Context: an optimization exercise on an open-source flow, tuned for small area. The choices shown serve that exercise and are no tape-out recipe. The RTL was checked by simulation tests, not by an equivalence proof against the original design. The series may have gaps, and a smaller design here may also do less where the tests do not look.

Fig. 1: run 1, signal routing as the flow saved it
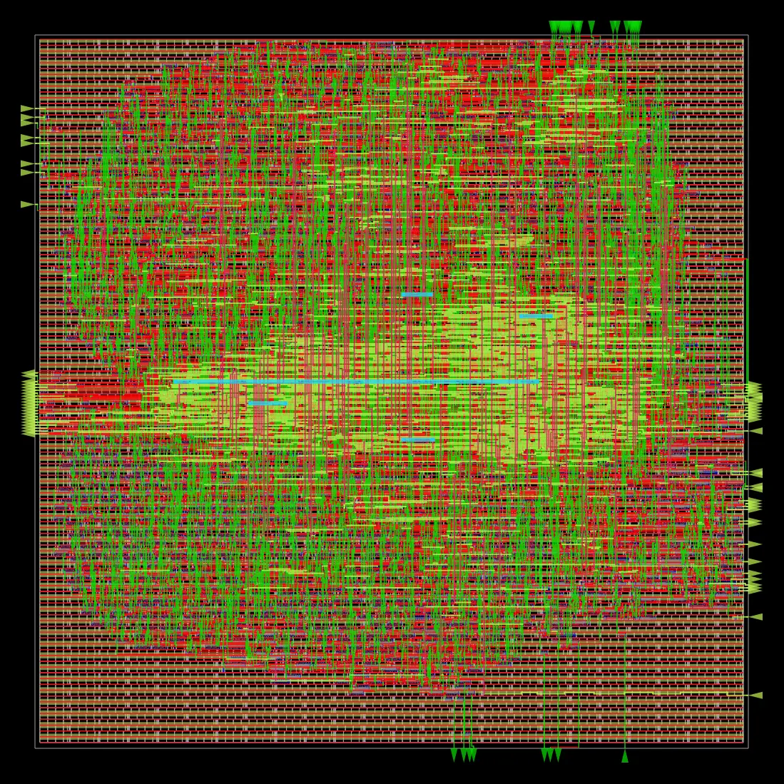
Fig. 2: run 1, sequential cells coloured by instance or generate block
The bar under the picture is 100 um long. Other cells in grey.
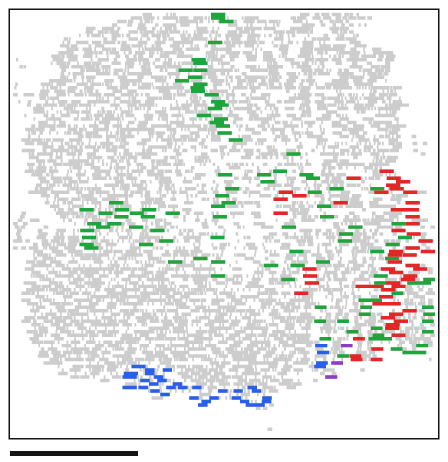
Fig. 3: run 1, sequential cells grouped by signal name
Other sequential cells in the stronger grey, the rest of the logic in the fainter grey.
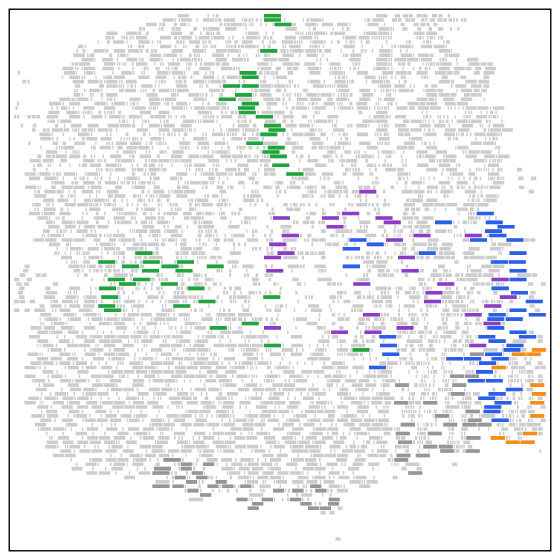
==> design/flow/design.v <==
module serial_interface (
    input         clk,
    input         rst_n,
    input  [3:0]  prog_nibble_in,
    input prog_nibble_in_valid,
    output [11:0] frame_addr,
    output [7:0]  frame_cmd,
    output [31:0] frame_wdata,
    output        frame_valid,
    input         frame_ready
);
    reg [3:0]  nibble_counter;
    reg        valid_reg;
    reg [51:0] frame_sr;
    always @(posedge clk or negedge rst_n) begin
        if (!rst_n) begin
            nibble_counter <= 4'd0;
            valid_reg <= 1'b0;
        end
        else if (frame_ready || !valid_reg) begin
            if (nibble_counter > 4'd12) begin
                nibble_counter <= 4'd0;
                valid_reg <= 1'b1;
            end
            else begin
                if (prog_nibble_in_valid)
                    nibble_counter <= nibble_counter + 4'd1;
                valid_reg <= 1'b0;
            end
        end
    end
    always @(posedge clk) begin
        if ((frame_ready || !valid_reg) && nibble_counter <= 4'd12 && prog_nibble_in_valid)
            frame_sr <= {prog_nibble_in, frame_sr[51:4]};
    end
    assign frame_addr  = frame_sr[11:0];
    assign frame_cmd   = frame_sr[19:12];
    assign frame_wdata = frame_sr[51:20];
    assign frame_valid = valid_reg;
endmodule
module cmd_controller (
    input         clk,
    input         rst_n,
    input         frame_valid,
    input  [11:0] frame_addr,
    input  [7:0]  frame_cmd,
    input  [31:0] frame_wdata,
    output        frame_ready,
    output        cmd_start,
    output        cmd_busy,
    output [31:0] cmd_result,
    output        cmd_result_valid,
    output        cmd_error,
    output [1:0]  cmd_error_type,
    input         serializer_busy,
    output [11:0] mem_addr,
    output [31:0] mem_wdata,
    input  [31:0] mem_rdata,
    output        mem_wen,
    output        mem_cen
);
    localparam [2:0] S_IDLE = 3'd0, S_DEC = 3'd1, S_EXE = 3'd2, S_MEM = 3'd3,
                     S_WAIT = 3'd4, S_DONE = 3'd5, S_SER1 = 3'd6, S_SER2 = 3'd7;
    localparam [3:0] C_FILL0 = 4'd0, C_FILL1 = 4'd1, C_WRITE = 4'd2, C_READ = 4'd3,
                     C_WINC = 4'd4, C_RSEQ = 4'd5, C_INC = 4'd6, C_NOP = 4'd7,
                     C_ADD = 4'd8, C_SUB = 4'd9, C_MUL = 4'd10, C_DIV = 4'd11,
                     C_INV = 4'd12, C_AND = 4'd13, C_OR = 4'd14, C_XOR = 4'd15;
    reg [2:0]  state;
    reg [3:0]  cmd;
    reg        error_reg;
    reg [11:0] aq;           
    reg        pend;         
    reg [2:0]  k;            
    reg        wrapped;      
    reg        mem_wen_reg;
    reg        mem_cen_reg;
    reg [31:0] W;
    reg [47:0] P;
    wire [3:0] fcode = (frame_cmd[7:5] == 3'b000 && !frame_cmd[3]) ?
                       {frame_cmd[4], frame_cmd[2:0]} : C_NOP;
    wire is_fill   = (cmd[3:1] == 3'b000);
    wire is_arith  = cmd[3] && (cmd != C_INV);
    wire is_logic  = cmd[3] && !cmd[1] ? 1'b0 : 1'b0;
    wire is_mul    = (cmd == C_MUL);
    wire is_div    = (cmd == C_DIV);
    wire is_muldiv = (cmd[3:1] == 3'b101);
    wire [11:0] cnt;
    wire        cnt_co;
    rca #(12) u_cnt (.a(aq), .b(12'd0), .ci(pend), .s(cnt), .co(cnt_co));
    wire cnt_max = &cnt;
    wire le_a  = wrapped || (k == 3'd0);
    wire eq1   = !wrapped && (k == 3'd1);
    wire eq2   = !wrapped && (k == 3'd2);
    wire eq3   = !wrapped && (k == 3'd3);
    wire st_idle = (state == S_IDLE);
    wire st_exe  = (state == S_EXE);
    wire st_mem  = (state == S_MEM);
    wire st_wait = (state == S_WAIT);
    wire st_done = (state == S_DONE);
    wire [31:0] d = mem_rdata;
    wire [32:0] dor;          
    assign dor[32] = 1'b0;
    genvar gi;
    generate
        for (gi = 31; gi >= 0; gi = gi - 1) begin : g_dor
            assign dor[gi] = dor[gi+1] | d[gi];
        end
    endgenerate
    wire rdata_zero = !dor[0];
    wire [31:0] q;
    wire [22:0] r22;
    wire [31:0] r31;
    generate
        for (gi = 0; gi < 32; gi = gi + 1) begin : g_div
            localparam integer NB = gi + 1;
            wire [NB-1:0] t;
            wire [NB-1:0] s;
            wire [NB-1:0] r;
            wire          co;
            if (gi == 0) begin : g_t0
                assign t = W[31];
            end else if (gi == 23) begin : g_t23
                assign t = {P[22:0], W[31-gi]};
            end else begin : g_tn
                assign t = {g_div[gi-1].r[gi-1:0], W[31-gi]};
            end
            rca #(NB) u_sub (.a(t), .b(~d[NB-1:0]), .ci(1'b1), .s(s), .co(co));
            assign q[31-gi] = co && !dor[NB];
            assign r = q[31-gi] ? s : t;
        end
    endgenerate
    assign r22 = g_div[22].r;
    assign r31 = g_div[31].r;
    wire [15:0] mb = st_wait ? mem_rdata[15:0] : mem_rdata[31:16];
    wire [31:0] pin = st_wait ? 32'd0 : P[47:16];
    wire [31:0] mrow [0:16];
    wire [15:0] mlo;
    assign mrow[0] = pin;
    generate
        for (gi = 0; gi < 16; gi = gi + 1) begin : g_mul
            wire [31:0] s;
            wire        co;
            rca #(32) u_add (.a(mrow[gi]), .b(W & {32{mb[gi]}}), .ci(1'b0), .s(s), .co(co));
            assign mlo[gi] = s[0];
            assign mrow[gi+1] = {co, s[31:1]};
        end
    endgenerate
    wire [31:0] md_low  = is_mul ? {mlo, P[15:0]} : {P[47:25], q[8:0]};
    wire [31:0] md_high = is_mul ? mrow[16] : r31;
    wire        a_sub = (cmd == C_SUB);
    wire [31:0] ax = (cmd == C_INC) ? 32'd0 : W;
    wire [31:0] ay = {32{st_wait}} & (mem_rdata ^ {32{a_sub}});
    wire        aci = a_sub || (cmd == C_INC) || (cmd == C_WINC);
    wire [31:0] asum;
    wire        aco;
    rca #(32) u_alu (.a(ax), .b(ay), .ci(aci), .s(asum), .co(aco));
    reg [2:0] next_state;
    always @(*) begin
        next_state = state;
        case (state)
            S_IDLE: if (frame_valid) next_state = S_DEC;
            S_DEC:  next_state = S_EXE;
            S_EXE:
                if (is_fill && !cnt_max)
                    next_state = S_EXE;
                else if (cmd == C_WINC && !cnt_max)
                    next_state = S_EXE;
                else if (is_arith && le_a)
                    next_state = S_EXE;
                else
                    next_state = S_MEM;
            S_MEM:  next_state = S_WAIT;
            S_WAIT:
                if (cmd == C_RSEQ && cnt != 12'd0)
                    next_state = S_SER1;
                else if (is_arith && eq2)
                    next_state = S_EXE;
                else if (is_mul && eq3)
                    next_state = S_EXE;
                else if (is_div && eq3 && !error_reg)
                    next_state = S_EXE;
                else
                    next_state = S_DONE;
            S_SER1: next_state = S_SER2;
            S_SER2: if (!serializer_busy) next_state = S_EXE;
            S_DONE: next_state = S_IDLE;
            default: next_state = S_IDLE;
        endcase
    end
    wire exe_inc = is_fill || cmd == C_WINC || cmd == C_RSEQ || is_arith;
    wire wait_wr = (cmd == C_INC) || (cmd == C_INV) ||
                   (is_arith && !is_div && eq2) || (is_mul && eq3) ||
                   (is_div && !error_reg && ((eq2 && !rdata_zero) || eq3));
    always @(posedge clk or negedge rst_n) begin
        if (!rst_n) begin
            state <= S_IDLE;
            cmd <= 4'd0;
            error_reg <= 1'b0;
            aq <= 12'd0;
            pend <= 1'b0;
            k <= 3'd0;
            wrapped <= 1'b0;
            mem_wen_reg <= 1'b0;
            mem_cen_reg <= 1'b0;
        end
        else begin
            state <= next_state;
            case (state)
                S_IDLE: if (frame_valid) begin
                    cmd <= fcode;
                    aq <= frame_addr;
                    pend <= 1'b0;
                    k <= 3'd0;
                    wrapped <= 1'b0;
                    error_reg <= (frame_addr >= 12'hFFE && fcode[3:1] == 3'b100) ||
                                 (frame_addr >= 12'hFFD && fcode[3:1] == 3'b101);
                end
                S_EXE: begin
                    if (exe_inc) begin
                        aq <= cnt;
                        pend <= 1'b1;
                        k <= k + 3'd1;
                        if (cnt_max) wrapped <= 1'b1;
                    end
                    if (cmd != C_NOP) begin
                        mem_wen_reg <= (cmd[3:1] == 3'b000) || cmd == C_WRITE || cmd == C_WINC;
                        mem_cen_reg <= !(is_arith && !is_muldiv) || le_a || eq1;
                    end
                end
                S_MEM: begin
                    mem_wen_reg <= 1'b0;
                    mem_cen_reg <= 1'b0;
                end
                S_WAIT: begin
                    if (cmd == C_DIV && eq2 && !error_reg && rdata_zero)
                        error_reg <= 1'b1;
                    if (wait_wr) begin
                        aq <= cnt;
                        pend <= 1'b0;
                        mem_wen_reg <= 1'b1;
                        mem_cen_reg <= 1'b1;
                    end
                end
                S_DONE: begin
                    mem_wen_reg <= 1'b0;
                    mem_cen_reg <= 1'b0;
                end
                default: ;
            endcase
        end
    end
    always @(posedge clk) begin
        case (state)
            S_IDLE: if (frame_valid) W <= frame_wdata;
            S_EXE: begin
                if (is_fill)
                    W <= {32{cmd[0]}};
                else if (cmd == C_WINC && mem_cen_reg)
                    W <= asum;
                else if (is_muldiv && eq2)
                    W <= md_high;
            end
            S_MEM: if (is_arith && eq2) W <= mem_rdata;
            S_WAIT: begin
                case (cmd)
                    C_READ, C_RSEQ: W <= mem_rdata;
                    C_INC, C_ADD, C_SUB: W <= asum;
                    C_INV: W <= ~mem_rdata;
                    C_AND: W <= W & mem_rdata;
                    C_OR:  W <= W | mem_rdata;
                    C_XOR: W <= W ^ mem_rdata;
                    default: ;
                endcase
                if (is_mul) P <= {mrow[16], mlo};
                else        P <= {q[31:9], 2'b00, r22};
            end
            default: ;
        endcase
    end
    assign frame_ready = st_idle;
    assign cmd_start = (state == S_DEC);
    assign cmd_busy = !st_idle;
    assign cmd_result = W;
    assign cmd_result_valid = (state == S_SER1) ||
        (st_done && (cmd == C_READ || cmd == C_RSEQ || cmd == C_INC || cmd == C_INV));
    assign cmd_error = error_reg;
    assign cmd_error_type = 2'b00;
    assign mem_addr = aq;
    assign mem_wdata = (st_exe && is_muldiv && eq2) ? md_low : W;
    assign mem_wen = mem_wen_reg;
    assign mem_cen = mem_cen_reg;
endmodule
module output_serializer (
    input         clk,
    input         rst_n,
    input  [31:0] data_in,
    input         data_valid,
    input         cmd_busy,
    output [3:0]  serial_out,
    output        serial_valid,
    output        serializer_busy
);
    reg [2:0]  nibble_counter;
    reg [31:0] data_reg;
    reg        busy_reg;
    always @(posedge clk or negedge rst_n) begin
        if (!rst_n) begin
            nibble_counter <= 3'd0;
            busy_reg <= 1'b0;
        end
        else begin
            if (data_valid && !busy_reg) begin
                nibble_counter <= 3'd0;
                busy_reg <= 1'b1;
            end
            else if (busy_reg) begin
                nibble_counter <= nibble_counter + 3'd1;
                if (nibble_counter == 3'd7)
                    busy_reg <= 1'b0;
            end
        end
    end
    always @(posedge clk) begin
        if (data_valid && !busy_reg)
            data_reg <= data_in;
        else
            data_reg <= {data_reg[31:28], data_reg[31:4]};
    end
    assign serial_out = data_reg[3:0];
    assign serial_valid = busy_reg;
    assign serializer_busy = busy_reg;
endmodule
module done_generator (
    input         clk,
    input         rst_n,
    input         cmd_start,
    input         cmd_busy,
    input         cmd_error,
    input  [1:0]  cmd_error_type,
    output        prog_done
);
    reg done_reg;
    reg [1:0] pulse_counter;
    reg error_pulse;
    always @(posedge clk or negedge rst_n) begin
        if (!rst_n) begin
            done_reg <= 1'b0;
            pulse_counter <= 2'd0;
            error_pulse <= 1'b0;
        end
        else begin
            if (cmd_busy && !cmd_start) begin
                if (cmd_error) begin
                    error_pulse <= 1'b1;
                    pulse_counter <= 2'd2;
                    done_reg <= 1'b1;
                end
                else begin
                    pulse_counter <= 2'd1;
                end
            end
            else if (pulse_counter > 0) begin
                pulse_counter <= pulse_counter - 2'd1;
                if (pulse_counter == 2'd1) begin
                    done_reg <= 1'b1;
                    error_pulse <= 1'b0;
                end
            end
            else begin
                done_reg <= 1'b0;
            end
        end
    end
    assign prog_done = done_reg;
endmodule
module rca #(parameter N = 32) (
    input  [N-1:0] a,
    input  [N-1:0] b,
    input          ci,
    output [N-1:0] s,
    output         co
);
    wire [N:0] c;
    assign c[0] = ci;
    genvar k;
    generate
        for (k = 0; k < N; k = k + 1) begin : g_fa
            assign s[k] = a[k] ^ b[k] ^ c[k];
            assign c[k+1] = (a[k] & b[k]) | (c[k] & (a[k] ^ b[k]));
        end
    endgenerate
    assign co = c[N];
endmodule
`timescale 1ns/1ps
module cpu_top (
    input         clk,
    input         rst_n,
    input  [3:0]  prog_nibble_in,
    input prog_nibble_in_valid,
    output [3:0]  prog_nibble_out,
    output        prog_out_valid,
    output        prog_done,
    output [11:0] mem_addr,
    output [31:0] mem_wdata,
    input  [31:0] mem_rdata,
    output        mem_wen,
    output        mem_cen
);
    wire [11:0] frame_addr;
    wire [7:0]  frame_cmd;
    wire [31:0] frame_wdata;
    wire        frame_valid;
    wire        frame_ready;
    wire        cmd_start;
    wire        cmd_busy;
    wire [31:0] cmd_result;
    wire        cmd_result_valid;
    wire        cmd_error;
    wire [1:0]  cmd_error_type;
    wire        serializer_busy;
    serial_interface u_serial_if (
        .clk            (clk),
        .rst_n          (rst_n),
        .prog_nibble_in (prog_nibble_in),
        .prog_nibble_in_valid (prog_nibble_in_valid),
        .frame_addr     (frame_addr),
        .frame_cmd      (frame_cmd),
        .frame_wdata    (frame_wdata),
        .frame_valid    (frame_valid),
        .frame_ready    (frame_ready)
    );
    cmd_controller u_cmd_ctrl (
        .clk                (clk),
        .rst_n              (rst_n),
        .frame_valid        (frame_valid),
        .frame_addr         (frame_addr),
        .frame_cmd          (frame_cmd),
        .frame_wdata        (frame_wdata),
        .frame_ready        (frame_ready),
        .cmd_start          (cmd_start),
        .cmd_busy           (cmd_busy),
        .cmd_result         (cmd_result),
        .cmd_result_valid   (cmd_result_valid),
        .cmd_error          (cmd_error),
        .cmd_error_type     (cmd_error_type),
	.serializer_busy    (serializer_busy),
        .mem_addr           (mem_addr),
        .mem_wdata          (mem_wdata),
        .mem_rdata          (mem_rdata),
        .mem_wen            (mem_wen),
        .mem_cen            (mem_cen)
    );
    output_serializer u_out_serializer (
        .clk                (clk),
        .rst_n              (rst_n),
        .data_in            (cmd_result),
        .data_valid         (cmd_result_valid),
        .cmd_busy           (cmd_busy),
        .serial_out         (prog_nibble_out),
        .serial_valid       (prog_out_valid),
        .serializer_busy    (serializer_busy)
    );
    done_generator u_done_gen (
        .clk            (clk),
        .rst_n          (rst_n),
        .cmd_start      (cmd_start),
        .cmd_busy       (cmd_busy),
        .cmd_error      (cmd_error),
        .cmd_error_type (cmd_error_type),
        .prog_done      (prog_done)
    );
endmodule
==> design/flow/run.sh <==
#!/bin/bash
# synth_recipe.tcl (not shown) runs the flow's synth.tcl, then flattens the netlist and writes it again
# the make line also repeats each setting of config.mk as NAME=value (left out here)
make -C /OpenROAD-flow-scripts/flow DESIGN_CONFIG=/design/flow/config.mk WORK_HOME=/design/flow/orfs CLKGATE_MAP_FILE= SYNTH_SCRIPT=/design/flow/synth_recipe.tcl finish
==> design/flow/config.mk <==
export PLATFORM = sky130hd
export DESIGN_NAME = cpu_top
export DESIGN_NICKNAME = cpu_top
export VERILOG_FILES = /design/flow/design.v
export SDC_FILE = /design/flow/constraint.sdc
export NUM_CORES = 4
export LEC_CHECK = 0
export ABC_AREA = 1
export CAP_MARGIN = 20
export CORE_MARGIN = 2
export CORE_UTILIZATION = 40
export SLEW_MARGIN = 20
==> design/flow/constraint.sdc <==
create_clock -name core_clock -period 250.0 [get_ports {clk}]
set_input_delay 50.0000 -clock core_clock [delete_from_list [all_inputs] [get_ports {clk}]]
set_output_delay 50.0000 -clock core_clock [all_outputs]
set_load 0.01 [all_outputs]
==> flow_metrics.env, run 1 <==
export IMPL_reg2reg_setup_slack_ns=135.03
export IMPL_holdPathStages=2
export IMPL_final_setup_worst_slack_ns=44.93
export IMPL_yosysTopAreaCell="fa_1"
export IMPL_area_growth_pct=8.19
export IMPL_cts_htree_levels=1
export IMPL_max_freq_mhz=4.88
export IMPL_nets=5904
export IMPL_synth_seq_cells=203
export IMPL_path_delay_family="adder cells"
export IMPL_cts_resized=0
export IMPL_start_util_pct=40.2
export IMPL_r2r_start="u_cmd_ctrl.W[31]"
export IMPL_async_flop_share_pct=19.2
export IMPL_max_flop_register="u_serial_if.frame_sr"
export IMPL_path_max_fanout=51
export IMPL_status="complete, no violations"
export IMPL_stdcell_count=6156
export IMPL_initialDrtViolationCount=3631
export IMPL_finClkSkew_ns=0.0192
export IMPL_die_area_um2=112000
export IMPL_vias=35400
export IMPL_yosys_area_share_simple_pct=18.2
export IMPL_final_core_util_pct=43.5
export IMPL_synth_top_family_by_area="adder cells"
export IMPL_clock_latency_ns=0.61
export IMPL_gp_congestion=1.02
export IMPL_hold_viol=0
export IMPL_highest_layer="met5"
export IMPL_yosysWarnings=4
export IMPL_die_w_um=334
export IMPL_antenna_found_initial=12
export IMPL_synth_main_ff_cell="edfxtp_1"
export IMPL_max_stage_delay_ns=0.95
export IMPL_whs_ns=0.425
export IMPL_hp_class="reg2reg"
export IMPL_post_cts_setup_buffer_count=0
export IMPL_maxCapViolCount=0
export IMPL_setup_violations_final=0
export IMPL_hold_start="u_out_serializer.data_reg[7]"
export IMPL_die_h_um=334
export IMPL_clkTransAtPathRegs_ns=0.07
export IMPL_slew_headroom_pct=18.9
export IMPL_dp_cells=6087
export IMPL_cts_hold_buffers_added=0
export IMPL_cts_buffers=29
export IMPL_synth_adder_area_share_pct=50.9
export IMPL_cp_end_kind="output port"
export IMPL_finalCritPeriodShare_pct=82.0
export IMPL_critPathLaunch="mem_rdata[1]"
export IMPL_row_count=121
export IMPL_crit_cells=288
export IMPL_largestRegisters="u_serial_if.frame_sr x52, u_cmd_ctrl.P x48"
export IMPL_synth_edf_count=136
export IMPL_numPortBuffers=90
export IMPL_via_per_inst=5.75
export IMPL_arrival_ns=155.07
export IMPL_cts_buffer_depth=3
export IMPL_largest_reg_flops=52
export IMPL_core_area_um2=108000
export IMPL_route_detailed_drc=0
export IMPL_rsz0062_at_grt="false"
export IMPL_crit_required_ns=200.00
export IMPL_pre_cts_ws_ns=45.64
export IMPL_cp_start_kind="input port"
export IMPL_io_pins=91
export IMPL_min_period_ns=205.07
export IMPL_synth_compound_area_share_pct=11.2
export IMPL_drv_slew=0
export IMPL_final_cell_mix="fa_1 (1023), nand2_1 (994), nor2_1 (667), inv_1 (302), o21ai_0 (264)"
export IMPL_dp_hpwl_mm=128
export IMPL_postRouteAntennaNets=0
export IMPL_drtPass1Iterations=8
export IMPL_first_global_vias=36100
export IMPL_rr_endpoint="u_cmd_ctrl.P[0]"
export IMPL_synth_fp_nets=5900
Notes on Fig. 1 above:
wire per inst: 25.9 um
DRT Wirelength: 160 mm
Met1 Routed Length: 64.7 mm
wire length on met3: 17.3 mm
gr usage total: 29.2%

Notes on Fig. 2 above:
- `u_cmd_ctrl`: green (flops 107)
- `u_serial_if`: red (flops 57)
- `u_out_serializer`: blue (flops 36)
- `u_done_gen`: purple (flops 3)

Notes on Fig. 3 above:
- `u_cmd_ctrl.W`: purple (flops 32)
- `u_cmd_ctrl.aq`: orange (flops 12; where south-east)
- `u_serial_if.frame_sr`: blue (flops 52; where east)
- `u_cmd_ctrl.P`: green (flops 48)

## run 1: cell families after synthesis
| family | count (synthesis) |
|---|---|
| fa+ha+maj | 1157 |
| buf+inv | 614 |
| compound gates | 766 |
| xor+xnor | 5 |
| simple gates | 1917 |
| flops | 203 |
| mux | 42 |
## run 1: cell usage after synthesis, drive strengths merged (13+ instances only)
cell type,instances
buf,48
ha,134
nand2,1025
mux2i,16
o21ai,278
and2,17
o21a,17
o211ai,52
edfxtp,136
clkbuf,206
dfrtp,39
fa,1023
a21oi,148
a221oi,38
inv,322
nor2,683
nand4,20
a31oi,147
or2,33
o2111ai,13
clkinv,36
o221ai,28
dfxtp,28
nand3,119
nor3,15
mux2,26
## run 1: layout make-up
class	instances	area [um^2]
timing repair buffer	229	1930
sequential	203	5620
clock buffer	34	744
clock inverter	20	166
fill	10600	61300
inverter	358	1350
antenna	11	27.5
tap	1414	1770
multi-input combinational	3887	35500
Fig. 4: run 1, gate families picked out
The bar under the picture is 100 um long.
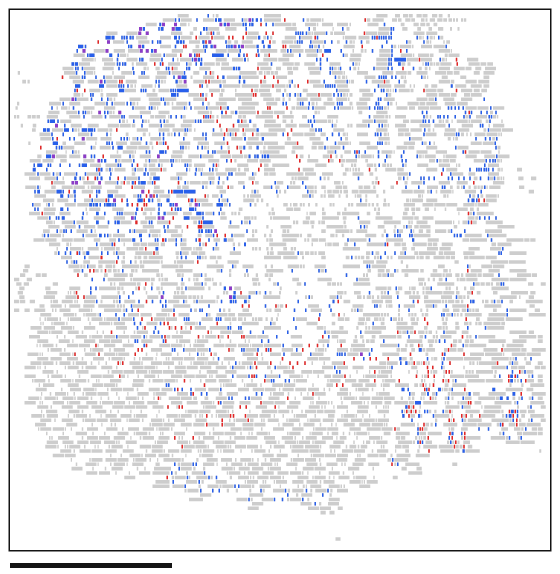

==> inputs of run 2 (changes only) <==
--- a/design/flow/design.v
+++ b/design/flow/design.v
@@ -76,5 +76,5 @@
     reg        mem_cen_reg;
     reg [31:0] W;
-    reg [47:0] P;
+    reg [45:0] P;
     wire [3:0] fcode = (frame_cmd[7:5] == 3'b000 && !frame_cmd[3]) ?
                        {frame_cmd[4], frame_cmd[2:0]} : C_NOP;
@@ -132,11 +132,12 @@
     assign r22 = g_div[22].r;
     assign r31 = g_div[31].r;
-    wire [15:0] mb = st_wait ? mem_rdata[15:0] : mem_rdata[31:16];
-    wire [31:0] pin = st_wait ? 32'd0 : P[47:16];
-    wire [31:0] mrow [0:16];
-    wire [15:0] mlo;
+    wire [10:0] mb = st_wait ? mem_rdata[10:0] :
+                     st_exe  ? mem_rdata[21:11] : {1'b0, mem_rdata[31:22]};
+    wire [31:0] pin = st_wait ? 32'd0 : P[31:0];
+    wire [31:0] mrow [0:11];
+    wire [10:0] mlo;
     assign mrow[0] = pin;
     generate
-        for (gi = 0; gi < 16; gi = gi + 1) begin : g_mul
+        for (gi = 0; gi < 11; gi = gi + 1) begin : g_mul
             wire [31:0] s;
             wire        co;
@@ -146,6 +147,24 @@
         end
     endgenerate
-    wire [31:0] md_low  = is_mul ? {mlo, P[15:0]} : {P[47:25], q[8:0]};
-    wire [31:0] md_high = is_mul ? mrow[16] : r31;
+    wire [31:0] macc = mrow[11];
+    wire [9:0] trow [0:10];
+    wire [9:0] tlo;
+    assign trow[0] = macc[9:0];
+    generate
+        for (gi = 0; gi < 10; gi = gi + 1) begin : g_tri
+            localparam integer NB = 10 - gi;
+            wire [NB-1:0] s;
+            wire          co;
+            rca #(NB) u_add (.a(trow[gi][NB-1:0]), .b(W[NB-1:0] & {NB{mem_rdata[22+gi]}}),
+                             .ci(1'b0), .s(s), .co(co));
+            assign tlo[gi] = s[0];
+            if (NB > 1) begin : g_n
+                assign trow[gi+1] = {1'b0, s[NB-1:1]};
+            end else begin : g_1
+                assign trow[gi+1] = 10'd0;
+            end
+        end
+    endgenerate
+    wire [31:0] md_low  = is_mul ? {tlo, mlo, P[42:32]} : {P[45:23], q[8:0]};
     wire        a_sub = (cmd == C_SUB);
     wire [31:0] ax = (cmd == C_INC) ? 32'd0 : W;
@@ -254,12 +273,16 @@
             S_IDLE: if (frame_valid) W <= frame_wdata;
             S_EXE: begin
+                if (is_mul) P[31:0] <= macc;
                 if (is_fill)
                     W <= {32{cmd[0]}};
                 else if (cmd == C_WINC && mem_cen_reg)
                     W <= asum;
-                else if (is_muldiv && eq2)
-                    W <= md_high;
+                else if (is_div && eq2)
+                    W <= r31;
+            end
+            S_MEM: begin
+                if (is_arith && eq2) W <= mem_rdata;
+                if (is_mul && eq3) W <= {macc[30:0], mlo[10]};
             end
-            S_MEM: if (is_arith && eq2) W <= mem_rdata;
             S_WAIT: begin
                 case (cmd)
@@ -272,6 +295,6 @@
                     default: ;
                 endcase
-                if (is_mul) P <= {mrow[16], mlo};
-                else        P <= {q[31:9], 2'b00, r22};
+                if (is_mul) P <= {3'b000, mlo, macc};
+                else        P <= {q[31:9], r22};
             end
             default: ;
--- a/design/flow/config.mk
+++ b/design/flow/config.mk
@@ -9,4 +9,4 @@
 export CAP_MARGIN = 20
 export CORE_MARGIN = 2
-export CORE_UTILIZATION = 40
+export CORE_UTILIZATION = 60
 export SLEW_MARGIN = 20
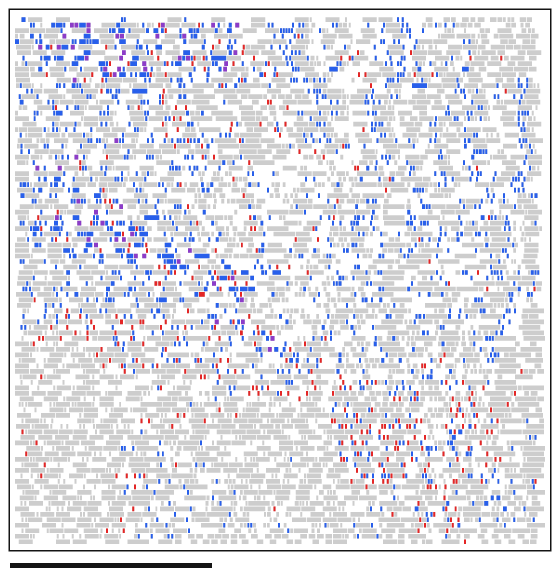
Fig. 5. Gate families picked out (run 2).
The bar under the picture is 100 um long.
- AND and OR gates: purple (cells 55)
- inverters: red (cells 374; where widely spread)
- NAND gates: blue (cells 1330; where widely spread)

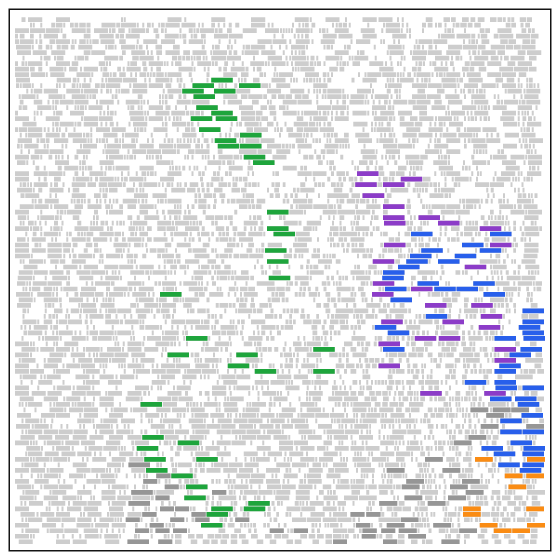
Fig. 6. Sequential cells grouped by signal name (run 2).
Other sequential cells in the stronger grey, the rest of the logic in the fainter grey.
- `u_cmd_ctrl.W`: purple (flops 32; where east)
- `u_cmd_ctrl.aq`: orange (flops 12; where south-east)
- `u_serial_if.frame_sr`: blue (flops 52)
- `u_cmd_ctrl.P`: green (flops 46; where a column down the middle)
- not coloured: 59

==> flow_metrics.env, run 2 <==
export IMPL_dp_cells=5552
export IMPL_worstSetupPathType="in2out"
export IMPL_area_growth_pct=6.65
export IMPL_cts_hold_buffers_added=0
export IMPL_gr_usage_all_layers_pct=43.4
export IMPL_numPortBuffers=90
export IMPL_cpMostUsedCell="fa_1"
export IMPL_cts_htree_levels=1
export IMPL_status="complete, no violations"
export IMPL_critPathLaunch="mem_rdata[1]"
export IMPL_cts_tree="done"
export IMPL_min_period_ns=204.96
export IMPL_die_h_um=267
export IMPL_hold_viol=0
export IMPL_largest_reg_flops=52
export IMPL_num_fill_cells=5903
export IMPL_first_global_vias=35100
export IMPL_yosysWarnings=4
export IMPL_finalCritPeriodShare_pct=82.0
export IMPL_holdPathStages=2
export IMPL_max_stage_delay_ns=1.00
export IMPL_placed_cell_area_um2=43600
export IMPL_yosysTopAreaCell="fa_1"
export IMPL_synth_most_common_cell="nand2_1"
export IMPL_nets=5728
export IMPL_yosysSeqAreaShare_pct=13.4
export IMPL_design_area_um2=44400
export IMPL_cts_buffer_depth=3
export IMPL_grt_max_degree=61
export IMPL_rsz0062_at_grt="false"
export IMPL_max_freq_mhz=4.88
export IMPL_synth_main_ff_cell="edfxtp_1"
export IMPL_layout_commonest_cell="nand2_1"
export IMPL_antenna_found_initial=5
export IMPL_gp_congestion=1.05
export IMPL_syn_area_um2=41600
export IMPL_postRouteAntennaNets=0
export IMPL_drive_gt1_share_pct=9.35
export IMPL_cp_start_kind="input port"
export IMPL_via_per_inst=6.30
export IMPL_finClkSkew_ns=0.0163
export IMPL_grt_overflow=0
export IMPL_pre_cts_ws_ns=46.07
export IMPL_arrival_ns=154.96
export IMPL_post_cts_setup_buffer_count=0
export IMPL_core_area_um2=68600
export IMPL_final_core_util_pct=64.7
export IMPL_rr_endpoint="u_cmd_ctrl.P[8]"
export IMPL_cp_end_kind="output port"
export IMPL_slew_headroom_pct=17.7
export IMPL_synth_xor_area_share_pct=0.505
export IMPL_cts_buffers=24
export IMPL_async_flop_share_pct=19.4
export IMPL_worst_slew_pin_slew_ns=1.22
export IMPL_synth_top_cell_area_share_pct=43.5
export IMPL_drv_slew=0
export IMPL_synth_edf_count=134
export IMPL_reg2reg_setup_slack_ns=134.86
export IMPL_rr_worst_depth=358
export IMPL_io_pins=91
export IMPL_synthTopCellsByArea="fa_1 (44%), edfxtp_1 (9.7%), nand2_1 (9.7%)"
export IMPL_die_w_um=267
export IMPL_initialDrtViolationCount=4135
export IMPL_max_flop_register="u_serial_if.frame_sr"
export IMPL_min_to="u_out_serializer.data_reg[3]"
export IMPL_grt_pass1_wl_mm=225
export IMPL_yosys_area_share_simple_pct=20.2
export IMPL_clkTransAtPathRegs_ns=0.07
export IMPL_whs_ns=0.423
export IMPL_setup_violations_final=0
export IMPL_yosysUniqueCellTypes=61
export IMPL_cp_slowest_cell="inv_1"
export IMPL_drtPass1Iterations=6
export IMPL_cts_resized=0
export IMPL_final_cell_mix="nand2_1 (1071), fa_1 (904), nor2_1 (545), inv_1 (333), o21ai_0 (271)"
export IMPL_synthMuxAreaShare_pct=1.28
export IMPL_syn_inst=4659
export IMPL_cts_sinks=201
export IMPL_hp_class="reg2reg"
export IMPL_syn_area_per_cell_um2=8.93
export IMPL_fin_setup_tns_ns=0
export IMPL_synth_adder_area_share_pct=47.7
export IMPL_r2r_start="u_cmd_ctrl.W[31]"
export IMPL_die_area_um2=71400
export IMPL_netlist_top_cells_count="nand2_1 (1072), fa_1 (904), nor2_1 (555), inv_1 (335), o21ai_0 (281)"
export IMPL_dp_hpwl_mm=116
export IMPL_path_max_fanout=60
export IMPL_hold_start="u_out_serializer.data_reg[7]"
export IMPL_synth_seq_cells=201
export IMPL_maxCapViolCount=0
export IMPL_crit_required_ns=200.00
export IMPL_final_setup_worst_slack_ns=45.04
export IMPL_clock_latency_ns=0.58
export IMPL_synth_fp_nets=5740
export IMPL_route_detailed_drc=0
export IMPL_start_util_pct=60.6
export IMPL_largestRegisters="u_serial_if.frame_sr x52, u_cmd_ctrl.P x46"
export IMPL_synth_compound_area_share_pct=10.9
export IMPL_cts_root_buf="clkbuf_16"
export IMPL_synth_top_family_by_area="adder cells"
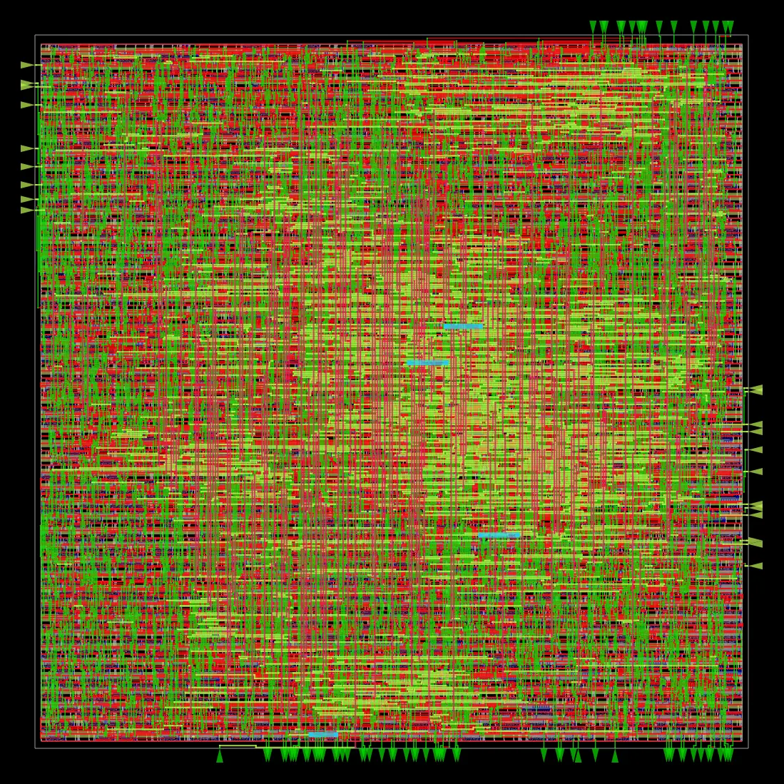
Fig. 7. Signal routing as the flow saved it (run 2).
wire length on met3: 18.5 mm
wire per inst: 26.7 um
DRT Wirelength: 150 mm
routed via count: 35200
highest metal used: met5

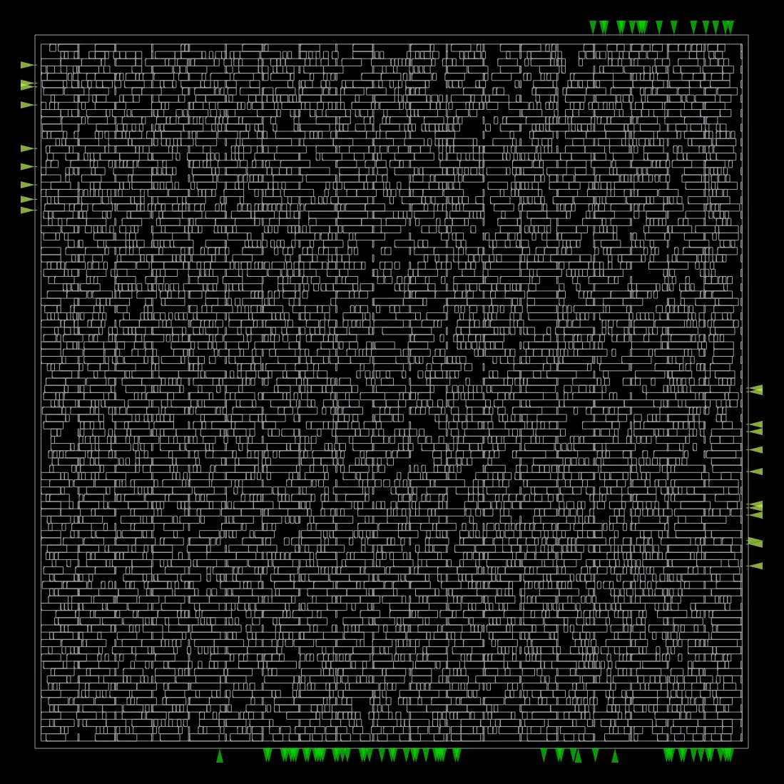
Fig. 8. Placement view (run 2).
# Taps: 931
fraction of area in registers: 12.5%
# rows: 96
Finished Layout Cells: 5597

-- run 2: worst max-delay path: cells and delay by family --
| family | cells | cell delay, ns |
|---|---|---|
| muxes | 1 | 0.36 |
| and+or+nand+nor | 10 | 1.28 |
| buffers and inverters | 24 | 5.92 |
| adders and majority gates | 242 | 95.67 |
| AOI/OAI and AO/OA | 9 | 1.53 |
-- run 2: final cells by class --
class | instances | area (um^2) | share of cell area (%)
diodes | 2 | 5.00 | 0.0113
repair buffers | 223 | 1810 | 4.09
well taps | 931 | 1160 | 2.63
clock buffers | 29 | 629 | 1.42
inverters | 374 | 1410 | 3.19
multi-input cells | 3823 | 33600 | 75.8
flip-flops and latches | 201 | 5560 | 12.5
clock inverters | 14 | 139 | 0.313
-- run 2: routing by layer --
layer,GRT usage [%],wire length [um]
met5,0,49
met4,28.2,12400
met3,12.6,18500
met2,62.3,62600
met1,57.7,56000
-- run 2: worst max-delay path by stage --
stage	depth (start not counted)	slack (ns)	to
finish	286	45.04	mem_wdata[0]
global route	286	41.76	mem_wdata[0]
detailed placement	286	46.07	mem_wdata[0]
CTS	286	45.76	mem_wdata[0]
floorplan	287	52.80	mem_wdata[0]
global placement	286	47.10	mem_wdata[0]
Fig. 9: run 2, placed cells, one colour a class
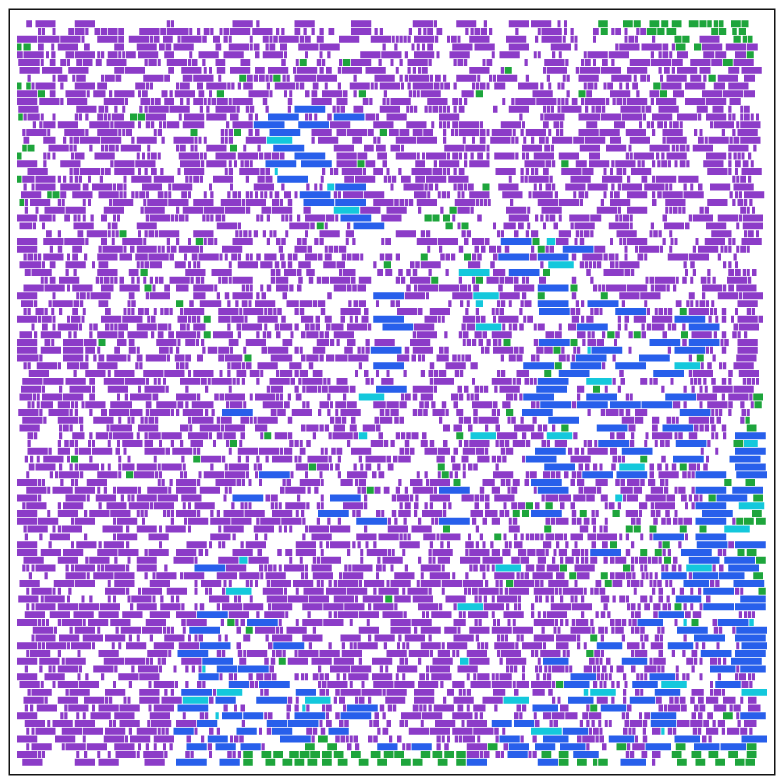

==> inputs of run 3 (changes only) <==
--- a/design/flow/config.mk
+++ b/design/flow/config.mk
@@ -9,4 +9,4 @@
 export CAP_MARGIN = 20
 export CORE_MARGIN = 2
-export CORE_UTILIZATION = 60
+export CORE_UTILIZATION = 80
 export SLEW_MARGIN = 20
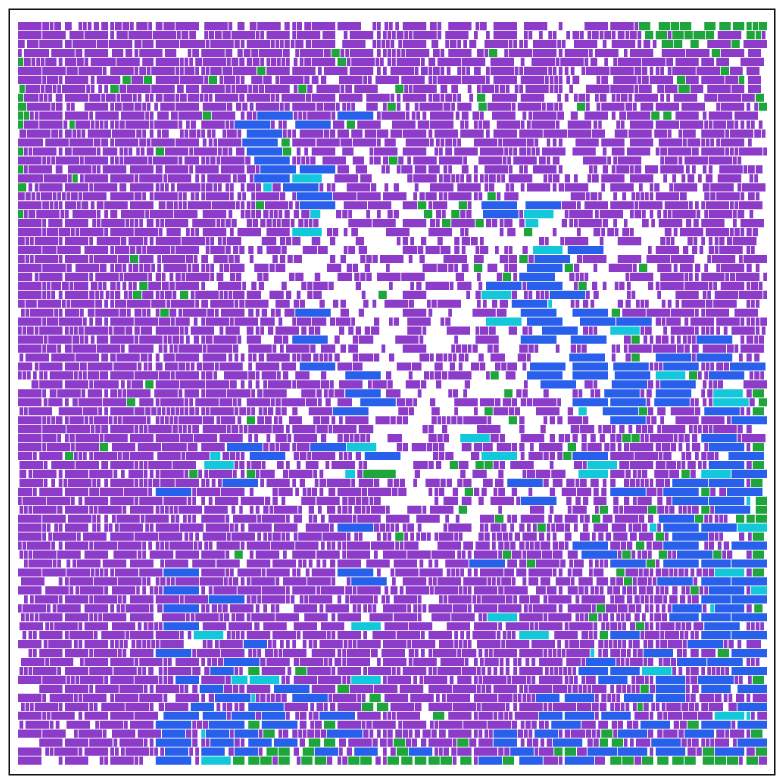
Fig. 10. Placed cells, one colour a class (run 3).
- other buffers and delay cells: green (cells 208; share of their area 4.0%)
- flip-flops: blue (cells 201; share of their area 13%)
- all other logic: purple (cells 4197; share of their area 81%)
- clock drivers and dummy loads: cyan (cells 44; share of their area 1.9%)

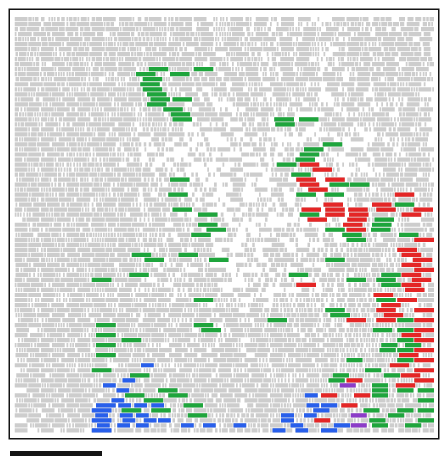
Fig. 11. Sequential cells coloured by instance or generate block (run 3).
The bar under the picture is 50 um long. Other cells in grey.
- `u_out_serializer`: blue (flops 36)
- `u_done_gen`: purple (flops 3)
- `u_cmd_ctrl`: green (flops 105; where widely spread)
- `u_serial_if`: red (flops 57)

==> flow_metrics.env, run 3 <==
export IMPL_inverters=374
export IMPL_max_stage_delay_ns=0.82
export IMPL_finalCritPeriodShare_pct=81.9
export IMPL_cts_root_buf="clkbuf_16"
export IMPL_maxCapViolCount=0
export IMPL_postRouteAntennaNets=0
export IMPL_bufAreaShareNonClock_pct=3.92
export IMPL_first_global_vias=41700
export IMPL_largestRegisters="u_serial_if.frame_sr x52, u_cmd_ctrl.P x46"
export IMPL_rr_worst_depth=359
export IMPL_cpMostUsedCell="fa_1"
export IMPL_dp_hpwl_mm=121
export IMPL_cts_resized=0
export IMPL_routedWlPerCell_um=31.0
export IMPL_via_per_inst=7.52
export IMPL_antenna_found_initial=10
export IMPL_multi_input_cells=3823
export IMPL_cp_start_kind="input port"
export IMPL_grt_max_degree=62
export IMPL_max_flop_register="u_serial_if.frame_sr"
export IMPL_pre_cts_ws_ns=47.02
export IMPL_grt_use_met1_pct=71.0
export IMPL_hp_class="reg2reg"
export IMPL_synth_top_cell_area_share_pct=43.5
export IMPL_num_fill_cells=2569
export IMPL_clkCellAreaFrac_pct=1.88
export IMPL_path_max_fanout=61
export IMPL_synth_seq_cells=201
export IMPL_numPortBuffers=90
export IMPL_synth_fp_nets=5740
export IMPL_area_growth_pct=5.84
export IMPL_worstSetupPathType="in2out"
export IMPL_wl_met1_mm=46.6
export IMPL_setup_violations_final=0
export IMPL_syn_inst=4659
export IMPL_netlist_top_cells_count="nand2_1 (1072), fa_1 (904), nor2_1 (555), inv_1 (335), o21ai_0 (281)"
export IMPL_hold_viol=0
export IMPL_min_period_ns=204.83
export IMPL_initialDrtViolationCount=7304
export IMPL_vias=40100
export IMPL_final_seq_area_um2=5560
export IMPL_clock_latency_ns=0.61
export IMPL_core_area_um2=51400
export IMPL_clkTransAtPathRegs_ns=0.06
export IMPL_status="complete, no violations"
export IMPL_cts_hold_buffers_added=0
export IMPL_arrival_ns=154.83
export IMPL_stdcell_count=5335
export IMPL_highest_layer="met5"
export IMPL_synth_edf_count=134
export IMPL_min_to="u_out_serializer.data_reg[15]"
export IMPL_synthTopCellsByArea="fa_1 (44%), edfxtp_1 (9.7%), nand2_1 (9.7%)"
export IMPL_drv_slew=0
export IMPL_final_cell_mix="nand2_1 (1071), fa_1 (904), nor2_1 (544), inv_1 (333), o21ai_0 (270)"
export IMPL_gr_usage_all_layers_pct=64.0
export IMPL_diodes=5
export IMPL_nWellTaps=680
export IMPL_drive_gt1_share_pct=9.05
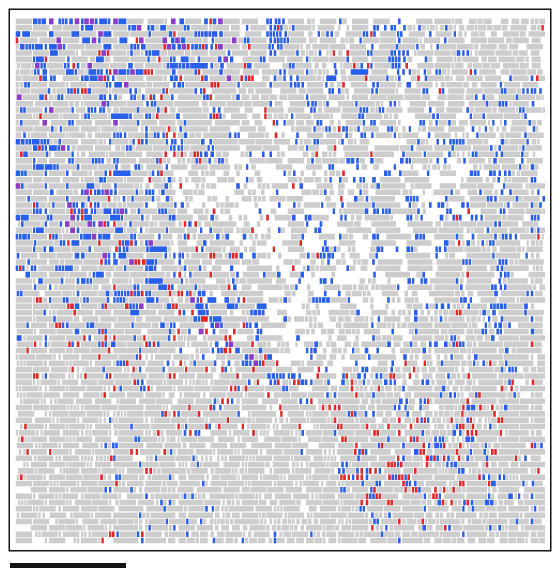
Fig. 12. Gate families picked out (run 3).
The bar under the picture is 50 um long.
- NAND gates: blue (cells 1330; where widely spread)
- AND and OR gates: purple (cells 55)
- inverters: red (cells 374; where widely spread)

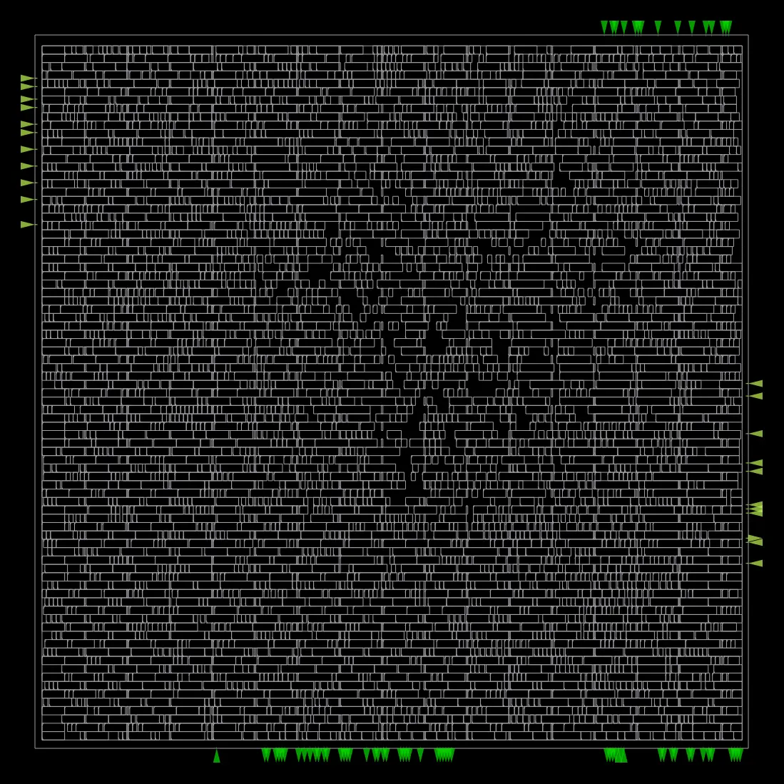
Fig. 13. Placement view (run 3).
sequential cell count: 201
fraction of area in registers: 12.6%
Core Util, Final: 85.6%

==> run 3: cell count changes in the layout (fill, tap and decap cells not counted), sizes merged, moves of 3 or more <==
cell / previous run / this run
clkinv: 32 / 28
buf: 150 / 133
diode: 2 / 5
clkbuf: 29 / 34
==> run 3: logic make-up after synthesis <==
logic type	Yosys count	synth area share (%)
muxes	50	1.28
and+or+nand+nor	1974	20.2
buffers and inverters	635	6.03
AOI/OAI and AO/OA	733	10.9
DFF	201	13.4
xor gates and xnor gates	24	0.505
adders and majority gates	1042	47.7
==> run 3: worst max path at each step <==
stage                       from      endpoint  slack (ns)  cells past startpoint
floorplan           mem_rdata[1]  mem_wdata[0]       52.80                    287
global placement    mem_rdata[1]  mem_wdata[0]       48.96                    284
detailed placement  mem_rdata[1]  mem_wdata[0]       47.02                    284
CTS                 mem_rdata[1]  mem_wdata[0]       46.60                    284
global route        mem_rdata[1]  mem_wdata[0]       42.65                    284
finish              mem_rdata[1]  mem_wdata[0]       45.18                    284
Fig. 14: run 3, signal routing as the flow saved it
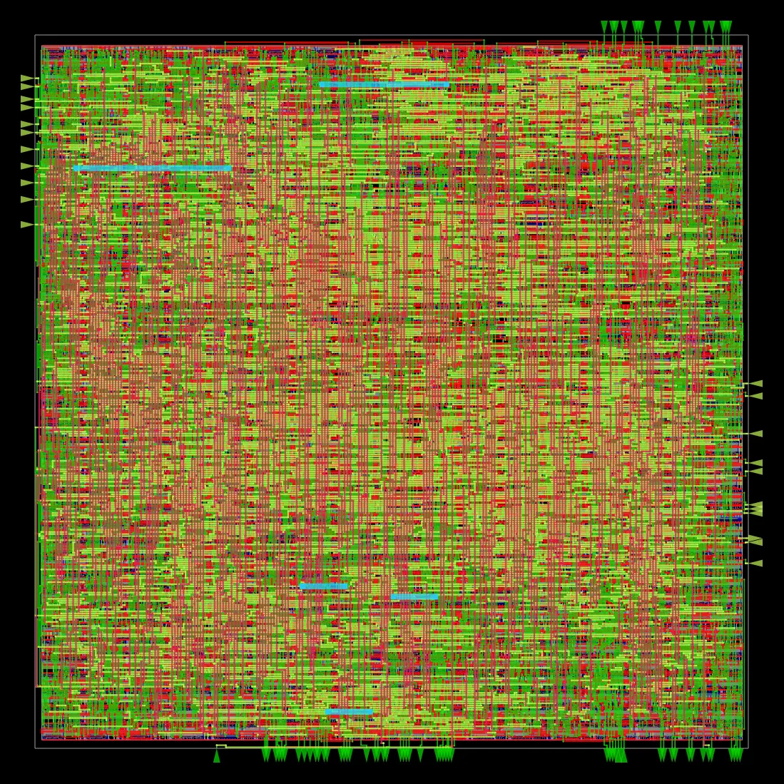

==> inputs of run 4 (changes only) <==
--- a/design/flow/design.v
+++ b/design/flow/design.v
@@ -76,5 +76,5 @@
     reg        mem_cen_reg;
     reg [31:0] W;
-    reg [45:0] P;
+    reg [47:0] P;
     wire [3:0] fcode = (frame_cmd[7:5] == 3'b000 && !frame_cmd[3]) ?
                        {frame_cmd[4], frame_cmd[2:0]} : C_NOP;
@@ -108,9 +108,25 @@
     endgenerate
     wire rdata_zero = !dor[0];
-    wire [31:0] q;
-    wire [22:0] r22;
-    wire [31:0] r31;
+    wire        mfirst = st_wait && eq2;
+    wire [7:0]  mb = st_wait ? (eq2 ? mem_rdata[7:0] : P[47:40]) :
+                     st_exe  ? mem_rdata[15:8] : mem_rdata[23:16];
+    wire [31:0] pin = mfirst ? 32'd0 : P[31:0];
+    wire [31:0] mrow [0:8];
+    wire [7:0]  mlo;
+    assign mrow[0] = pin;
+    generate
+        for (gi = 0; gi < 8; gi = gi + 1) begin : g_mul
+            wire [31:0] s;
+            wire        co;
+            rca #(32) u_add (.a(mrow[gi]), .b(W & {32{mb[gi]}}), .ci(1'b0), .s(s), .co(co));
+            assign mlo[gi] = s[0];
+            assign mrow[gi+1] = {co, s[31:1]};
+        end
+    endgenerate
+    wire [31:0] macc = mrow[8];
+    wire [15:0] qn;
+    wire [15:0] ncol = is_mul ? W[15:0] : ~d[15:0];
     generate
-        for (gi = 0; gi < 32; gi = gi + 1) begin : g_div
+        for (gi = 0; gi < 16; gi = gi + 1) begin : g_div
             localparam integer NB = gi + 1;
             wire [NB-1:0] t;
@@ -118,53 +134,47 @@
             wire [NB-1:0] r;
             wire          co;
+            wire          x = is_mul ? macc[15-gi] : W[31-gi];
+            wire          g = !is_mul || mem_rdata[31-gi];
             if (gi == 0) begin : g_t0
-                assign t = W[31];
-            end else if (gi == 23) begin : g_t23
-                assign t = {P[22:0], W[31-gi]};
+                assign t = x;
             end else begin : g_tn
-                assign t = {g_div[gi-1].r[gi-1:0], W[31-gi]};
+                assign t = {g_div[gi-1].r[gi-1:0], x};
             end
-            rca #(NB) u_sub (.a(t), .b(~d[NB-1:0]), .ci(1'b1), .s(s), .co(co));
-            assign q[31-gi] = co && !dor[NB];
-            assign r = q[31-gi] ? s : t;
+            rca #(NB) u_sub (.a(t), .b(ncol[NB-1:0] & {NB{g}}), .ci(!is_mul), .s(s), .co(co));
+            assign qn[15-gi] = co && !dor[NB];
+            assign r = (qn[15-gi] || is_mul) ? s : t;
         end
     endgenerate
-    assign r22 = g_div[22].r;
-    assign r31 = g_div[31].r;
-    wire [10:0] mb = st_wait ? mem_rdata[10:0] :
-                     st_exe  ? mem_rdata[21:11] : {1'b0, mem_rdata[31:22]};
-    wire [31:0] pin = st_wait ? 32'd0 : P[31:0];
-    wire [31:0] mrow [0:11];
-    wire [10:0] mlo;
-    assign mrow[0] = pin;
+    wire [15:0] r15 = g_div[15].r;
+    wire [31:9] qh;
+    wire [8:0]  qf;
     generate
-        for (gi = 0; gi < 11; gi = gi + 1) begin : g_mul
-            wire [31:0] s;
-            wire        co;
-            rca #(32) u_add (.a(mrow[gi]), .b(W & {32{mb[gi]}}), .ci(1'b0), .s(s), .co(co));
-            assign mlo[gi] = s[0];
-            assign mrow[gi+1] = {co, s[31:1]};
-        end
-    endgenerate
-    wire [31:0] macc = mrow[11];
-    wire [9:0] trow [0:10];
-    wire [9:0] tlo;
-    assign trow[0] = macc[9:0];
-    generate
-        for (gi = 0; gi < 10; gi = gi + 1) begin : g_tri
-            localparam integer NB = 10 - gi;
+        for (gi = 16; gi < 32; gi = gi + 1) begin : g_div2
+            localparam integer NB = gi + 1;
+            wire [NB-1:0] t;
             wire [NB-1:0] s;
+            wire [NB-1:0] r;
             wire          co;
-            rca #(NB) u_add (.a(trow[gi][NB-1:0]), .b(W[NB-1:0] & {NB{mem_rdata[22+gi]}}),
-                             .ci(1'b0), .s(s), .co(co));
-            assign tlo[gi] = s[0];
-            if (NB > 1) begin : g_n
-                assign trow[gi+1] = {1'b0, s[NB-1:1]};
-            end else begin : g_1
-                assign trow[gi+1] = 10'd0;
+            wire          qq;
+            if (gi == 16) begin : g_t16
+                assign t = {r15, W[31-gi]};
+            end else if (gi == 23) begin : g_t23
+                assign t = {P[22:0], W[31-gi]};
+            end else begin : g_tn
+                assign t = {g_div2[gi-1].r[gi-1:0], W[31-gi]};
+            end
+            rca #(NB) u_sub (.a(t), .b(~d[NB-1:0]), .ci(1'b1), .s(s), .co(co));
+            assign qq = co && !dor[NB];
+            assign r = qq ? s : t;
+            if (gi < 23) begin : g_qh
+                assign qh[31-gi] = qq;
+            end else begin : g_ql
+                assign qf[31-gi] = qq;
             end
         end
     endgenerate
-    wire [31:0] md_low  = is_mul ? {tlo, mlo, P[42:32]} : {P[45:23], q[8:0]};
+    wire [22:0] r22 = g_div2[22].r;
+    wire [31:0] r31 = g_div2[31].r;
+    wire [31:0] md_low  = is_mul ? {r15, mlo, P[39:32]} : {P[45:23], qf};
     wire        a_sub = (cmd == C_SUB);
     wire [31:0] ax = (cmd == C_INC) ? 32'd0 : W;
@@ -283,5 +293,5 @@
             S_MEM: begin
                 if (is_arith && eq2) W <= mem_rdata;
-                if (is_mul && eq3) W <= {macc[30:0], mlo[10]};
+                if (is_mul) P[31:0] <= macc;
             end
             S_WAIT: begin
@@ -293,8 +303,12 @@
                     C_OR:  W <= W | mem_rdata;
                     C_XOR: W <= W ^ mem_rdata;
+                    C_MUL: if (eq3) W <= macc;
                     default: ;
                 endcase
-                if (is_mul) P <= {3'b000, mlo, macc};
-                else        P <= {q[31:9], r22};
+                if (is_mul) begin
+                    P[31:0] <= macc;
+                    if (eq2) P[47:32] <= {mem_rdata[31:24], mlo};
+                end
+                else        P <= {2'b00, qn, qh[15:9], r22};
             end
             default: ;
--- a/design/flow/config.mk
+++ b/design/flow/config.mk
@@ -9,4 +9,4 @@
 export CAP_MARGIN = 20
 export CORE_MARGIN = 2
-export CORE_UTILIZATION = 80
+export CORE_UTILIZATION = 60
 export SLEW_MARGIN = 20
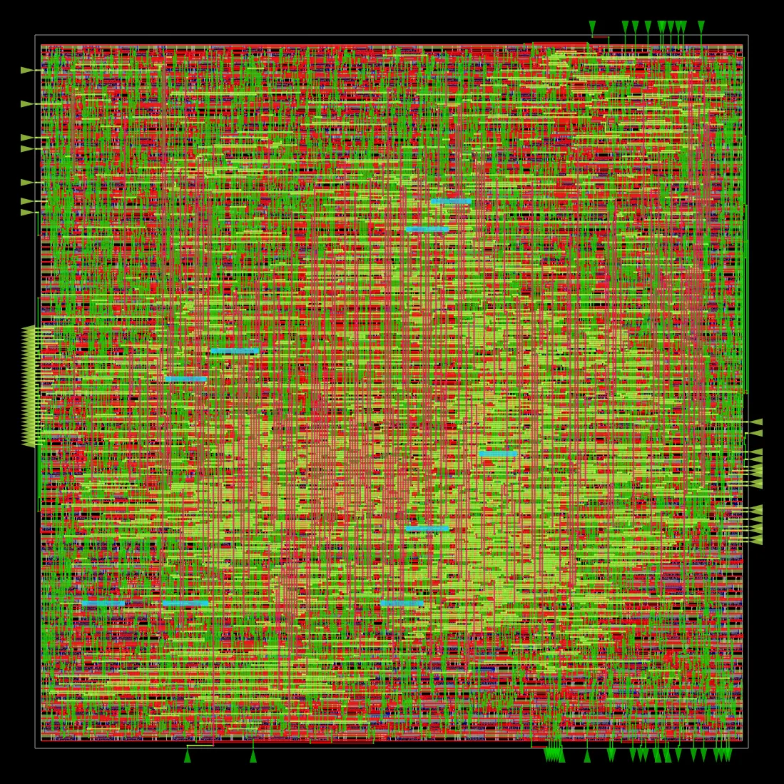
Fig. 15. Signal routing as the flow saved it (run 4).
gr usage total: 47.1%
wire length on met3: 23.9 mm
DR WL met2: 63.0 mm
DRT Wirelength: 155 mm
routed via count: 34700

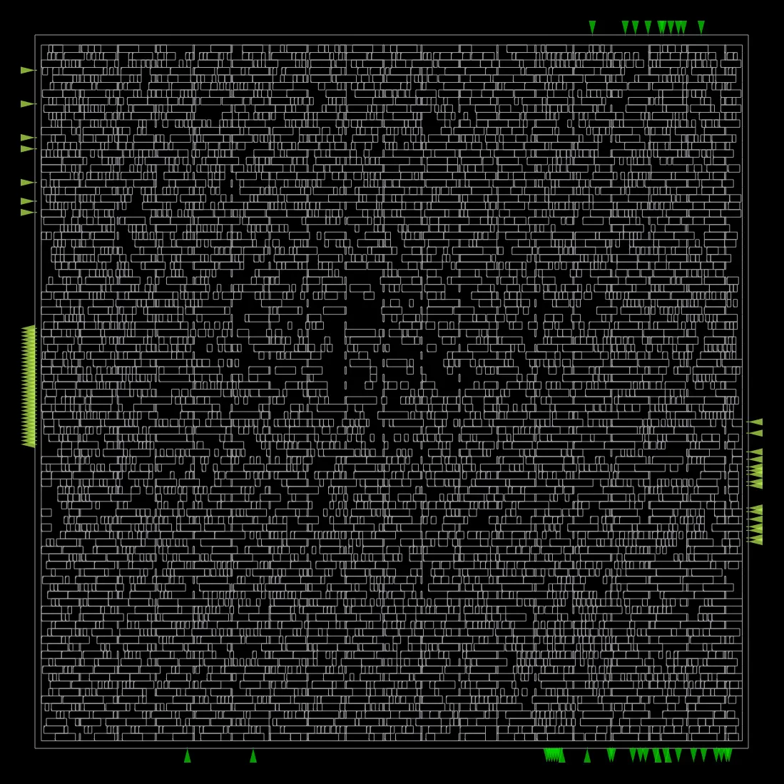
Fig. 16. Placement view (run 4).
# Taps: 855
fraction of area in registers: 13.4%
# rows: 93
Core Util, Final: 64.9%
Core ar.: 64500 um^2

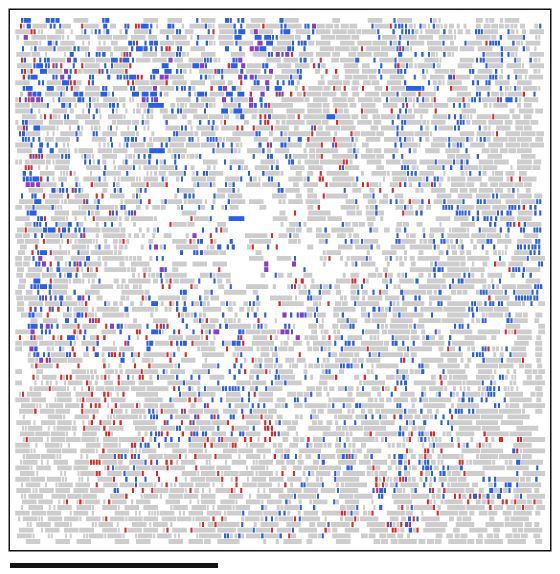
Fig. 17. Gate families picked out (run 4).
The bar under the picture is 100 um long.
- AND and OR gates: purple (cells 54)
- NAND gates: blue (cells 1335; where widely spread)
- inverters: red (cells 466; where widely spread)

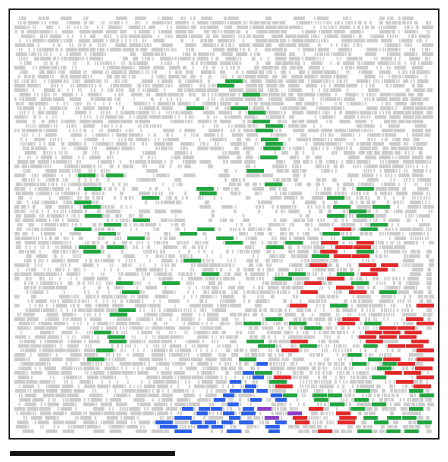
Fig. 18. Sequential cells coloured by instance or generate block (run 4).
The bar under the picture is 100 um long. Other cells in grey.
- `u_serial_if`: red (flops 57)
- `u_cmd_ctrl`: green (flops 107; where widely spread)
- `u_out_serializer`: blue (flops 36; where south)
- `u_done_gen`: purple (flops 3)

==> flow_metrics.env, run 4 <==
export IMPL_status="complete, no violations"
export IMPL_r2r_start="u_cmd_ctrl.state[1]"
export IMPL_io_pins=91
export IMPL_route_detailed_drc=0
export IMPL_maxCapViolCount=0
export IMPL_cp_end_kind="output port"
export IMPL_synthMuxAreaShare_pct=2.27
export IMPL_path_delay_family="adder cells"
export IMPL_reg2reg_setup_slack_ns=120.15
export IMPL_final_cell_mix="nand2_1 (1133), fa_1 (791), nor2_1 (478), inv_1 (407), o21ai_0 (243)"
export IMPL_cp_start_kind="input port"
export IMPL_hp_class="reg2reg"
export IMPL_clkTransAtPathRegs_ns=0.06
export IMPL_drv_slew=0
export IMPL_synth_fp_nets=5424
export IMPL_cts_resized=0
export IMPL_worstSetupPathType="in2out"
export IMPL_slew_headroom_pct=20.3
export IMPL_cts_buffers=25
export IMPL_synth_edf_count=136
export IMPL_finClkSkew_ns=0.0421
export IMPL_rr_worst_depth=425
export IMPL_antenna_found_initial=12
export IMPL_use_met2_pct=65.6
export IMPL_rsz0062_at_grt="false"
export IMPL_largest_reg_flops=52
export IMPL_postRouteAntennaNets=0
export IMPL_first_global_vias=33400
export IMPL_fin_setup_tns_ns=0
export IMPL_crit_buf_inv=44
export IMPL_hold_viol=0
export IMPL_critPathLaunch="mem_rdata[0]"
export IMPL_final_seq_area_um2=5620
export IMPL_synth_most_common_cell="nand2_1"
export IMPL_syn_inst=4484
export IMPL_area_growth_pct=7.04
export IMPL_max_stage_delay_ns=0.77
export IMPL_synth_top_cell_area_share_pct=40.5
export IMPL_min_period_ns=201.61
export IMPL_yosysTopAreaCell="fa_1"
export IMPL_path_max_fanout=56
export IMPL_grt_overflow=0
export IMPL_cts_tree="done"
export IMPL_hold_start="u_out_serializer.data_reg[27]"
export IMPL_layout_commonest_cell="nand2_1"
export IMPL_finalCritPeriodShare_pct=80.6
export IMPL_met3_usage_pct=19.4
export IMPL_synth_compound_area_share_pct=11.6
export IMPL_dp_hpwl_mm=120
export IMPL_syn_area_per_cell_um2=8.72
export IMPL_min_to="u_out_serializer.data_reg[23]"
export IMPL_largestRegisters="u_serial_if.frame_sr x52, u_cmd_ctrl.P x48"
export IMPL_design_area_um2=41900
export IMPL_initialDrtViolationCount=4961
export IMPL_arrival_ns=151.61
export IMPL_crit_cells=307
export IMPL_grt_busiest_layer="met2"
export IMPL_netlist_top_cells_count="nand2_1 (1134), fa_1 (791), nor2_1 (484), inv_1 (409), o21ai_0 (245)"
export IMPL_rr_endpoint="u_cmd_ctrl.P[13]"
export IMPL_grt_use_met1_pct=62.0
export IMPL_setup_violations_final=0
export IMPL_die_area_um2=67300
export IMPL_yosysSeqAreaShare_pct=14.4
export IMPL_synth_xor_area_share_pct=0.0896
export IMPL_yosys_area_share_simple_pct=20.4
export IMPL_max_flop_register="u_serial_if.frame_sr"
export IMPL_crit_end="mem_wdata[0]"
export IMPL_numPortBuffers=90
export IMPL_grt_max_degree=66
export IMPL_synth_adder_area_share_pct=44.0
export IMPL_cts_root_buf="clkbuf_16"
export IMPL_yosysUniqueCellTypes=64
export IMPL_worst_slew_pin_slew_ns=1.17
export IMPL_yosysWarnings=4
export IMPL_highest_layer="met5"
export IMPL_syn_area_um2=39100
export IMPL_routedWlPerCell_um=28.7
export IMPL_via_per_inst=6.43
export IMPL_die_w_um=259
export IMPL_drive_gt1_share_pct=10.1
export IMPL_synth_top_family_by_area="adder cells"
export IMPL_clock_latency_ns=0.60
export IMPL_max_freq_mhz=4.96
export IMPL_wl_met1_mm=56.0
export IMPL_cts_hold_buffers_added=0
export IMPL_synth_main_ff_cell="edfxtp_1"
export IMPL_stdcell_count=5395
export IMPL_cpMostUsedCell="fa_1"
export IMPL_synth_seq_cells=203
export IMPL_synthTopCellsByArea="fa_1 (40%), nand2_1 (11%), edfxtp_1 (10%)"
export IMPL_num_fill_cells=5626
export IMPL_holdPathStages=2
==> run 4: cell count changes in the layout (fill, tap and decap cells not counted), sizes merged, moves of 24 or more <==
cell,previous run,this run
inv,353,426
nand3,196,129
a21oi,147,112
fa,904,791
mux2,27,55
nand2,1114,1182
nor2,564,493
clkinv,28,52
a31oi,160,120
o2111ai,4,28
ha,138,110
o21ai,293,268
==> run 4: cell type report <==
type,instances,area share [%]
Clock buffer,34,1.84
Inverter,466,4.19
Timing Repair Buffer,225,4.38
Tap cell,855,2.56
Antenna cell,4,0.0239
Clock inverter,12,0.203
Multi-Input combinational cell,3596,73.4
Sequential cell,203,13.4
==> run 4: through the flow <==
stage	setup WS (ns)	utilization (%)	hold WS (ns)
6_report	48.39	64.9	0.431
3_3_place_gp	50.60	63.6	0.410
3_5_place_dp	49.51	63.6	0.415
4_1_cts	49.28	64.9	0.431
5_1_grt	44.99	64.9	0.444
2_1_floorplan	56.90	-	0.406
==> run 4: worst min-delay path, cell delays in order, from the launching register on <==
cell     delay [ns]
dfxtp_1        0.30
nand2_1        0.04
o21ai_0        0.05
Fig. 19: run 4, sequential cells grouped by signal name
Other sequential cells in the stronger grey, the rest of the logic in the fainter grey.
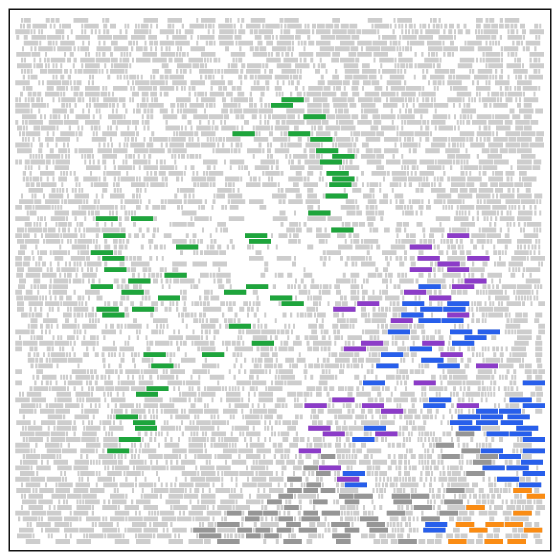

==> inputs of run 5 (changes only) <==
--- a/design/flow/design.v
+++ b/design/flow/design.v
@@ -125,55 +125,81 @@
     endgenerate
     wire [31:0] macc = mrow[8];
-    wire [15:0] qn;
+    localparam integer DK  = 11;
+    localparam integer DEW = 23 - DK;
+    wire        pass2 = !st_wait && !is_mul;
+    wire [22:0] qn;           
+    wire [8:0]  qf;           
     wire [15:0] ncol = is_mul ? W[15:0] : ~d[15:0];
     generate
-        for (gi = 0; gi < 16; gi = gi + 1) begin : g_div
+        for (gi = 0; gi < 23; gi = gi + 1) begin : g_div
             localparam integer NB = gi + 1;
+            localparam integer MJ = gi - DK;                  
+            localparam         MAPPED = (gi >= DK) && (gi < DK + 9);
             wire [NB-1:0] t;
             wire [NB-1:0] s;
             wire [NB-1:0] r;
+            wire [NB-1:0] yb;
             wire          co;
-            wire          x = is_mul ? macc[15-gi] : W[31-gi];
-            wire          g = !is_mul || mem_rdata[31-gi];
+            wire          x;
+            wire          qsel;
+            if (gi < 16) begin : g_m
+                wire g = !is_mul || mem_rdata[31-gi];
+                assign yb = ncol[NB-1:0] & {NB{g}};
+            end else begin : g_d
+                assign yb = ~d[NB-1:0];
+            end
+            if (MAPPED) begin : g_xm
+                if (gi < 16) begin : g_xmm
+                    assign x = is_mul ? macc[15-gi] : (pass2 ? W[8-MJ] : W[31-gi]);
+                end else begin : g_xmd
+                    assign x = pass2 ? W[8-MJ] : W[31-gi];
+                end
+            end else if (gi < 16) begin : g_xn
+                assign x = is_mul ? macc[15-gi] : W[31-gi];
+            end else begin : g_xd
+                assign x = W[31-gi];
+            end
             if (gi == 0) begin : g_t0
                 assign t = x;
+            end else if (gi == DK) begin : g_tk
+                assign t = {(pass2 ? P[DK-1:0] : g_div[gi-1].r[gi-1:0]), x};
             end else begin : g_tn
                 assign t = {g_div[gi-1].r[gi-1:0], x};
             end
-            rca #(NB) u_sub (.a(t), .b(ncol[NB-1:0] & {NB{g}}), .ci(!is_mul), .s(s), .co(co));
-            assign qn[15-gi] = co && !dor[NB];
-            assign r = (qn[15-gi] || is_mul) ? s : t;
-        end
-    endgenerate
-    wire [15:0] r15 = g_div[15].r;
-    wire [31:9] qh;
-    wire [8:0]  qf;
-    generate
-        for (gi = 16; gi < 32; gi = gi + 1) begin : g_div2
-            localparam integer NB = gi + 1;
-            wire [NB-1:0] t;
-            wire [NB-1:0] s;
-            wire [NB-1:0] r;
-            wire          co;
-            wire          qq;
-            if (gi == 16) begin : g_t16
-                assign t = {r15, W[31-gi]};
-            end else if (gi == 23) begin : g_t23
-                assign t = {P[22:0], W[31-gi]};
-            end else begin : g_tn
-                assign t = {g_div2[gi-1].r[gi-1:0], W[31-gi]};
-            end
-            rca #(NB) u_sub (.a(t), .b(~d[NB-1:0]), .ci(1'b1), .s(s), .co(co));
-            assign qq = co && !dor[NB];
-            assign r = qq ? s : t;
-            if (gi < 23) begin : g_qh
-                assign qh[31-gi] = qq;
-            end else begin : g_ql
-                assign qf[31-gi] = qq;
+            if (gi < 16) begin : g_c
+                rca #(NB) u_sub (.a(t), .b(yb), .ci(!is_mul), .s(s), .co(co));
+            end else begin : g_c1
+                rca #(NB) u_sub (.a(t), .b(yb), .ci(1'b1), .s(s), .co(co));
+            end
+            wire q1 = co && !dor[NB];
+            assign qn[22-gi] = q1;
+            if (MAPPED) begin : g_ext
+                wire [DEW-1:0] te;
+                wire [DEW-1:0] se;
+                wire [DEW-1:0] re;
+                wire           coe;
+                if (gi == DK) begin : g_te0
+                    assign te = P[22:DK];
+                end else begin : g_ten
+                    assign te = g_div[gi-1].g_ext.re;
+                end
+                rca #(DEW) u_ext (.a(te), .b(~d[NB+DEW-1:NB]), .ci(co), .s(se), .co(coe));
+                wire q2 = coe && !dor[NB+DEW];
+                assign qf[8-MJ] = q2;
+                assign qsel = pass2 ? q2 : q1;
+                assign re = qsel ? se : te;
+            end else begin : g_noext
+                assign qsel = q1;
+            end
+            if (gi < 16) begin : g_rm
+                assign r = (qsel || is_mul) ? s : t;
+            end else begin : g_rd
+                assign r = qsel ? s : t;
             end
         end
     endgenerate
-    wire [22:0] r22 = g_div2[22].r;
-    wire [31:0] r31 = g_div2[31].r;
+    wire [15:0] r15 = g_div[15].r;
+    wire [22:0] r22 = g_div[22].r;
+    wire [31:0] r31 = {g_div[DK+8].g_ext.re, g_div[DK+8].r};
     wire [31:0] md_low  = is_mul ? {r15, mlo, P[39:32]} : {P[45:23], qf};
     wire        a_sub = (cmd == C_SUB);
@@ -310,5 +336,5 @@
                     if (eq2) P[47:32] <= {mem_rdata[31:24], mlo};
                 end
-                else        P <= {2'b00, qn, qh[15:9], r22};
+                else        P <= {qn, r22};
             end
             default: ;
--- a/design/flow/config.mk
+++ b/design/flow/config.mk
@@ -10,3 +10,4 @@
 export CORE_MARGIN = 2
 export CORE_UTILIZATION = 60
+export CTS_BUF_LIST = sky130_fd_sc_hd__clkbuf_4 sky130_fd_sc_hd__clkbuf_8
 export SLEW_MARGIN = 20
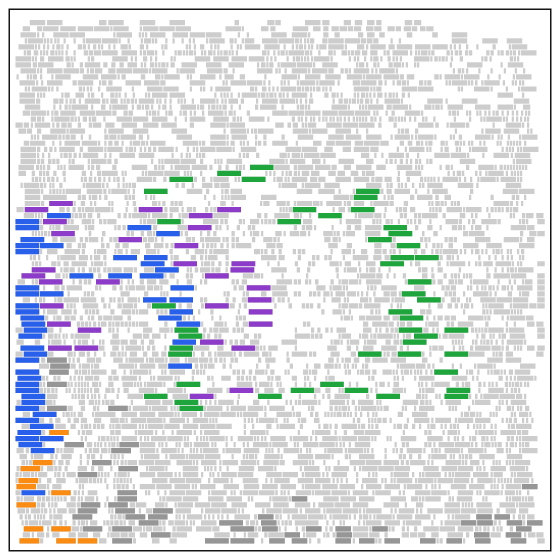
Fig. 20. Sequential cells grouped by signal name (run 5).
Other sequential cells in the stronger grey, the rest of the logic in the fainter grey.
- `u_cmd_ctrl.W`: purple (flops 32)
- `u_cmd_ctrl.P`: green (flops 48)
- `u_serial_if.frame_sr`: blue (flops 52)
- `u_cmd_ctrl.aq`: orange (flops 12; where south-west)
- not coloured: 59

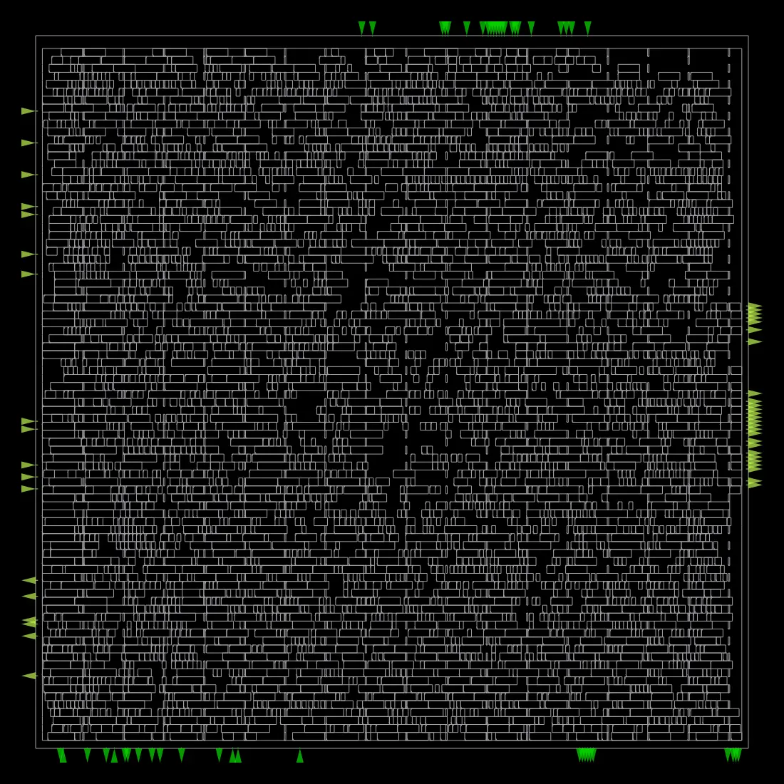
Fig. 21. Placement view (run 5).
Core ar.: 56600 um^2
Filler cells: 4817
# Taps: 756
sequential cell count: 203
# rows: 87

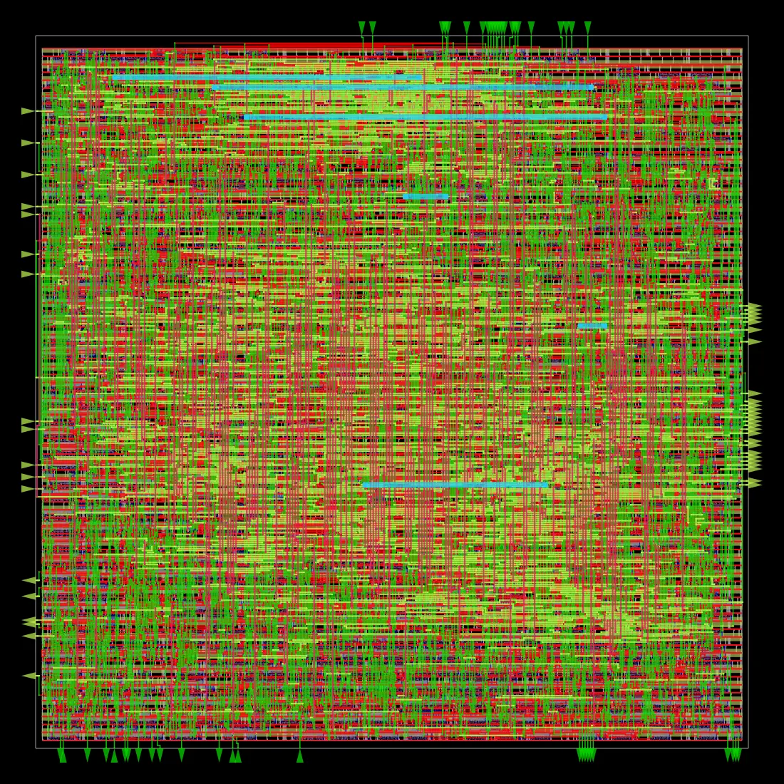
Fig. 22. Signal routing as the flow saved it (run 5).
wire length on met3: 21.7 mm
Met1 Routed Length: 46.3 mm
DR WL met2: 58.1 mm

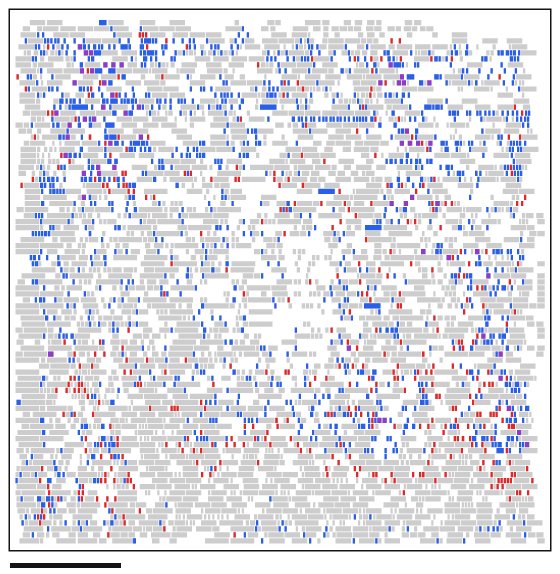
Fig. 23. Gate families picked out (run 5).
The bar under the picture is 50 um long.
- AND and OR gates: purple (cells 56)
- inverters: red (cells 411; where widely spread)
- NAND gates: blue (cells 1192; where widely spread)

==> flow_metrics.env, run 5 <==
export IMPL_grt_max_degree=113
export IMPL_path_max_fanout=48
export IMPL_bufAreaShareNonClock_pct=4.39
export IMPL_inverters=411
export IMPL_dominant_cell_class="multi-input gates"
export IMPL_stdcell_count=4921
export IMPL_maxCapViolCount=0
export IMPL_layout_commonest_cell="nand2_1"
export IMPL_cts_buffers=38
export IMPL_crit_required_ns=200.00
export IMPL_syn_area_um2=34500
export IMPL_cts_root_buf="clkbuf_8"
export IMPL_nets=4931
export IMPL_gp_congestion=1.11
export IMPL_die_w_um=244
export IMPL_yosysUniqueCellTypes=61
export IMPL_routed_wl_mm=139
export IMPL_grt_overflow=0
export IMPL_synth_fp_nets=4917
export IMPL_largestRegisters="u_serial_if.frame_sr x52, u_cmd_ctrl.P x48"
export IMPL_die_area_um2=59400
export IMPL_io_pins=91
export IMPL_post_cts_setup_buffer_count=0
export IMPL_dp_cells=4851
export IMPL_first_global_vias=32500
export IMPL_design_area_um2=37100
export IMPL_max_freq_mhz=4.14
export IMPL_crit_buf_inv=60
export IMPL_synth_main_ff_cell="edfxtp_1"
export IMPL_via_per_inst=6.53
export IMPL_synth_most_common_cell="nand2_1"
export IMPL_cp_end_kind="output port"
export IMPL_setup_violations_final=0
export IMPL_die_h_um=244
export IMPL_pre_cts_ws_ns=9.08
export IMPL_synth_adder_area_share_pct=41.7
export IMPL_finalCritPeriodShare_pct=96.7
export IMPL_vias=32100
export IMPL_use_met2_pct=68.6
export IMPL_cp_slowest_cell="inv_1"
export IMPL_synthTopCellsByArea="fa_1 (38%), edfxtp_1 (12%), nand2_1 (11%)"
export IMPL_postRouteAntennaNets=0
export IMPL_slew_headroom_pct=16.8
export IMPL_final_core_util_pct=65.5
export IMPL_final_cell_mix="nand2_1 (985), fa_1 (656), nor2_1 (510), inv_1 (348), o21ai_0 (273)"
export IMPL_max_flop_register="u_serial_if.frame_sr"
export IMPL_worstSetupPathType="in2out"
export IMPL_placed_cell_area_um2=36300
export IMPL_routedWlPerCell_um=28.2
export IMPL_min_period_ns=241.82
export IMPL_route_detailed_drc=0
export IMPL_arrival_ns=191.82
export IMPL_buffers=186
export IMPL_dp_hpwl_mm=108
export IMPL_multi_input_area_share_pct=71.6
export IMPL_clkTransAtPathRegs_ns=0.08
export IMPL_area_growth_pct=7.48
export IMPL_netlist_top_cells_count="nand2_1 (989), fa_1 (656), nor2_1 (521), inv_1 (351), o21ai_0 (279)"
export IMPL_cts_buffer_depth=3
export IMPL_multi_input_area_um2=26500
export IMPL_cts_resized=0
export IMPL_path_delay_family="adder cells"
export IMPL_synth_compound_area_share_pct=12.0
export IMPL_met3_usage_pct=20.9
export IMPL_status="complete, no violations"
export IMPL_sh_seq_area_pct=15.2
export IMPL_cts_tree="done"
export IMPL_worst_slew_pin_slew_ns=1.22
export IMPL_final_setup_worst_slack_ns=8.18
export IMPL_cp_start_kind="input port"
export IMPL_largest_reg_flops=52
export IMPL_initialDrtViolationCount=4307
export IMPL_yosys_area_share_simple_pct=21.9
export IMPL_clkbuf_count=51
export IMPL_synth_top_family_by_area="adder cells"
export IMPL_clkCellAreaFrac_pct=2.14
export IMPL_synth_xor_area_share_pct=0.127
export IMPL_max_stage_delay_ns=0.79
export IMPL_synth_top_cell_area_share_pct=38.1
export IMPL_rsz0062_at_grt="false"
export IMPL_synthMuxAreaShare_pct=0.885
export IMPL_grt_pass1_wl_mm=206
export IMPL_highest_layer="met5"
export IMPL_antenna_found_initial=3
export IMPL_cts_htree_levels=2
export IMPL_start_util_pct=60.9
export IMPL_drtPass1Iterations=7
export IMPL_cts_hold_buffers_added=0
export IMPL_fin_setup_tns_ns=0
export IMPL_diodes=2
export IMPL_gr_usage_all_layers_pct=47.6
export IMPL_multi_input_cells=3295
export IMPL_finClkSkew_ns=0.0312
export IMPL_grt_busiest_layer="met2"
export IMPL_yosysWarnings=4
export IMPL_drv_slew=0
export IMPL_synth_seq_cells=203
export IMPL_hold_viol=0
export IMPL_grt_use_met1_pct=57.4
export IMPL_clock_latency_ns=0.60
export IMPL_syn_area_per_cell_um2=8.37
export IMPL_syn_inst=4121
export IMPL_async_flop_share_pct=19.2
export IMPL_yosysTopAreaCell="fa_1"
export IMPL_whs_ns=0.420
export IMPL_cpMostUsedCell="fa_1"
export IMPL_drive_gt1_share_pct=8.10
export IMPL_final_seq_area_um2=5620
export IMPL_hp_class="reg2reg"
export IMPL_numPortBuffers=90
export IMPL_cts_sinks=203
export IMPL_synth_edf_count=136
export IMPL_yosysSeqAreaShare_pct=16.3
-- run 5: worst paths after layout --
check / from / endpoint / slack (ns) / cells past startpoint
hold / removal: u_out_serializer.data_reg[10] / u_out_serializer.data_reg[6] / 0.42 / 2
max in group asynchronous: rst_n / u_cmd_ctrl.cmd[0] / 199.88 / 1
hold reg to reg: u_out_serializer.data_reg[10] / u_out_serializer.data_reg[6] / 0.42 / 2
setup / recovery: mem_rdata[16] / mem_wdata[0] / 8.18 / 472
setup reg to reg: u_cmd_ctrl.state[1] / u_cmd_ctrl.P[18] / 79.84 / 560
min in group asynchronous: rst_n / u_cmd_ctrl.aq[4] / 49.54 / 1
-- run 5: worst register-to-register path: cells and delay by family, from the launching register on --
| kind | cells | cell delay, ns |
|---|---|---|
| compound gates | 27 | 5.26 |
| fa+ha+maj | 392 | 144.17 |
| buf+inv | 71 | 10.30 |
| flops | 1 | 0.41 |
| mux | 1 | 0.15 |
| simple gates | 69 | 9.77 |
Fig. 24: run 5, placed cells, one colour a class
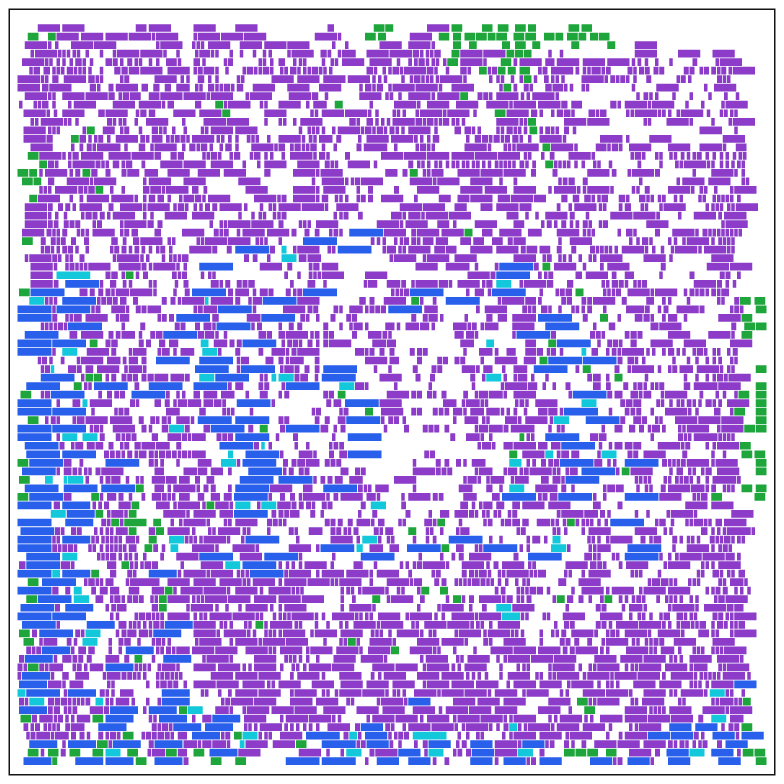

==> inputs of run 6 (changes only) <==
--- a/design/flow/config.mk
+++ b/design/flow/config.mk
@@ -10,4 +10,3 @@
 export CORE_MARGIN = 2
 export CORE_UTILIZATION = 60
-export CTS_BUF_LIST = sky130_fd_sc_hd__clkbuf_4 sky130_fd_sc_hd__clkbuf_8
 export SLEW_MARGIN = 20
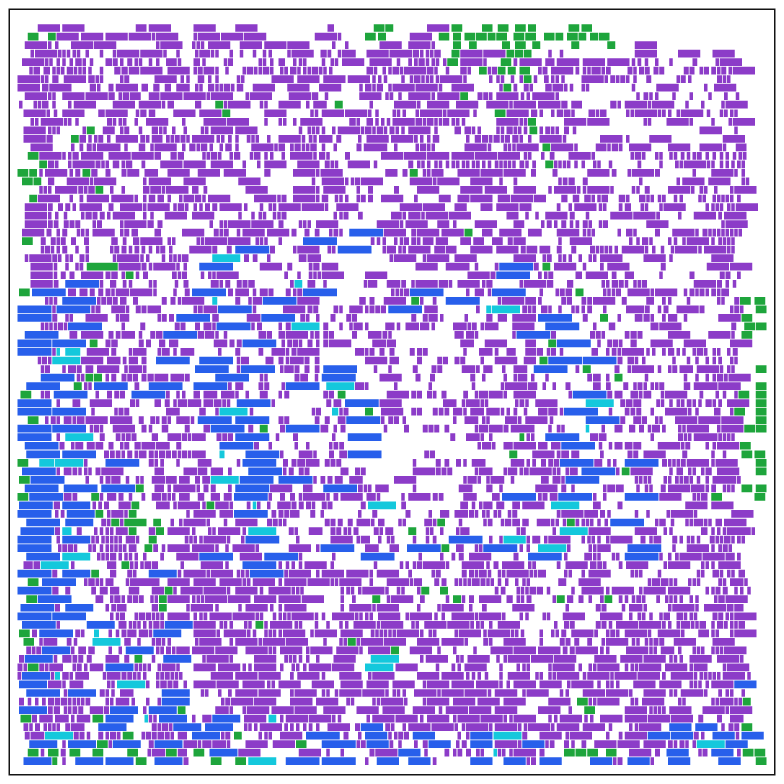
Fig. 25. Placed cells, one colour a class (run 6).
- flip-flops: blue (cells 203; share of their area 16%)
- clock drivers and dummy loads: cyan (cells 42; share of their area 2.1%)
- all other logic: purple (cells 3706; share of their area 78%)
- other buffers and delay cells: green (cells 187; share of their area 4.6%)

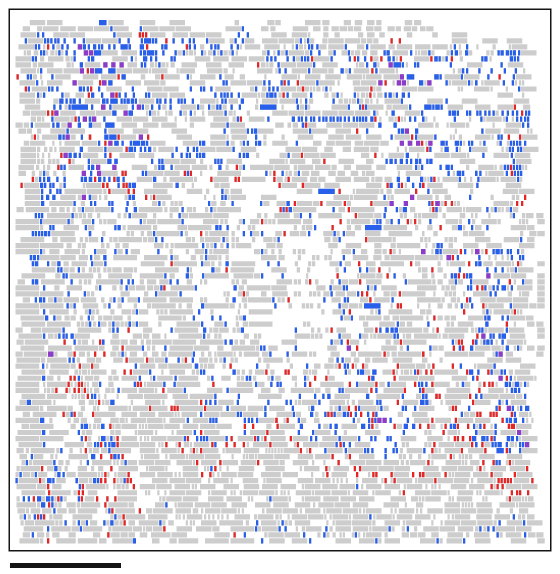
Fig. 26. Gate families picked out (run 6).
The bar under the picture is 50 um long.
- AND and OR gates: purple (cells 56)
- NAND gates: blue (cells 1192; where widely spread)
- inverters: red (cells 411; where widely spread)

==> flow_metrics.env, run 6 <==
export IMPL_status="complete, no violations"
export IMPL_cts_buffers=23
export IMPL_maxCapViolCount=0
export IMPL_first_global_vias=32400
export IMPL_clkTransAtPathRegs_ns=0.07
export IMPL_multi_input_area_um2=26500
export IMPL_syn_inst=4121
export IMPL_via_per_inst=6.53
export IMPL_cts_tree="done"
export IMPL_row_count=87
export IMPL_postRouteAntennaNets=0
export IMPL_cpMostUsedCell="fa_1"
export IMPL_initialDrtViolationCount=4214
export IMPL_core_area_um2=56600
export IMPL_gr_usage_all_layers_pct=47.4
export IMPL_crit_buf_inv=60
export IMPL_synth_edf_count=136
export IMPL_pre_cts_ws_ns=9.08
export IMPL_clock_latency_ns=0.58
export IMPL_layout_commonest_cell="nand2_1"
export IMPL_grt_overflow=0
export IMPL_setup_violations_final=0
export IMPL_r2r_start="u_cmd_ctrl.state[1]"
export IMPL_netlist_top_cells_count="nand2_1 (989), fa_1 (656), nor2_1 (521), inv_1 (351), o21ai_0 (279)"
export IMPL_cts_resized=0
export IMPL_synth_fp_nets=4917
export IMPL_route_detailed_drc=0
export IMPL_clkbuf_count=33
export IMPL_drv_slew=0
export IMPL_synthMuxAreaShare_pct=0.885
export IMPL_post_cts_setup_buffer_count=0
export IMPL_max_flop_register="u_serial_if.frame_sr"
export IMPL_worst_slew_pin_slew_ns=1.23
export IMPL_drtPass1Iterations=7
export IMPL_inverters=411
export IMPL_finClkSkew_ns=0.0298
export IMPL_yosysWarnings=4
export IMPL_seq_cells=203
export IMPL_critPathLaunch="mem_rdata[16]"
export IMPL_synthTopCellsByArea="fa_1 (38%), edfxtp_1 (12%), nand2_1 (11%)"
export IMPL_largestRegisters="u_serial_if.frame_sr x52, u_cmd_ctrl.P x48"
export IMPL_synth_xor_area_share_pct=0.127
export IMPL_cts_htree_levels=1
export IMPL_grt_pass1_wl_mm=206
export IMPL_arrival_ns=191.67
export IMPL_dominant_cell_class="multi-input gates"
export IMPL_synth_compound_area_share_pct=12.0
export IMPL_hp_class="reg2reg"
export IMPL_grt_max_degree=113
export IMPL_num_fill_cells=4818
export IMPL_buffers=187
export IMPL_synth_seq_cells=203
export IMPL_synth_most_common_cell="nand2_1"
export IMPL_multi_input_area_share_pct=71.6
export IMPL_die_h_um=244
export IMPL_synth_adder_area_share_pct=41.7
export IMPL_multi_input_cells=3295
export IMPL_fin_setup_tns_ns=0
export IMPL_clkCellAreaFrac_pct=2.02
export IMPL_slew_headroom_pct=15.9
export IMPL_yosys_area_share_simple_pct=21.9
export IMPL_sh_seq_area_pct=15.2
export IMPL_cp_end_kind="output port"
export IMPL_syn_area_per_cell_um2=8.37
export IMPL_largest_reg_flops=52
export IMPL_async_flop_share_pct=19.2
export IMPL_synth_main_ff_cell="edfxtp_1"
export IMPL_cts_sinks=203
export IMPL_area_growth_pct=7.43
export IMPL_die_area_um2=59400
export IMPL_path_delay_family="adder cells"
export IMPL_synth_top_family_by_area="adder cells"
export IMPL_crit_required_ns=200.00
export IMPL_min_period_ns=241.67
export IMPL_hold_viol=0
export IMPL_cts_buffer_depth=3
export IMPL_yosysUniqueCellTypes=61
export IMPL_nWellTaps=756
export IMPL_gp_congestion=1.11
export IMPL_antenna_found_initial=2
export IMPL_yosysTopAreaCell="fa_1"
export IMPL_path_max_fanout=48
export IMPL_cts_root_buf="clkbuf_16"
export IMPL_crit_cells=472
export IMPL_hold_start="u_out_serializer.data_reg[30]"
export IMPL_max_freq_mhz=4.14
export IMPL_die_w_um=244
export IMPL_reg2reg_setup_slack_ns=80.00
export IMPL_cts_hold_buffers_added=0
export IMPL_rsz0062_at_grt="false"
export IMPL_yosysSeqAreaShare_pct=16.3
export IMPL_bufAreaShareNonClock_pct=4.46
export IMPL_drive_gt1_share_pct=7.49
export IMPL_final_seq_area_um2=5620
export IMPL_rr_worst_depth=561
export IMPL_cp_slowest_cell="inv_1"
export IMPL_nets=4917
export IMPL_rr_endpoint="u_cmd_ctrl.P[19]"
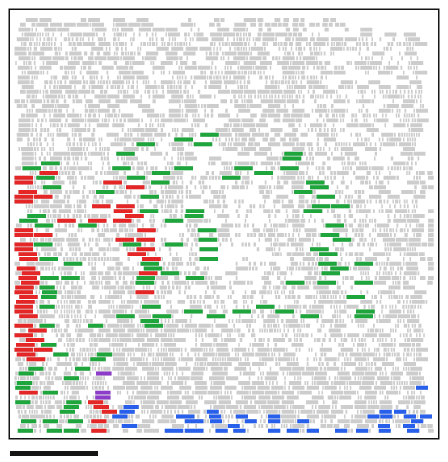
Fig. 27. Sequential cells coloured by instance or generate block (run 6).
The bar under the picture is 50 um long. Other cells in grey.
- `u_serial_if`: red (flops 57)
- `u_out_serializer`: blue (flops 36; where a horizontal strip, bottom)
- `u_done_gen`: purple (flops 3)
- `u_cmd_ctrl`: green (flops 107)

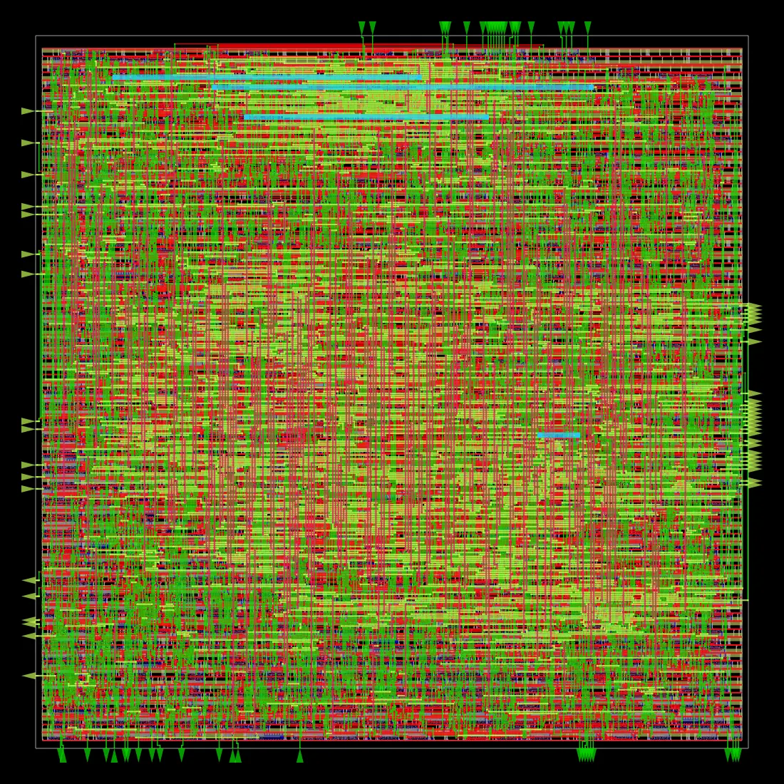
Fig. 28. Signal routing as the flow saved it (run 6).
wire per inst: 28.2 um
DRT Wirelength: 138 mm
routed via count: 32000
DR WL met2: 58.4 mm

[run 6: how the worst min path moves through the flow]
stage                                    end  depth (start not counted)
2_1_floorplan   u_out_serializer.data_reg[0]                          2
3_3_place_gp    u_out_serializer.data_reg[0]                          2
3_5_place_dp   u_out_serializer.data_reg[11]                          2
4_1_cts        u_out_serializer.data_reg[11]                          2
5_1_grt         u_out_serializer.data_reg[8]                          2
6_report       u_out_serializer.data_reg[26]                          2
[run 6: per-stage QoR]
stage / hold WS (ns) / util [%] / instances / instance area (um^2)
2_1_floorplan: 0.406 / - / 4121 / 34500
4_1_cts: 0.432 / 65.4 / 4893 / 37000
6_report: 0.423 / 65.4 / 4896 / 37000
3_5_place_dp: 0.417 / 64.0 / 4851 / 36300
3_3_place_gp: 0.412 / 64.0 / 4850 / 36200
5_1_grt: 0.446 / 65.4 / 4894 / 37000
[run 6: per-layer routing]
metal | global-route usage (%) | up-vias | share of wire [%]
met4 | 31.1 | 8 | 8.6
met1 | 57.2 | 15700 | 33
met5 | 3.84 | - | 0.24
met3 | 20.6 | 656 | 16
met2 | 68.6 | 2328 | 42
li1 | - | 13300 | -
Fig. 29: run 6, sequential cells grouped by signal name
Other sequential cells in the stronger grey, the rest of the logic in the fainter grey.
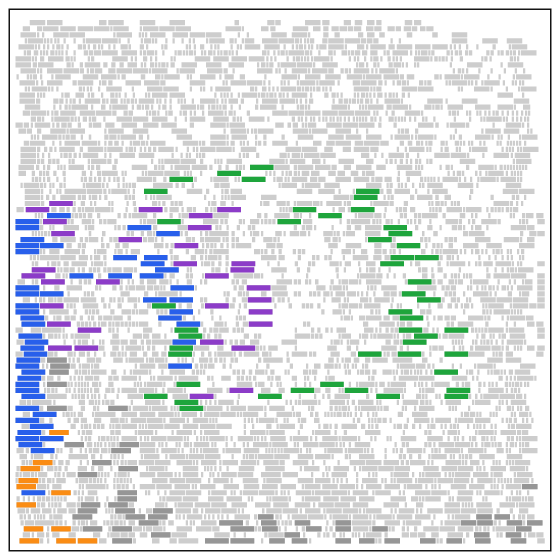

==> inputs of run 7 (changes only) <==
--- a/design/flow/config.mk
+++ b/design/flow/config.mk
@@ -10,3 +10,6 @@
 export CORE_MARGIN = 2
 export CORE_UTILIZATION = 60
+export CTS_BUF_LIST = sky130_fd_sc_hd__clkbuf_8
+export CTS_CLUSTER_DIAMETER = 50
+export CTS_CLUSTER_SIZE = 10
 export SLEW_MARGIN = 20
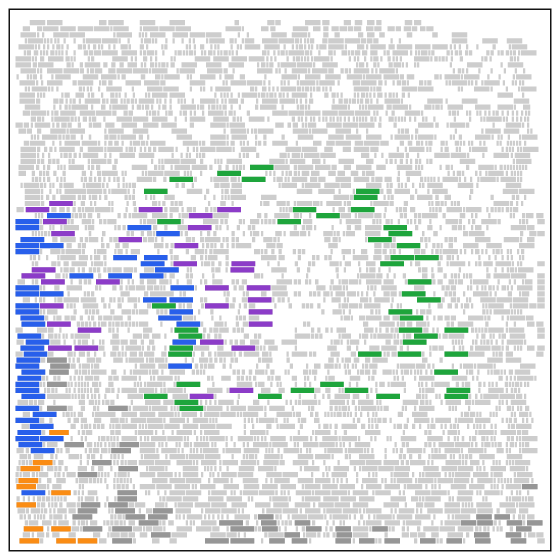
Fig. 30. Sequential cells grouped by signal name (run 7).
Other sequential cells in the stronger grey, the rest of the logic in the fainter grey.
- `u_cmd_ctrl.W`: purple (flops 32)
- `u_cmd_ctrl.P`: green (flops 48)
- `u_serial_if.frame_sr`: blue (flops 52)
- `u_cmd_ctrl.aq`: orange (flops 12; where south-west)

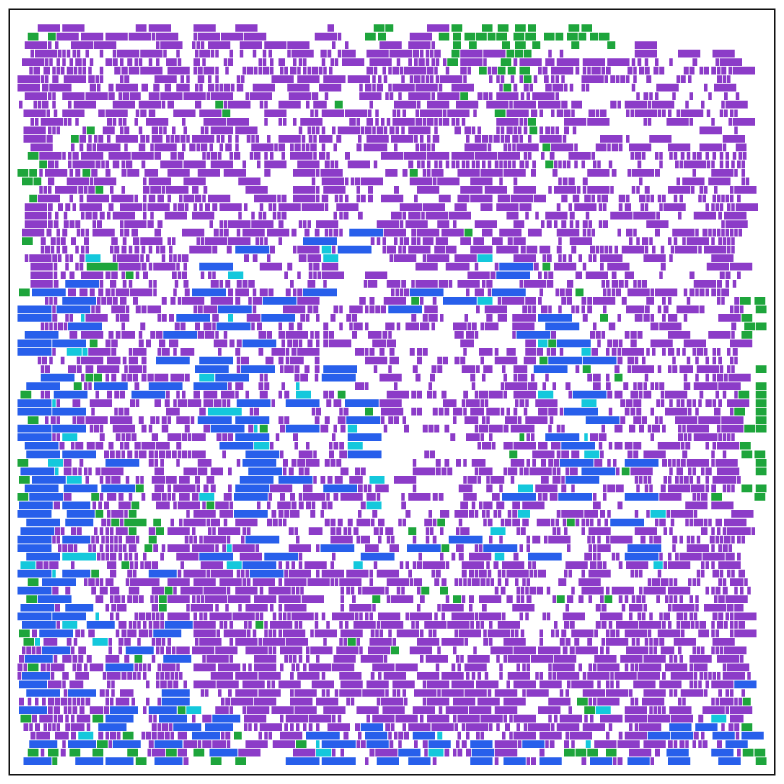
Fig. 31. Placed cells, one colour a class (run 7).
- other buffers and delay cells: green (cells 187; share of their area 4.6%)
- all other logic: purple (cells 3706; share of their area 78%)
- clock drivers and dummy loads: cyan (cells 57; share of their area 1.8%)
- flip-flops: blue (cells 203; share of their area 16%)

==> flow_metrics.env, run 7 <==
export IMPL_status="complete, no violations"
export IMPL_synthTopCellsByArea="fa_1 (38%), edfxtp_1 (12%), nand2_1 (11%)"
export IMPL_crit_buf_inv=60
export IMPL_cts_resized=0
export IMPL_core_area_um2=56600
export IMPL_first_global_vias=32300
export IMPL_use_met2_pct=68.2
export IMPL_cts_buffer_depth=3
export IMPL_hp_class="reg2reg"
export IMPL_async_flop_share_pct=19.2
export IMPL_holdPathStages=2
export IMPL_postRouteAntennaNets=0
export IMPL_highest_layer="met5"
export IMPL_drive_gt1_share_pct=7.73
export IMPL_placed_cell_area_um2=36300
export IMPL_maxCapViolCount=0
export IMPL_routed_wl_met2_mm=58.0
export IMPL_layout_commonest_cell="nand2_1"
export IMPL_yosysWarnings=4
export IMPL_syn_area_per_cell_um2=8.37
export IMPL_yosysSeqAreaShare_pct=16.3
export IMPL_via_per_inst=6.53
export IMPL_met3_usage_pct=20.8
export IMPL_yosysTopAreaCell="fa_1"
export IMPL_clkTransAtPathRegs_ns=0.06
export IMPL_cts_buffers=31
export IMPL_synth_main_ff_cell="edfxtp_1"
export IMPL_grt_overflow=0
export IMPL_cts_root_buf="clkbuf_8"
export IMPL_grt_pass1_wl_mm=205
export IMPL_cp_end_kind="output port"
export IMPL_drtPass1Iterations=8
export IMPL_cts_hold_buffers_added=0
export IMPL_syn_inst=4121
export IMPL_grt_use_met1_pct=57.2
export IMPL_r2r_start="u_cmd_ctrl.state[1]"
export IMPL_clock_latency_ns=0.70
export IMPL_vias=32100
export IMPL_row_count=87
export IMPL_hold_viol=0
export IMPL_min_period_ns=241.61
export IMPL_grt_max_degree=113
export IMPL_min_to="u_out_serializer.data_reg[16]"
export IMPL_arrival_ns=191.61
export IMPL_antenna_found_initial=5
export IMPL_finClkSkew_ns=0.0422
export IMPL_nets=4925
export IMPL_drv_slew=0
export IMPL_max_flop_register="u_serial_if.frame_sr"
export IMPL_worst_slew_pin_slew_ns=1.24
export IMPL_fin_setup_tns_ns=0
export IMPL_path_max_fanout=48
export IMPL_largestRegisters="u_serial_if.frame_sr x52, u_cmd_ctrl.P x48"
export IMPL_max_freq_mhz=4.14
export IMPL_area_growth_pct=7.13
export IMPL_rsz0062_at_grt="false"
export IMPL_path_delay_family="adder cells"
export IMPL_slew_headroom_pct=15.4
export IMPL_crit_cells=472
export IMPL_synth_most_common_cell="nand2_1"
export IMPL_routedWlPerCell_um=28.1
export IMPL_cp_slowest_cell="inv_1"
export IMPL_cpMostUsedCell="fa_1"
export IMPL_route_detailed_drc=0
export IMPL_synth_edf_count=136
export IMPL_whs_ns=0.432
export IMPL_grt_busiest_layer="met2"
export IMPL_gp_congestion=1.11
export IMPL_yosysUniqueCellTypes=61
export IMPL_cts_htree_levels=1
export IMPL_cts_tree="done"
export IMPL_die_area_um2=59400
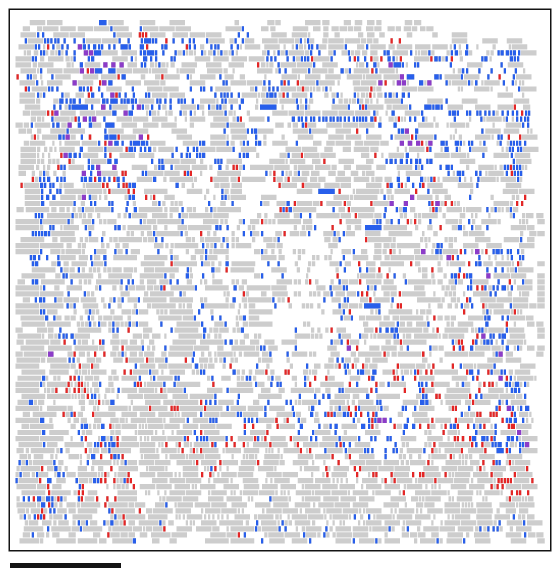
Fig. 32. Gate families picked out (run 7).
The bar under the picture is 50 um long.
- NAND gates: blue (cells 1192; where widely spread)
- AND and OR gates: purple (cells 56)
- inverters: red (cells 411; where widely spread)

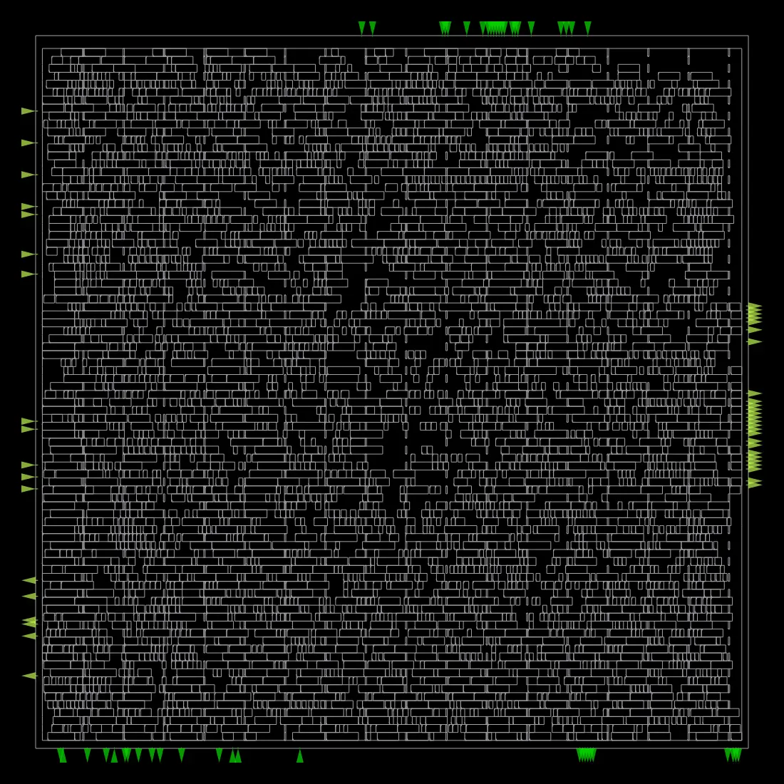
Fig. 33. Placement view (run 7).
Finished Layout Cells: 4914
Core Util, Final: 65.3%
Filler cells: 4841
fraction of area in registers: 15.2%

-- run 7: cell counts after synthesis --
No cell type changed its count.
-- run 7: metrics by stage --
stage | setup WS [ns] | utilization, % | std cells
6_report | 8.39 | 65.3 | 4914
5_1_grt | 2.99 | 65.2 | 4909
4_1_cts | 9.06 | 65.2 | 4908
3_5_place_dp | 9.08 | 64.0 | 4851
3_3_place_gp | 13.52 | 64.0 | 4850
2_1_floorplan | 22.92 | - | 4121
-- run 7: kinds of logic after synthesis --
logic type	after synthesis	synth area share [%]
and+or+nand+nor	1814	21.9
DFF	203	16.3
xor gates and xnor gates	5	0.127
adders and majority gates	757	41.7
AOI/OAI and AO/OA	690	12.0
buffers and inverters	623	7.05
muxes	29	0.885
-- run 7: layout make-up --
type                            count  area [um^2]  area share (%)
Multi-Input combinational cell   3295        26500            71.8
Clock buffer                       32          440            1.19
Sequential cell                   203         5620            15.2
Tap cell                          756          946            2.56
Antenna cell                        5         12.5          0.0339
Clock inverter                     25          196           0.532
Inverter                          411         1550            4.18
Timing Repair Buffer              187         1650            4.48
-- run 7: worst min-delay path, stage by stage, from the launching register on --
cell and delay [ns]:
dfxtp_1 0.31, nand2_1 0.04, o21ai_0 0.05
Fig. 34: run 7, sequential cells coloured by instance or generate block
The bar under the picture is 50 um long. Other cells in grey.
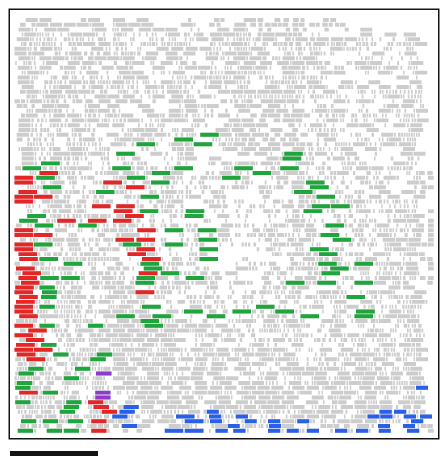

==> inputs of run 8 (changes only) <==
--- a/design/flow/config.mk
+++ b/design/flow/config.mk
@@ -11,5 +11,5 @@
 export CORE_UTILIZATION = 60
 export CTS_BUF_LIST = sky130_fd_sc_hd__clkbuf_8
-export CTS_CLUSTER_DIAMETER = 50
-export CTS_CLUSTER_SIZE = 10
+export CTS_CLUSTER_DIAMETER = 60
+export CTS_CLUSTER_SIZE = 16
 export SLEW_MARGIN = 20
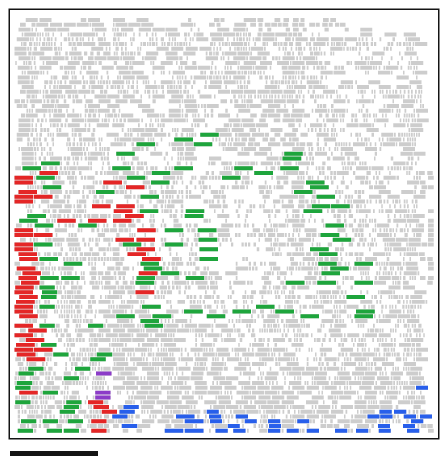
Fig. 35. Sequential cells coloured by instance or generate block (run 8).
The bar under the picture is 50 um long. Other cells in grey.
- `u_cmd_ctrl`: green (flops 107)
- `u_serial_if`: red (flops 57)
- `u_done_gen`: purple (flops 3)
- `u_out_serializer`: blue (flops 36; where a horizontal strip, bottom)

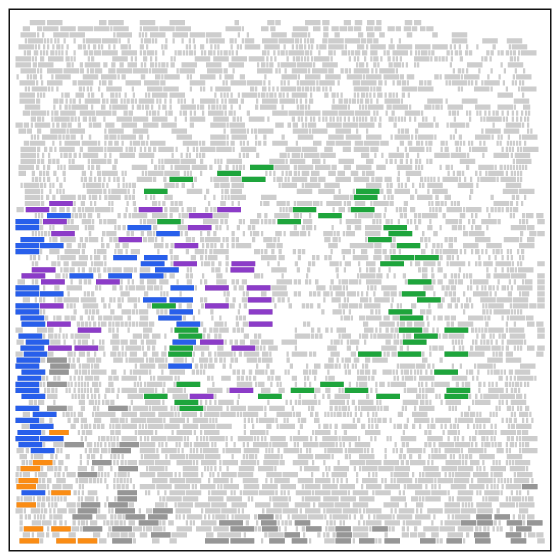
Fig. 36. Sequential cells grouped by signal name (run 8).
Other sequential cells in the stronger grey, the rest of the logic in the fainter grey.
- `u_cmd_ctrl.W`: purple (flops 32)
- `u_serial_if.frame_sr`: blue (flops 52)
- `u_cmd_ctrl.P`: green (flops 48)
- `u_cmd_ctrl.aq`: orange (flops 12; where south-west)
- not coloured: 59

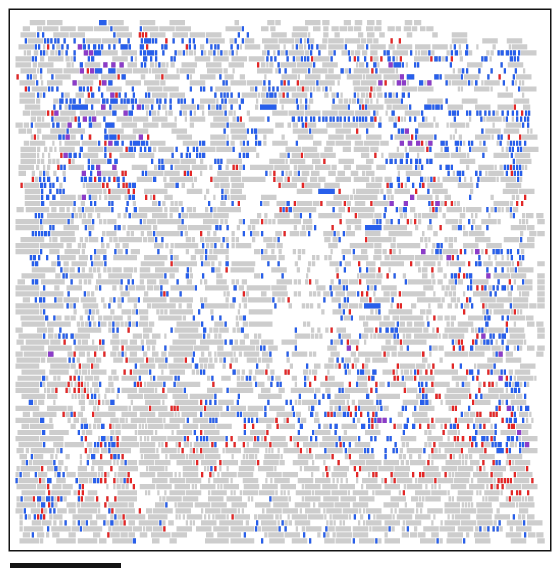
Fig. 37. Gate families picked out (run 8).
The bar under the picture is 50 um long.
- AND and OR gates: purple (cells 56)
- NAND gates: blue (cells 1192; where widely spread)
- inverters: red (cells 411; where widely spread)

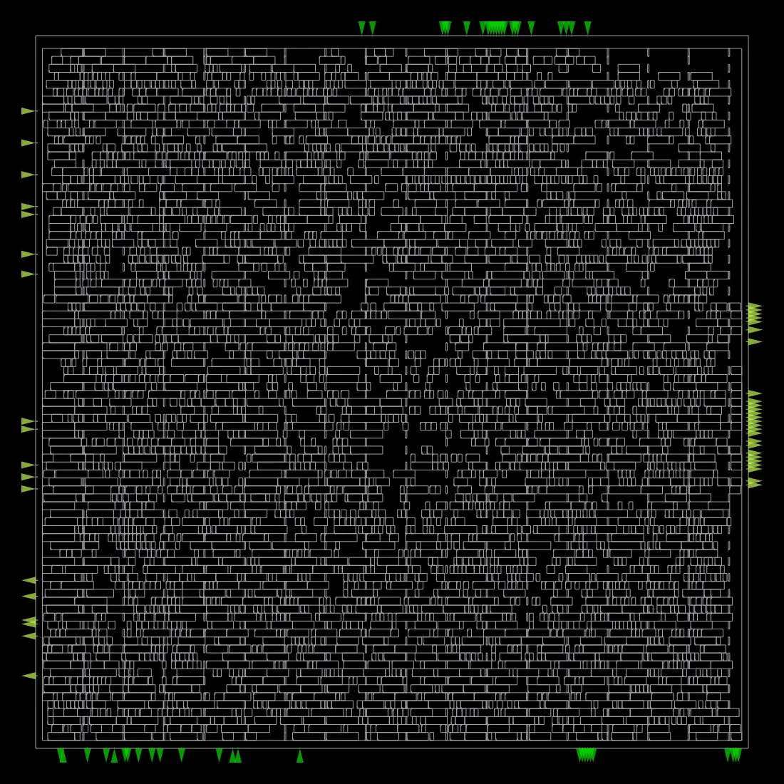
Fig. 38. Placement view (run 8).
Filler cells: 4858
Core Util, Final: 65.1%
fraction of area in registers: 15.3%

==> flow_metrics.env, run 8 <==
export IMPL_path_max_fanout=48
export IMPL_cp_end_kind="output port"
export IMPL_rsz0062_at_grt="false"
export IMPL_yosys_area_share_simple_pct=21.9
export IMPL_clkbuf_count=24
export IMPL_diodes=6
export IMPL_seq_cells=203
export IMPL_syn_inst=4121
export IMPL_setup_violations_final=0
export IMPL_multi_input_area_um2=26500
export IMPL_max_freq_mhz=4.14
export IMPL_final_setup_worst_slack_ns=8.44
export IMPL_async_flop_share_pct=19.2
export IMPL_final_seq_area_um2=5620
export IMPL_synth_main_ff_cell="edfxtp_1"
export IMPL_via_per_inst=6.54
export IMPL_largestRegisters="u_serial_if.frame_sr x52, u_cmd_ctrl.P x48"
export IMPL_yosysTopAreaCell="fa_1"
export IMPL_synth_compound_area_share_pct=12.0
export IMPL_whs_ns=0.439
export IMPL_synth_adder_area_share_pct=41.7
export IMPL_yosysWarnings=4
export IMPL_buffers=186
export IMPL_min_period_ns=241.56
export IMPL_core_area_um2=56600
export IMPL_synthTopCellsByArea="fa_1 (38%), edfxtp_1 (12%), nand2_1 (11%)"
export IMPL_clock_latency_ns=0.66
export IMPL_cts_root_buf="clkbuf_8"
export IMPL_vias=32000
export IMPL_routedWlPerCell_um=28.2
export IMPL_syn_area_per_cell_um2=8.37
export IMPL_cp_slowest_cell="inv_1"
export IMPL_nWellTaps=756
export IMPL_hp_class="reg2reg"
export IMPL_dp_cells=4851
export IMPL_multi_input_area_share_pct=72.0
export IMPL_arrival_ns=191.56
export IMPL_cts_resized=0
export IMPL_clkCellAreaFrac_pct=1.50
export IMPL_synth_top_family_by_area="adder cells"
export IMPL_nets=4916
export IMPL_route_detailed_drc=0
export IMPL_row_count=87
export IMPL_synth_most_common_cell="nand2_1"
export IMPL_layout_commonest_cell="nand2_1"
export IMPL_cts_hold_buffers_added=0
export IMPL_cpMostUsedCell="fa_1"
export IMPL_status="complete, no violations"
export IMPL_area_growth_pct=6.81
export IMPL_bufAreaShareNonClock_pct=4.42
export IMPL_fin_setup_tns_ns=0
export IMPL_post_cts_setup_buffer_count=0
export IMPL_multi_input_cells=3295
export IMPL_hold_viol=0
export IMPL_dominant_cell_class="multi-input gates"
export IMPL_finClkSkew_ns=0.0298
export IMPL_cts_buffers=23
export IMPL_synth_xor_area_share_pct=0.127
export IMPL_clkTransAtPathRegs_ns=0.10
export IMPL_placed_cell_area_um2=36300
export IMPL_synthMuxAreaShare_pct=0.885
export IMPL_stdcell_count=4899
export IMPL_cts_buffer_depth=3
export IMPL_die_area_um2=59400
export IMPL_grt_pass1_wl_mm=205
export IMPL_gp_congestion=1.11
export IMPL_postRouteAntennaNets=0
export IMPL_slew_headroom_pct=14.2
export IMPL_drtPass1Iterations=9
export IMPL_yosysUniqueCellTypes=61
export IMPL_worst_slew_pin_slew_ns=1.25
export IMPL_synth_seq_cells=203
export IMPL_synth_edf_count=136
export IMPL_drive_gt1_share_pct=7.52
export IMPL_drv_slew=0
run 8: cell counts after synthesis:
No cell type changed its count.
run 8: worst max-delay path: cells and delay by family:
kind                     cells  cell delay [ns]
buffers and inverters       60             9.24
AND/OR/NAND/NOR             58             7.60
multiplexers                 1             0.14
adder cells (fa/ha/maj)    329           119.61
AO/OA/AOI/OAI               24             4.72
run 8: worst paths after layout:
path | start | endpoint | slack [ns] | cells after the start
hold reg to reg | u_out_serializer.data_reg[6] | u_out_serializer.data_reg[2] | 0.44 | 2
setup reg to reg | u_cmd_ctrl.state[1] | u_cmd_ctrl.P[18] | 80.07 | 560
min in group asynchronous | rst_n | u_cmd_ctrl.aq[8] | 49.47 | 1
setup / recovery | mem_rdata[16] | mem_wdata[0] | 8.44 | 472
hold / removal | u_out_serializer.data_reg[6] | u_out_serializer.data_reg[2] | 0.44 | 2
max in group asynchronous | rst_n | u_cmd_ctrl.aq[10] | 199.97 | 1
run 8: metal layers:
metal	wire (um)	share of wire [%]	track usage, %
met3	21400	15	20.8
met4	11700	8.5	30.7
met2	58400	42	68.5
met5	339	0.25	3.84
met1	46200	33	57.5

-- separate check: timing with driven ports --
Ports are ideal in the flow. The routed layouts listed here were re-timed in OpenROAD. Step 1 sets driving cells, clkbuf_16 on the clock port and buf_2 on the other inputs (assumed; they add their load-dependent delay and slew). Step 2 moves the port delays by t, midway between the first and last clock arrival at a register: inputs arrive t later, outputs are due t later. That takes back most of the time a late clock gives input paths. Slacks: no drivers / after step 1 / after step 2; pairs: no drivers / after step 1.
| run | shift t [ns] | slack for setup (ns) | hold WS [ns] | clock arrival spread, ns | cell pins on the clock port's net |
|---|---|---|---|---|---|
| run 1 | 0.671 | 44.933 / 44.913 / 44.913 | 0.425 / 0.425 / 0.425 | 0.021 / 0.021 | 1 |
| run 2 | 0.628 | 45.043 / 45.010 / 45.010 | 0.423 / 0.423 / 0.423 | 0.016 / 0.016 | 1 |
| run 3 | 0.637 | 45.175 / 45.131 / 45.131 | 0.430 / 0.430 / 0.430 | 0.044 / 0.043 | 1 |
| run 4 | 0.645 | 48.388 / 48.363 / 48.363 | 0.431 / 0.431 / 0.431 | 0.043 / 0.043 | 1 |
| run 5 | 0.647 | 8.182 / 8.157 / 8.157 | 0.420 / 0.420 / 0.420 | 0.032 / 0.032 | 1 |
| run 6 | 0.634 | 8.332 / 8.306 / 8.306 | 0.423 / 0.423 / 0.423 | 0.030 / 0.030 | 1 |
| run 7 | 0.733 | 8.392 / 8.367 / 8.367 | 0.432 / 0.432 / 0.432 | 0.042 / 0.042 | 1 |
| run 8 | 0.711 | 8.441 / 8.416 / 8.416 | 0.439 / 0.439 / 0.439 | 0.030 / 0.030 | 1 |
After both steps every run listed still meets setup and hold. The setup slack of run 3, which loses most, moves by -0.044 ns with the drivers and by -0.044 ns with both steps.
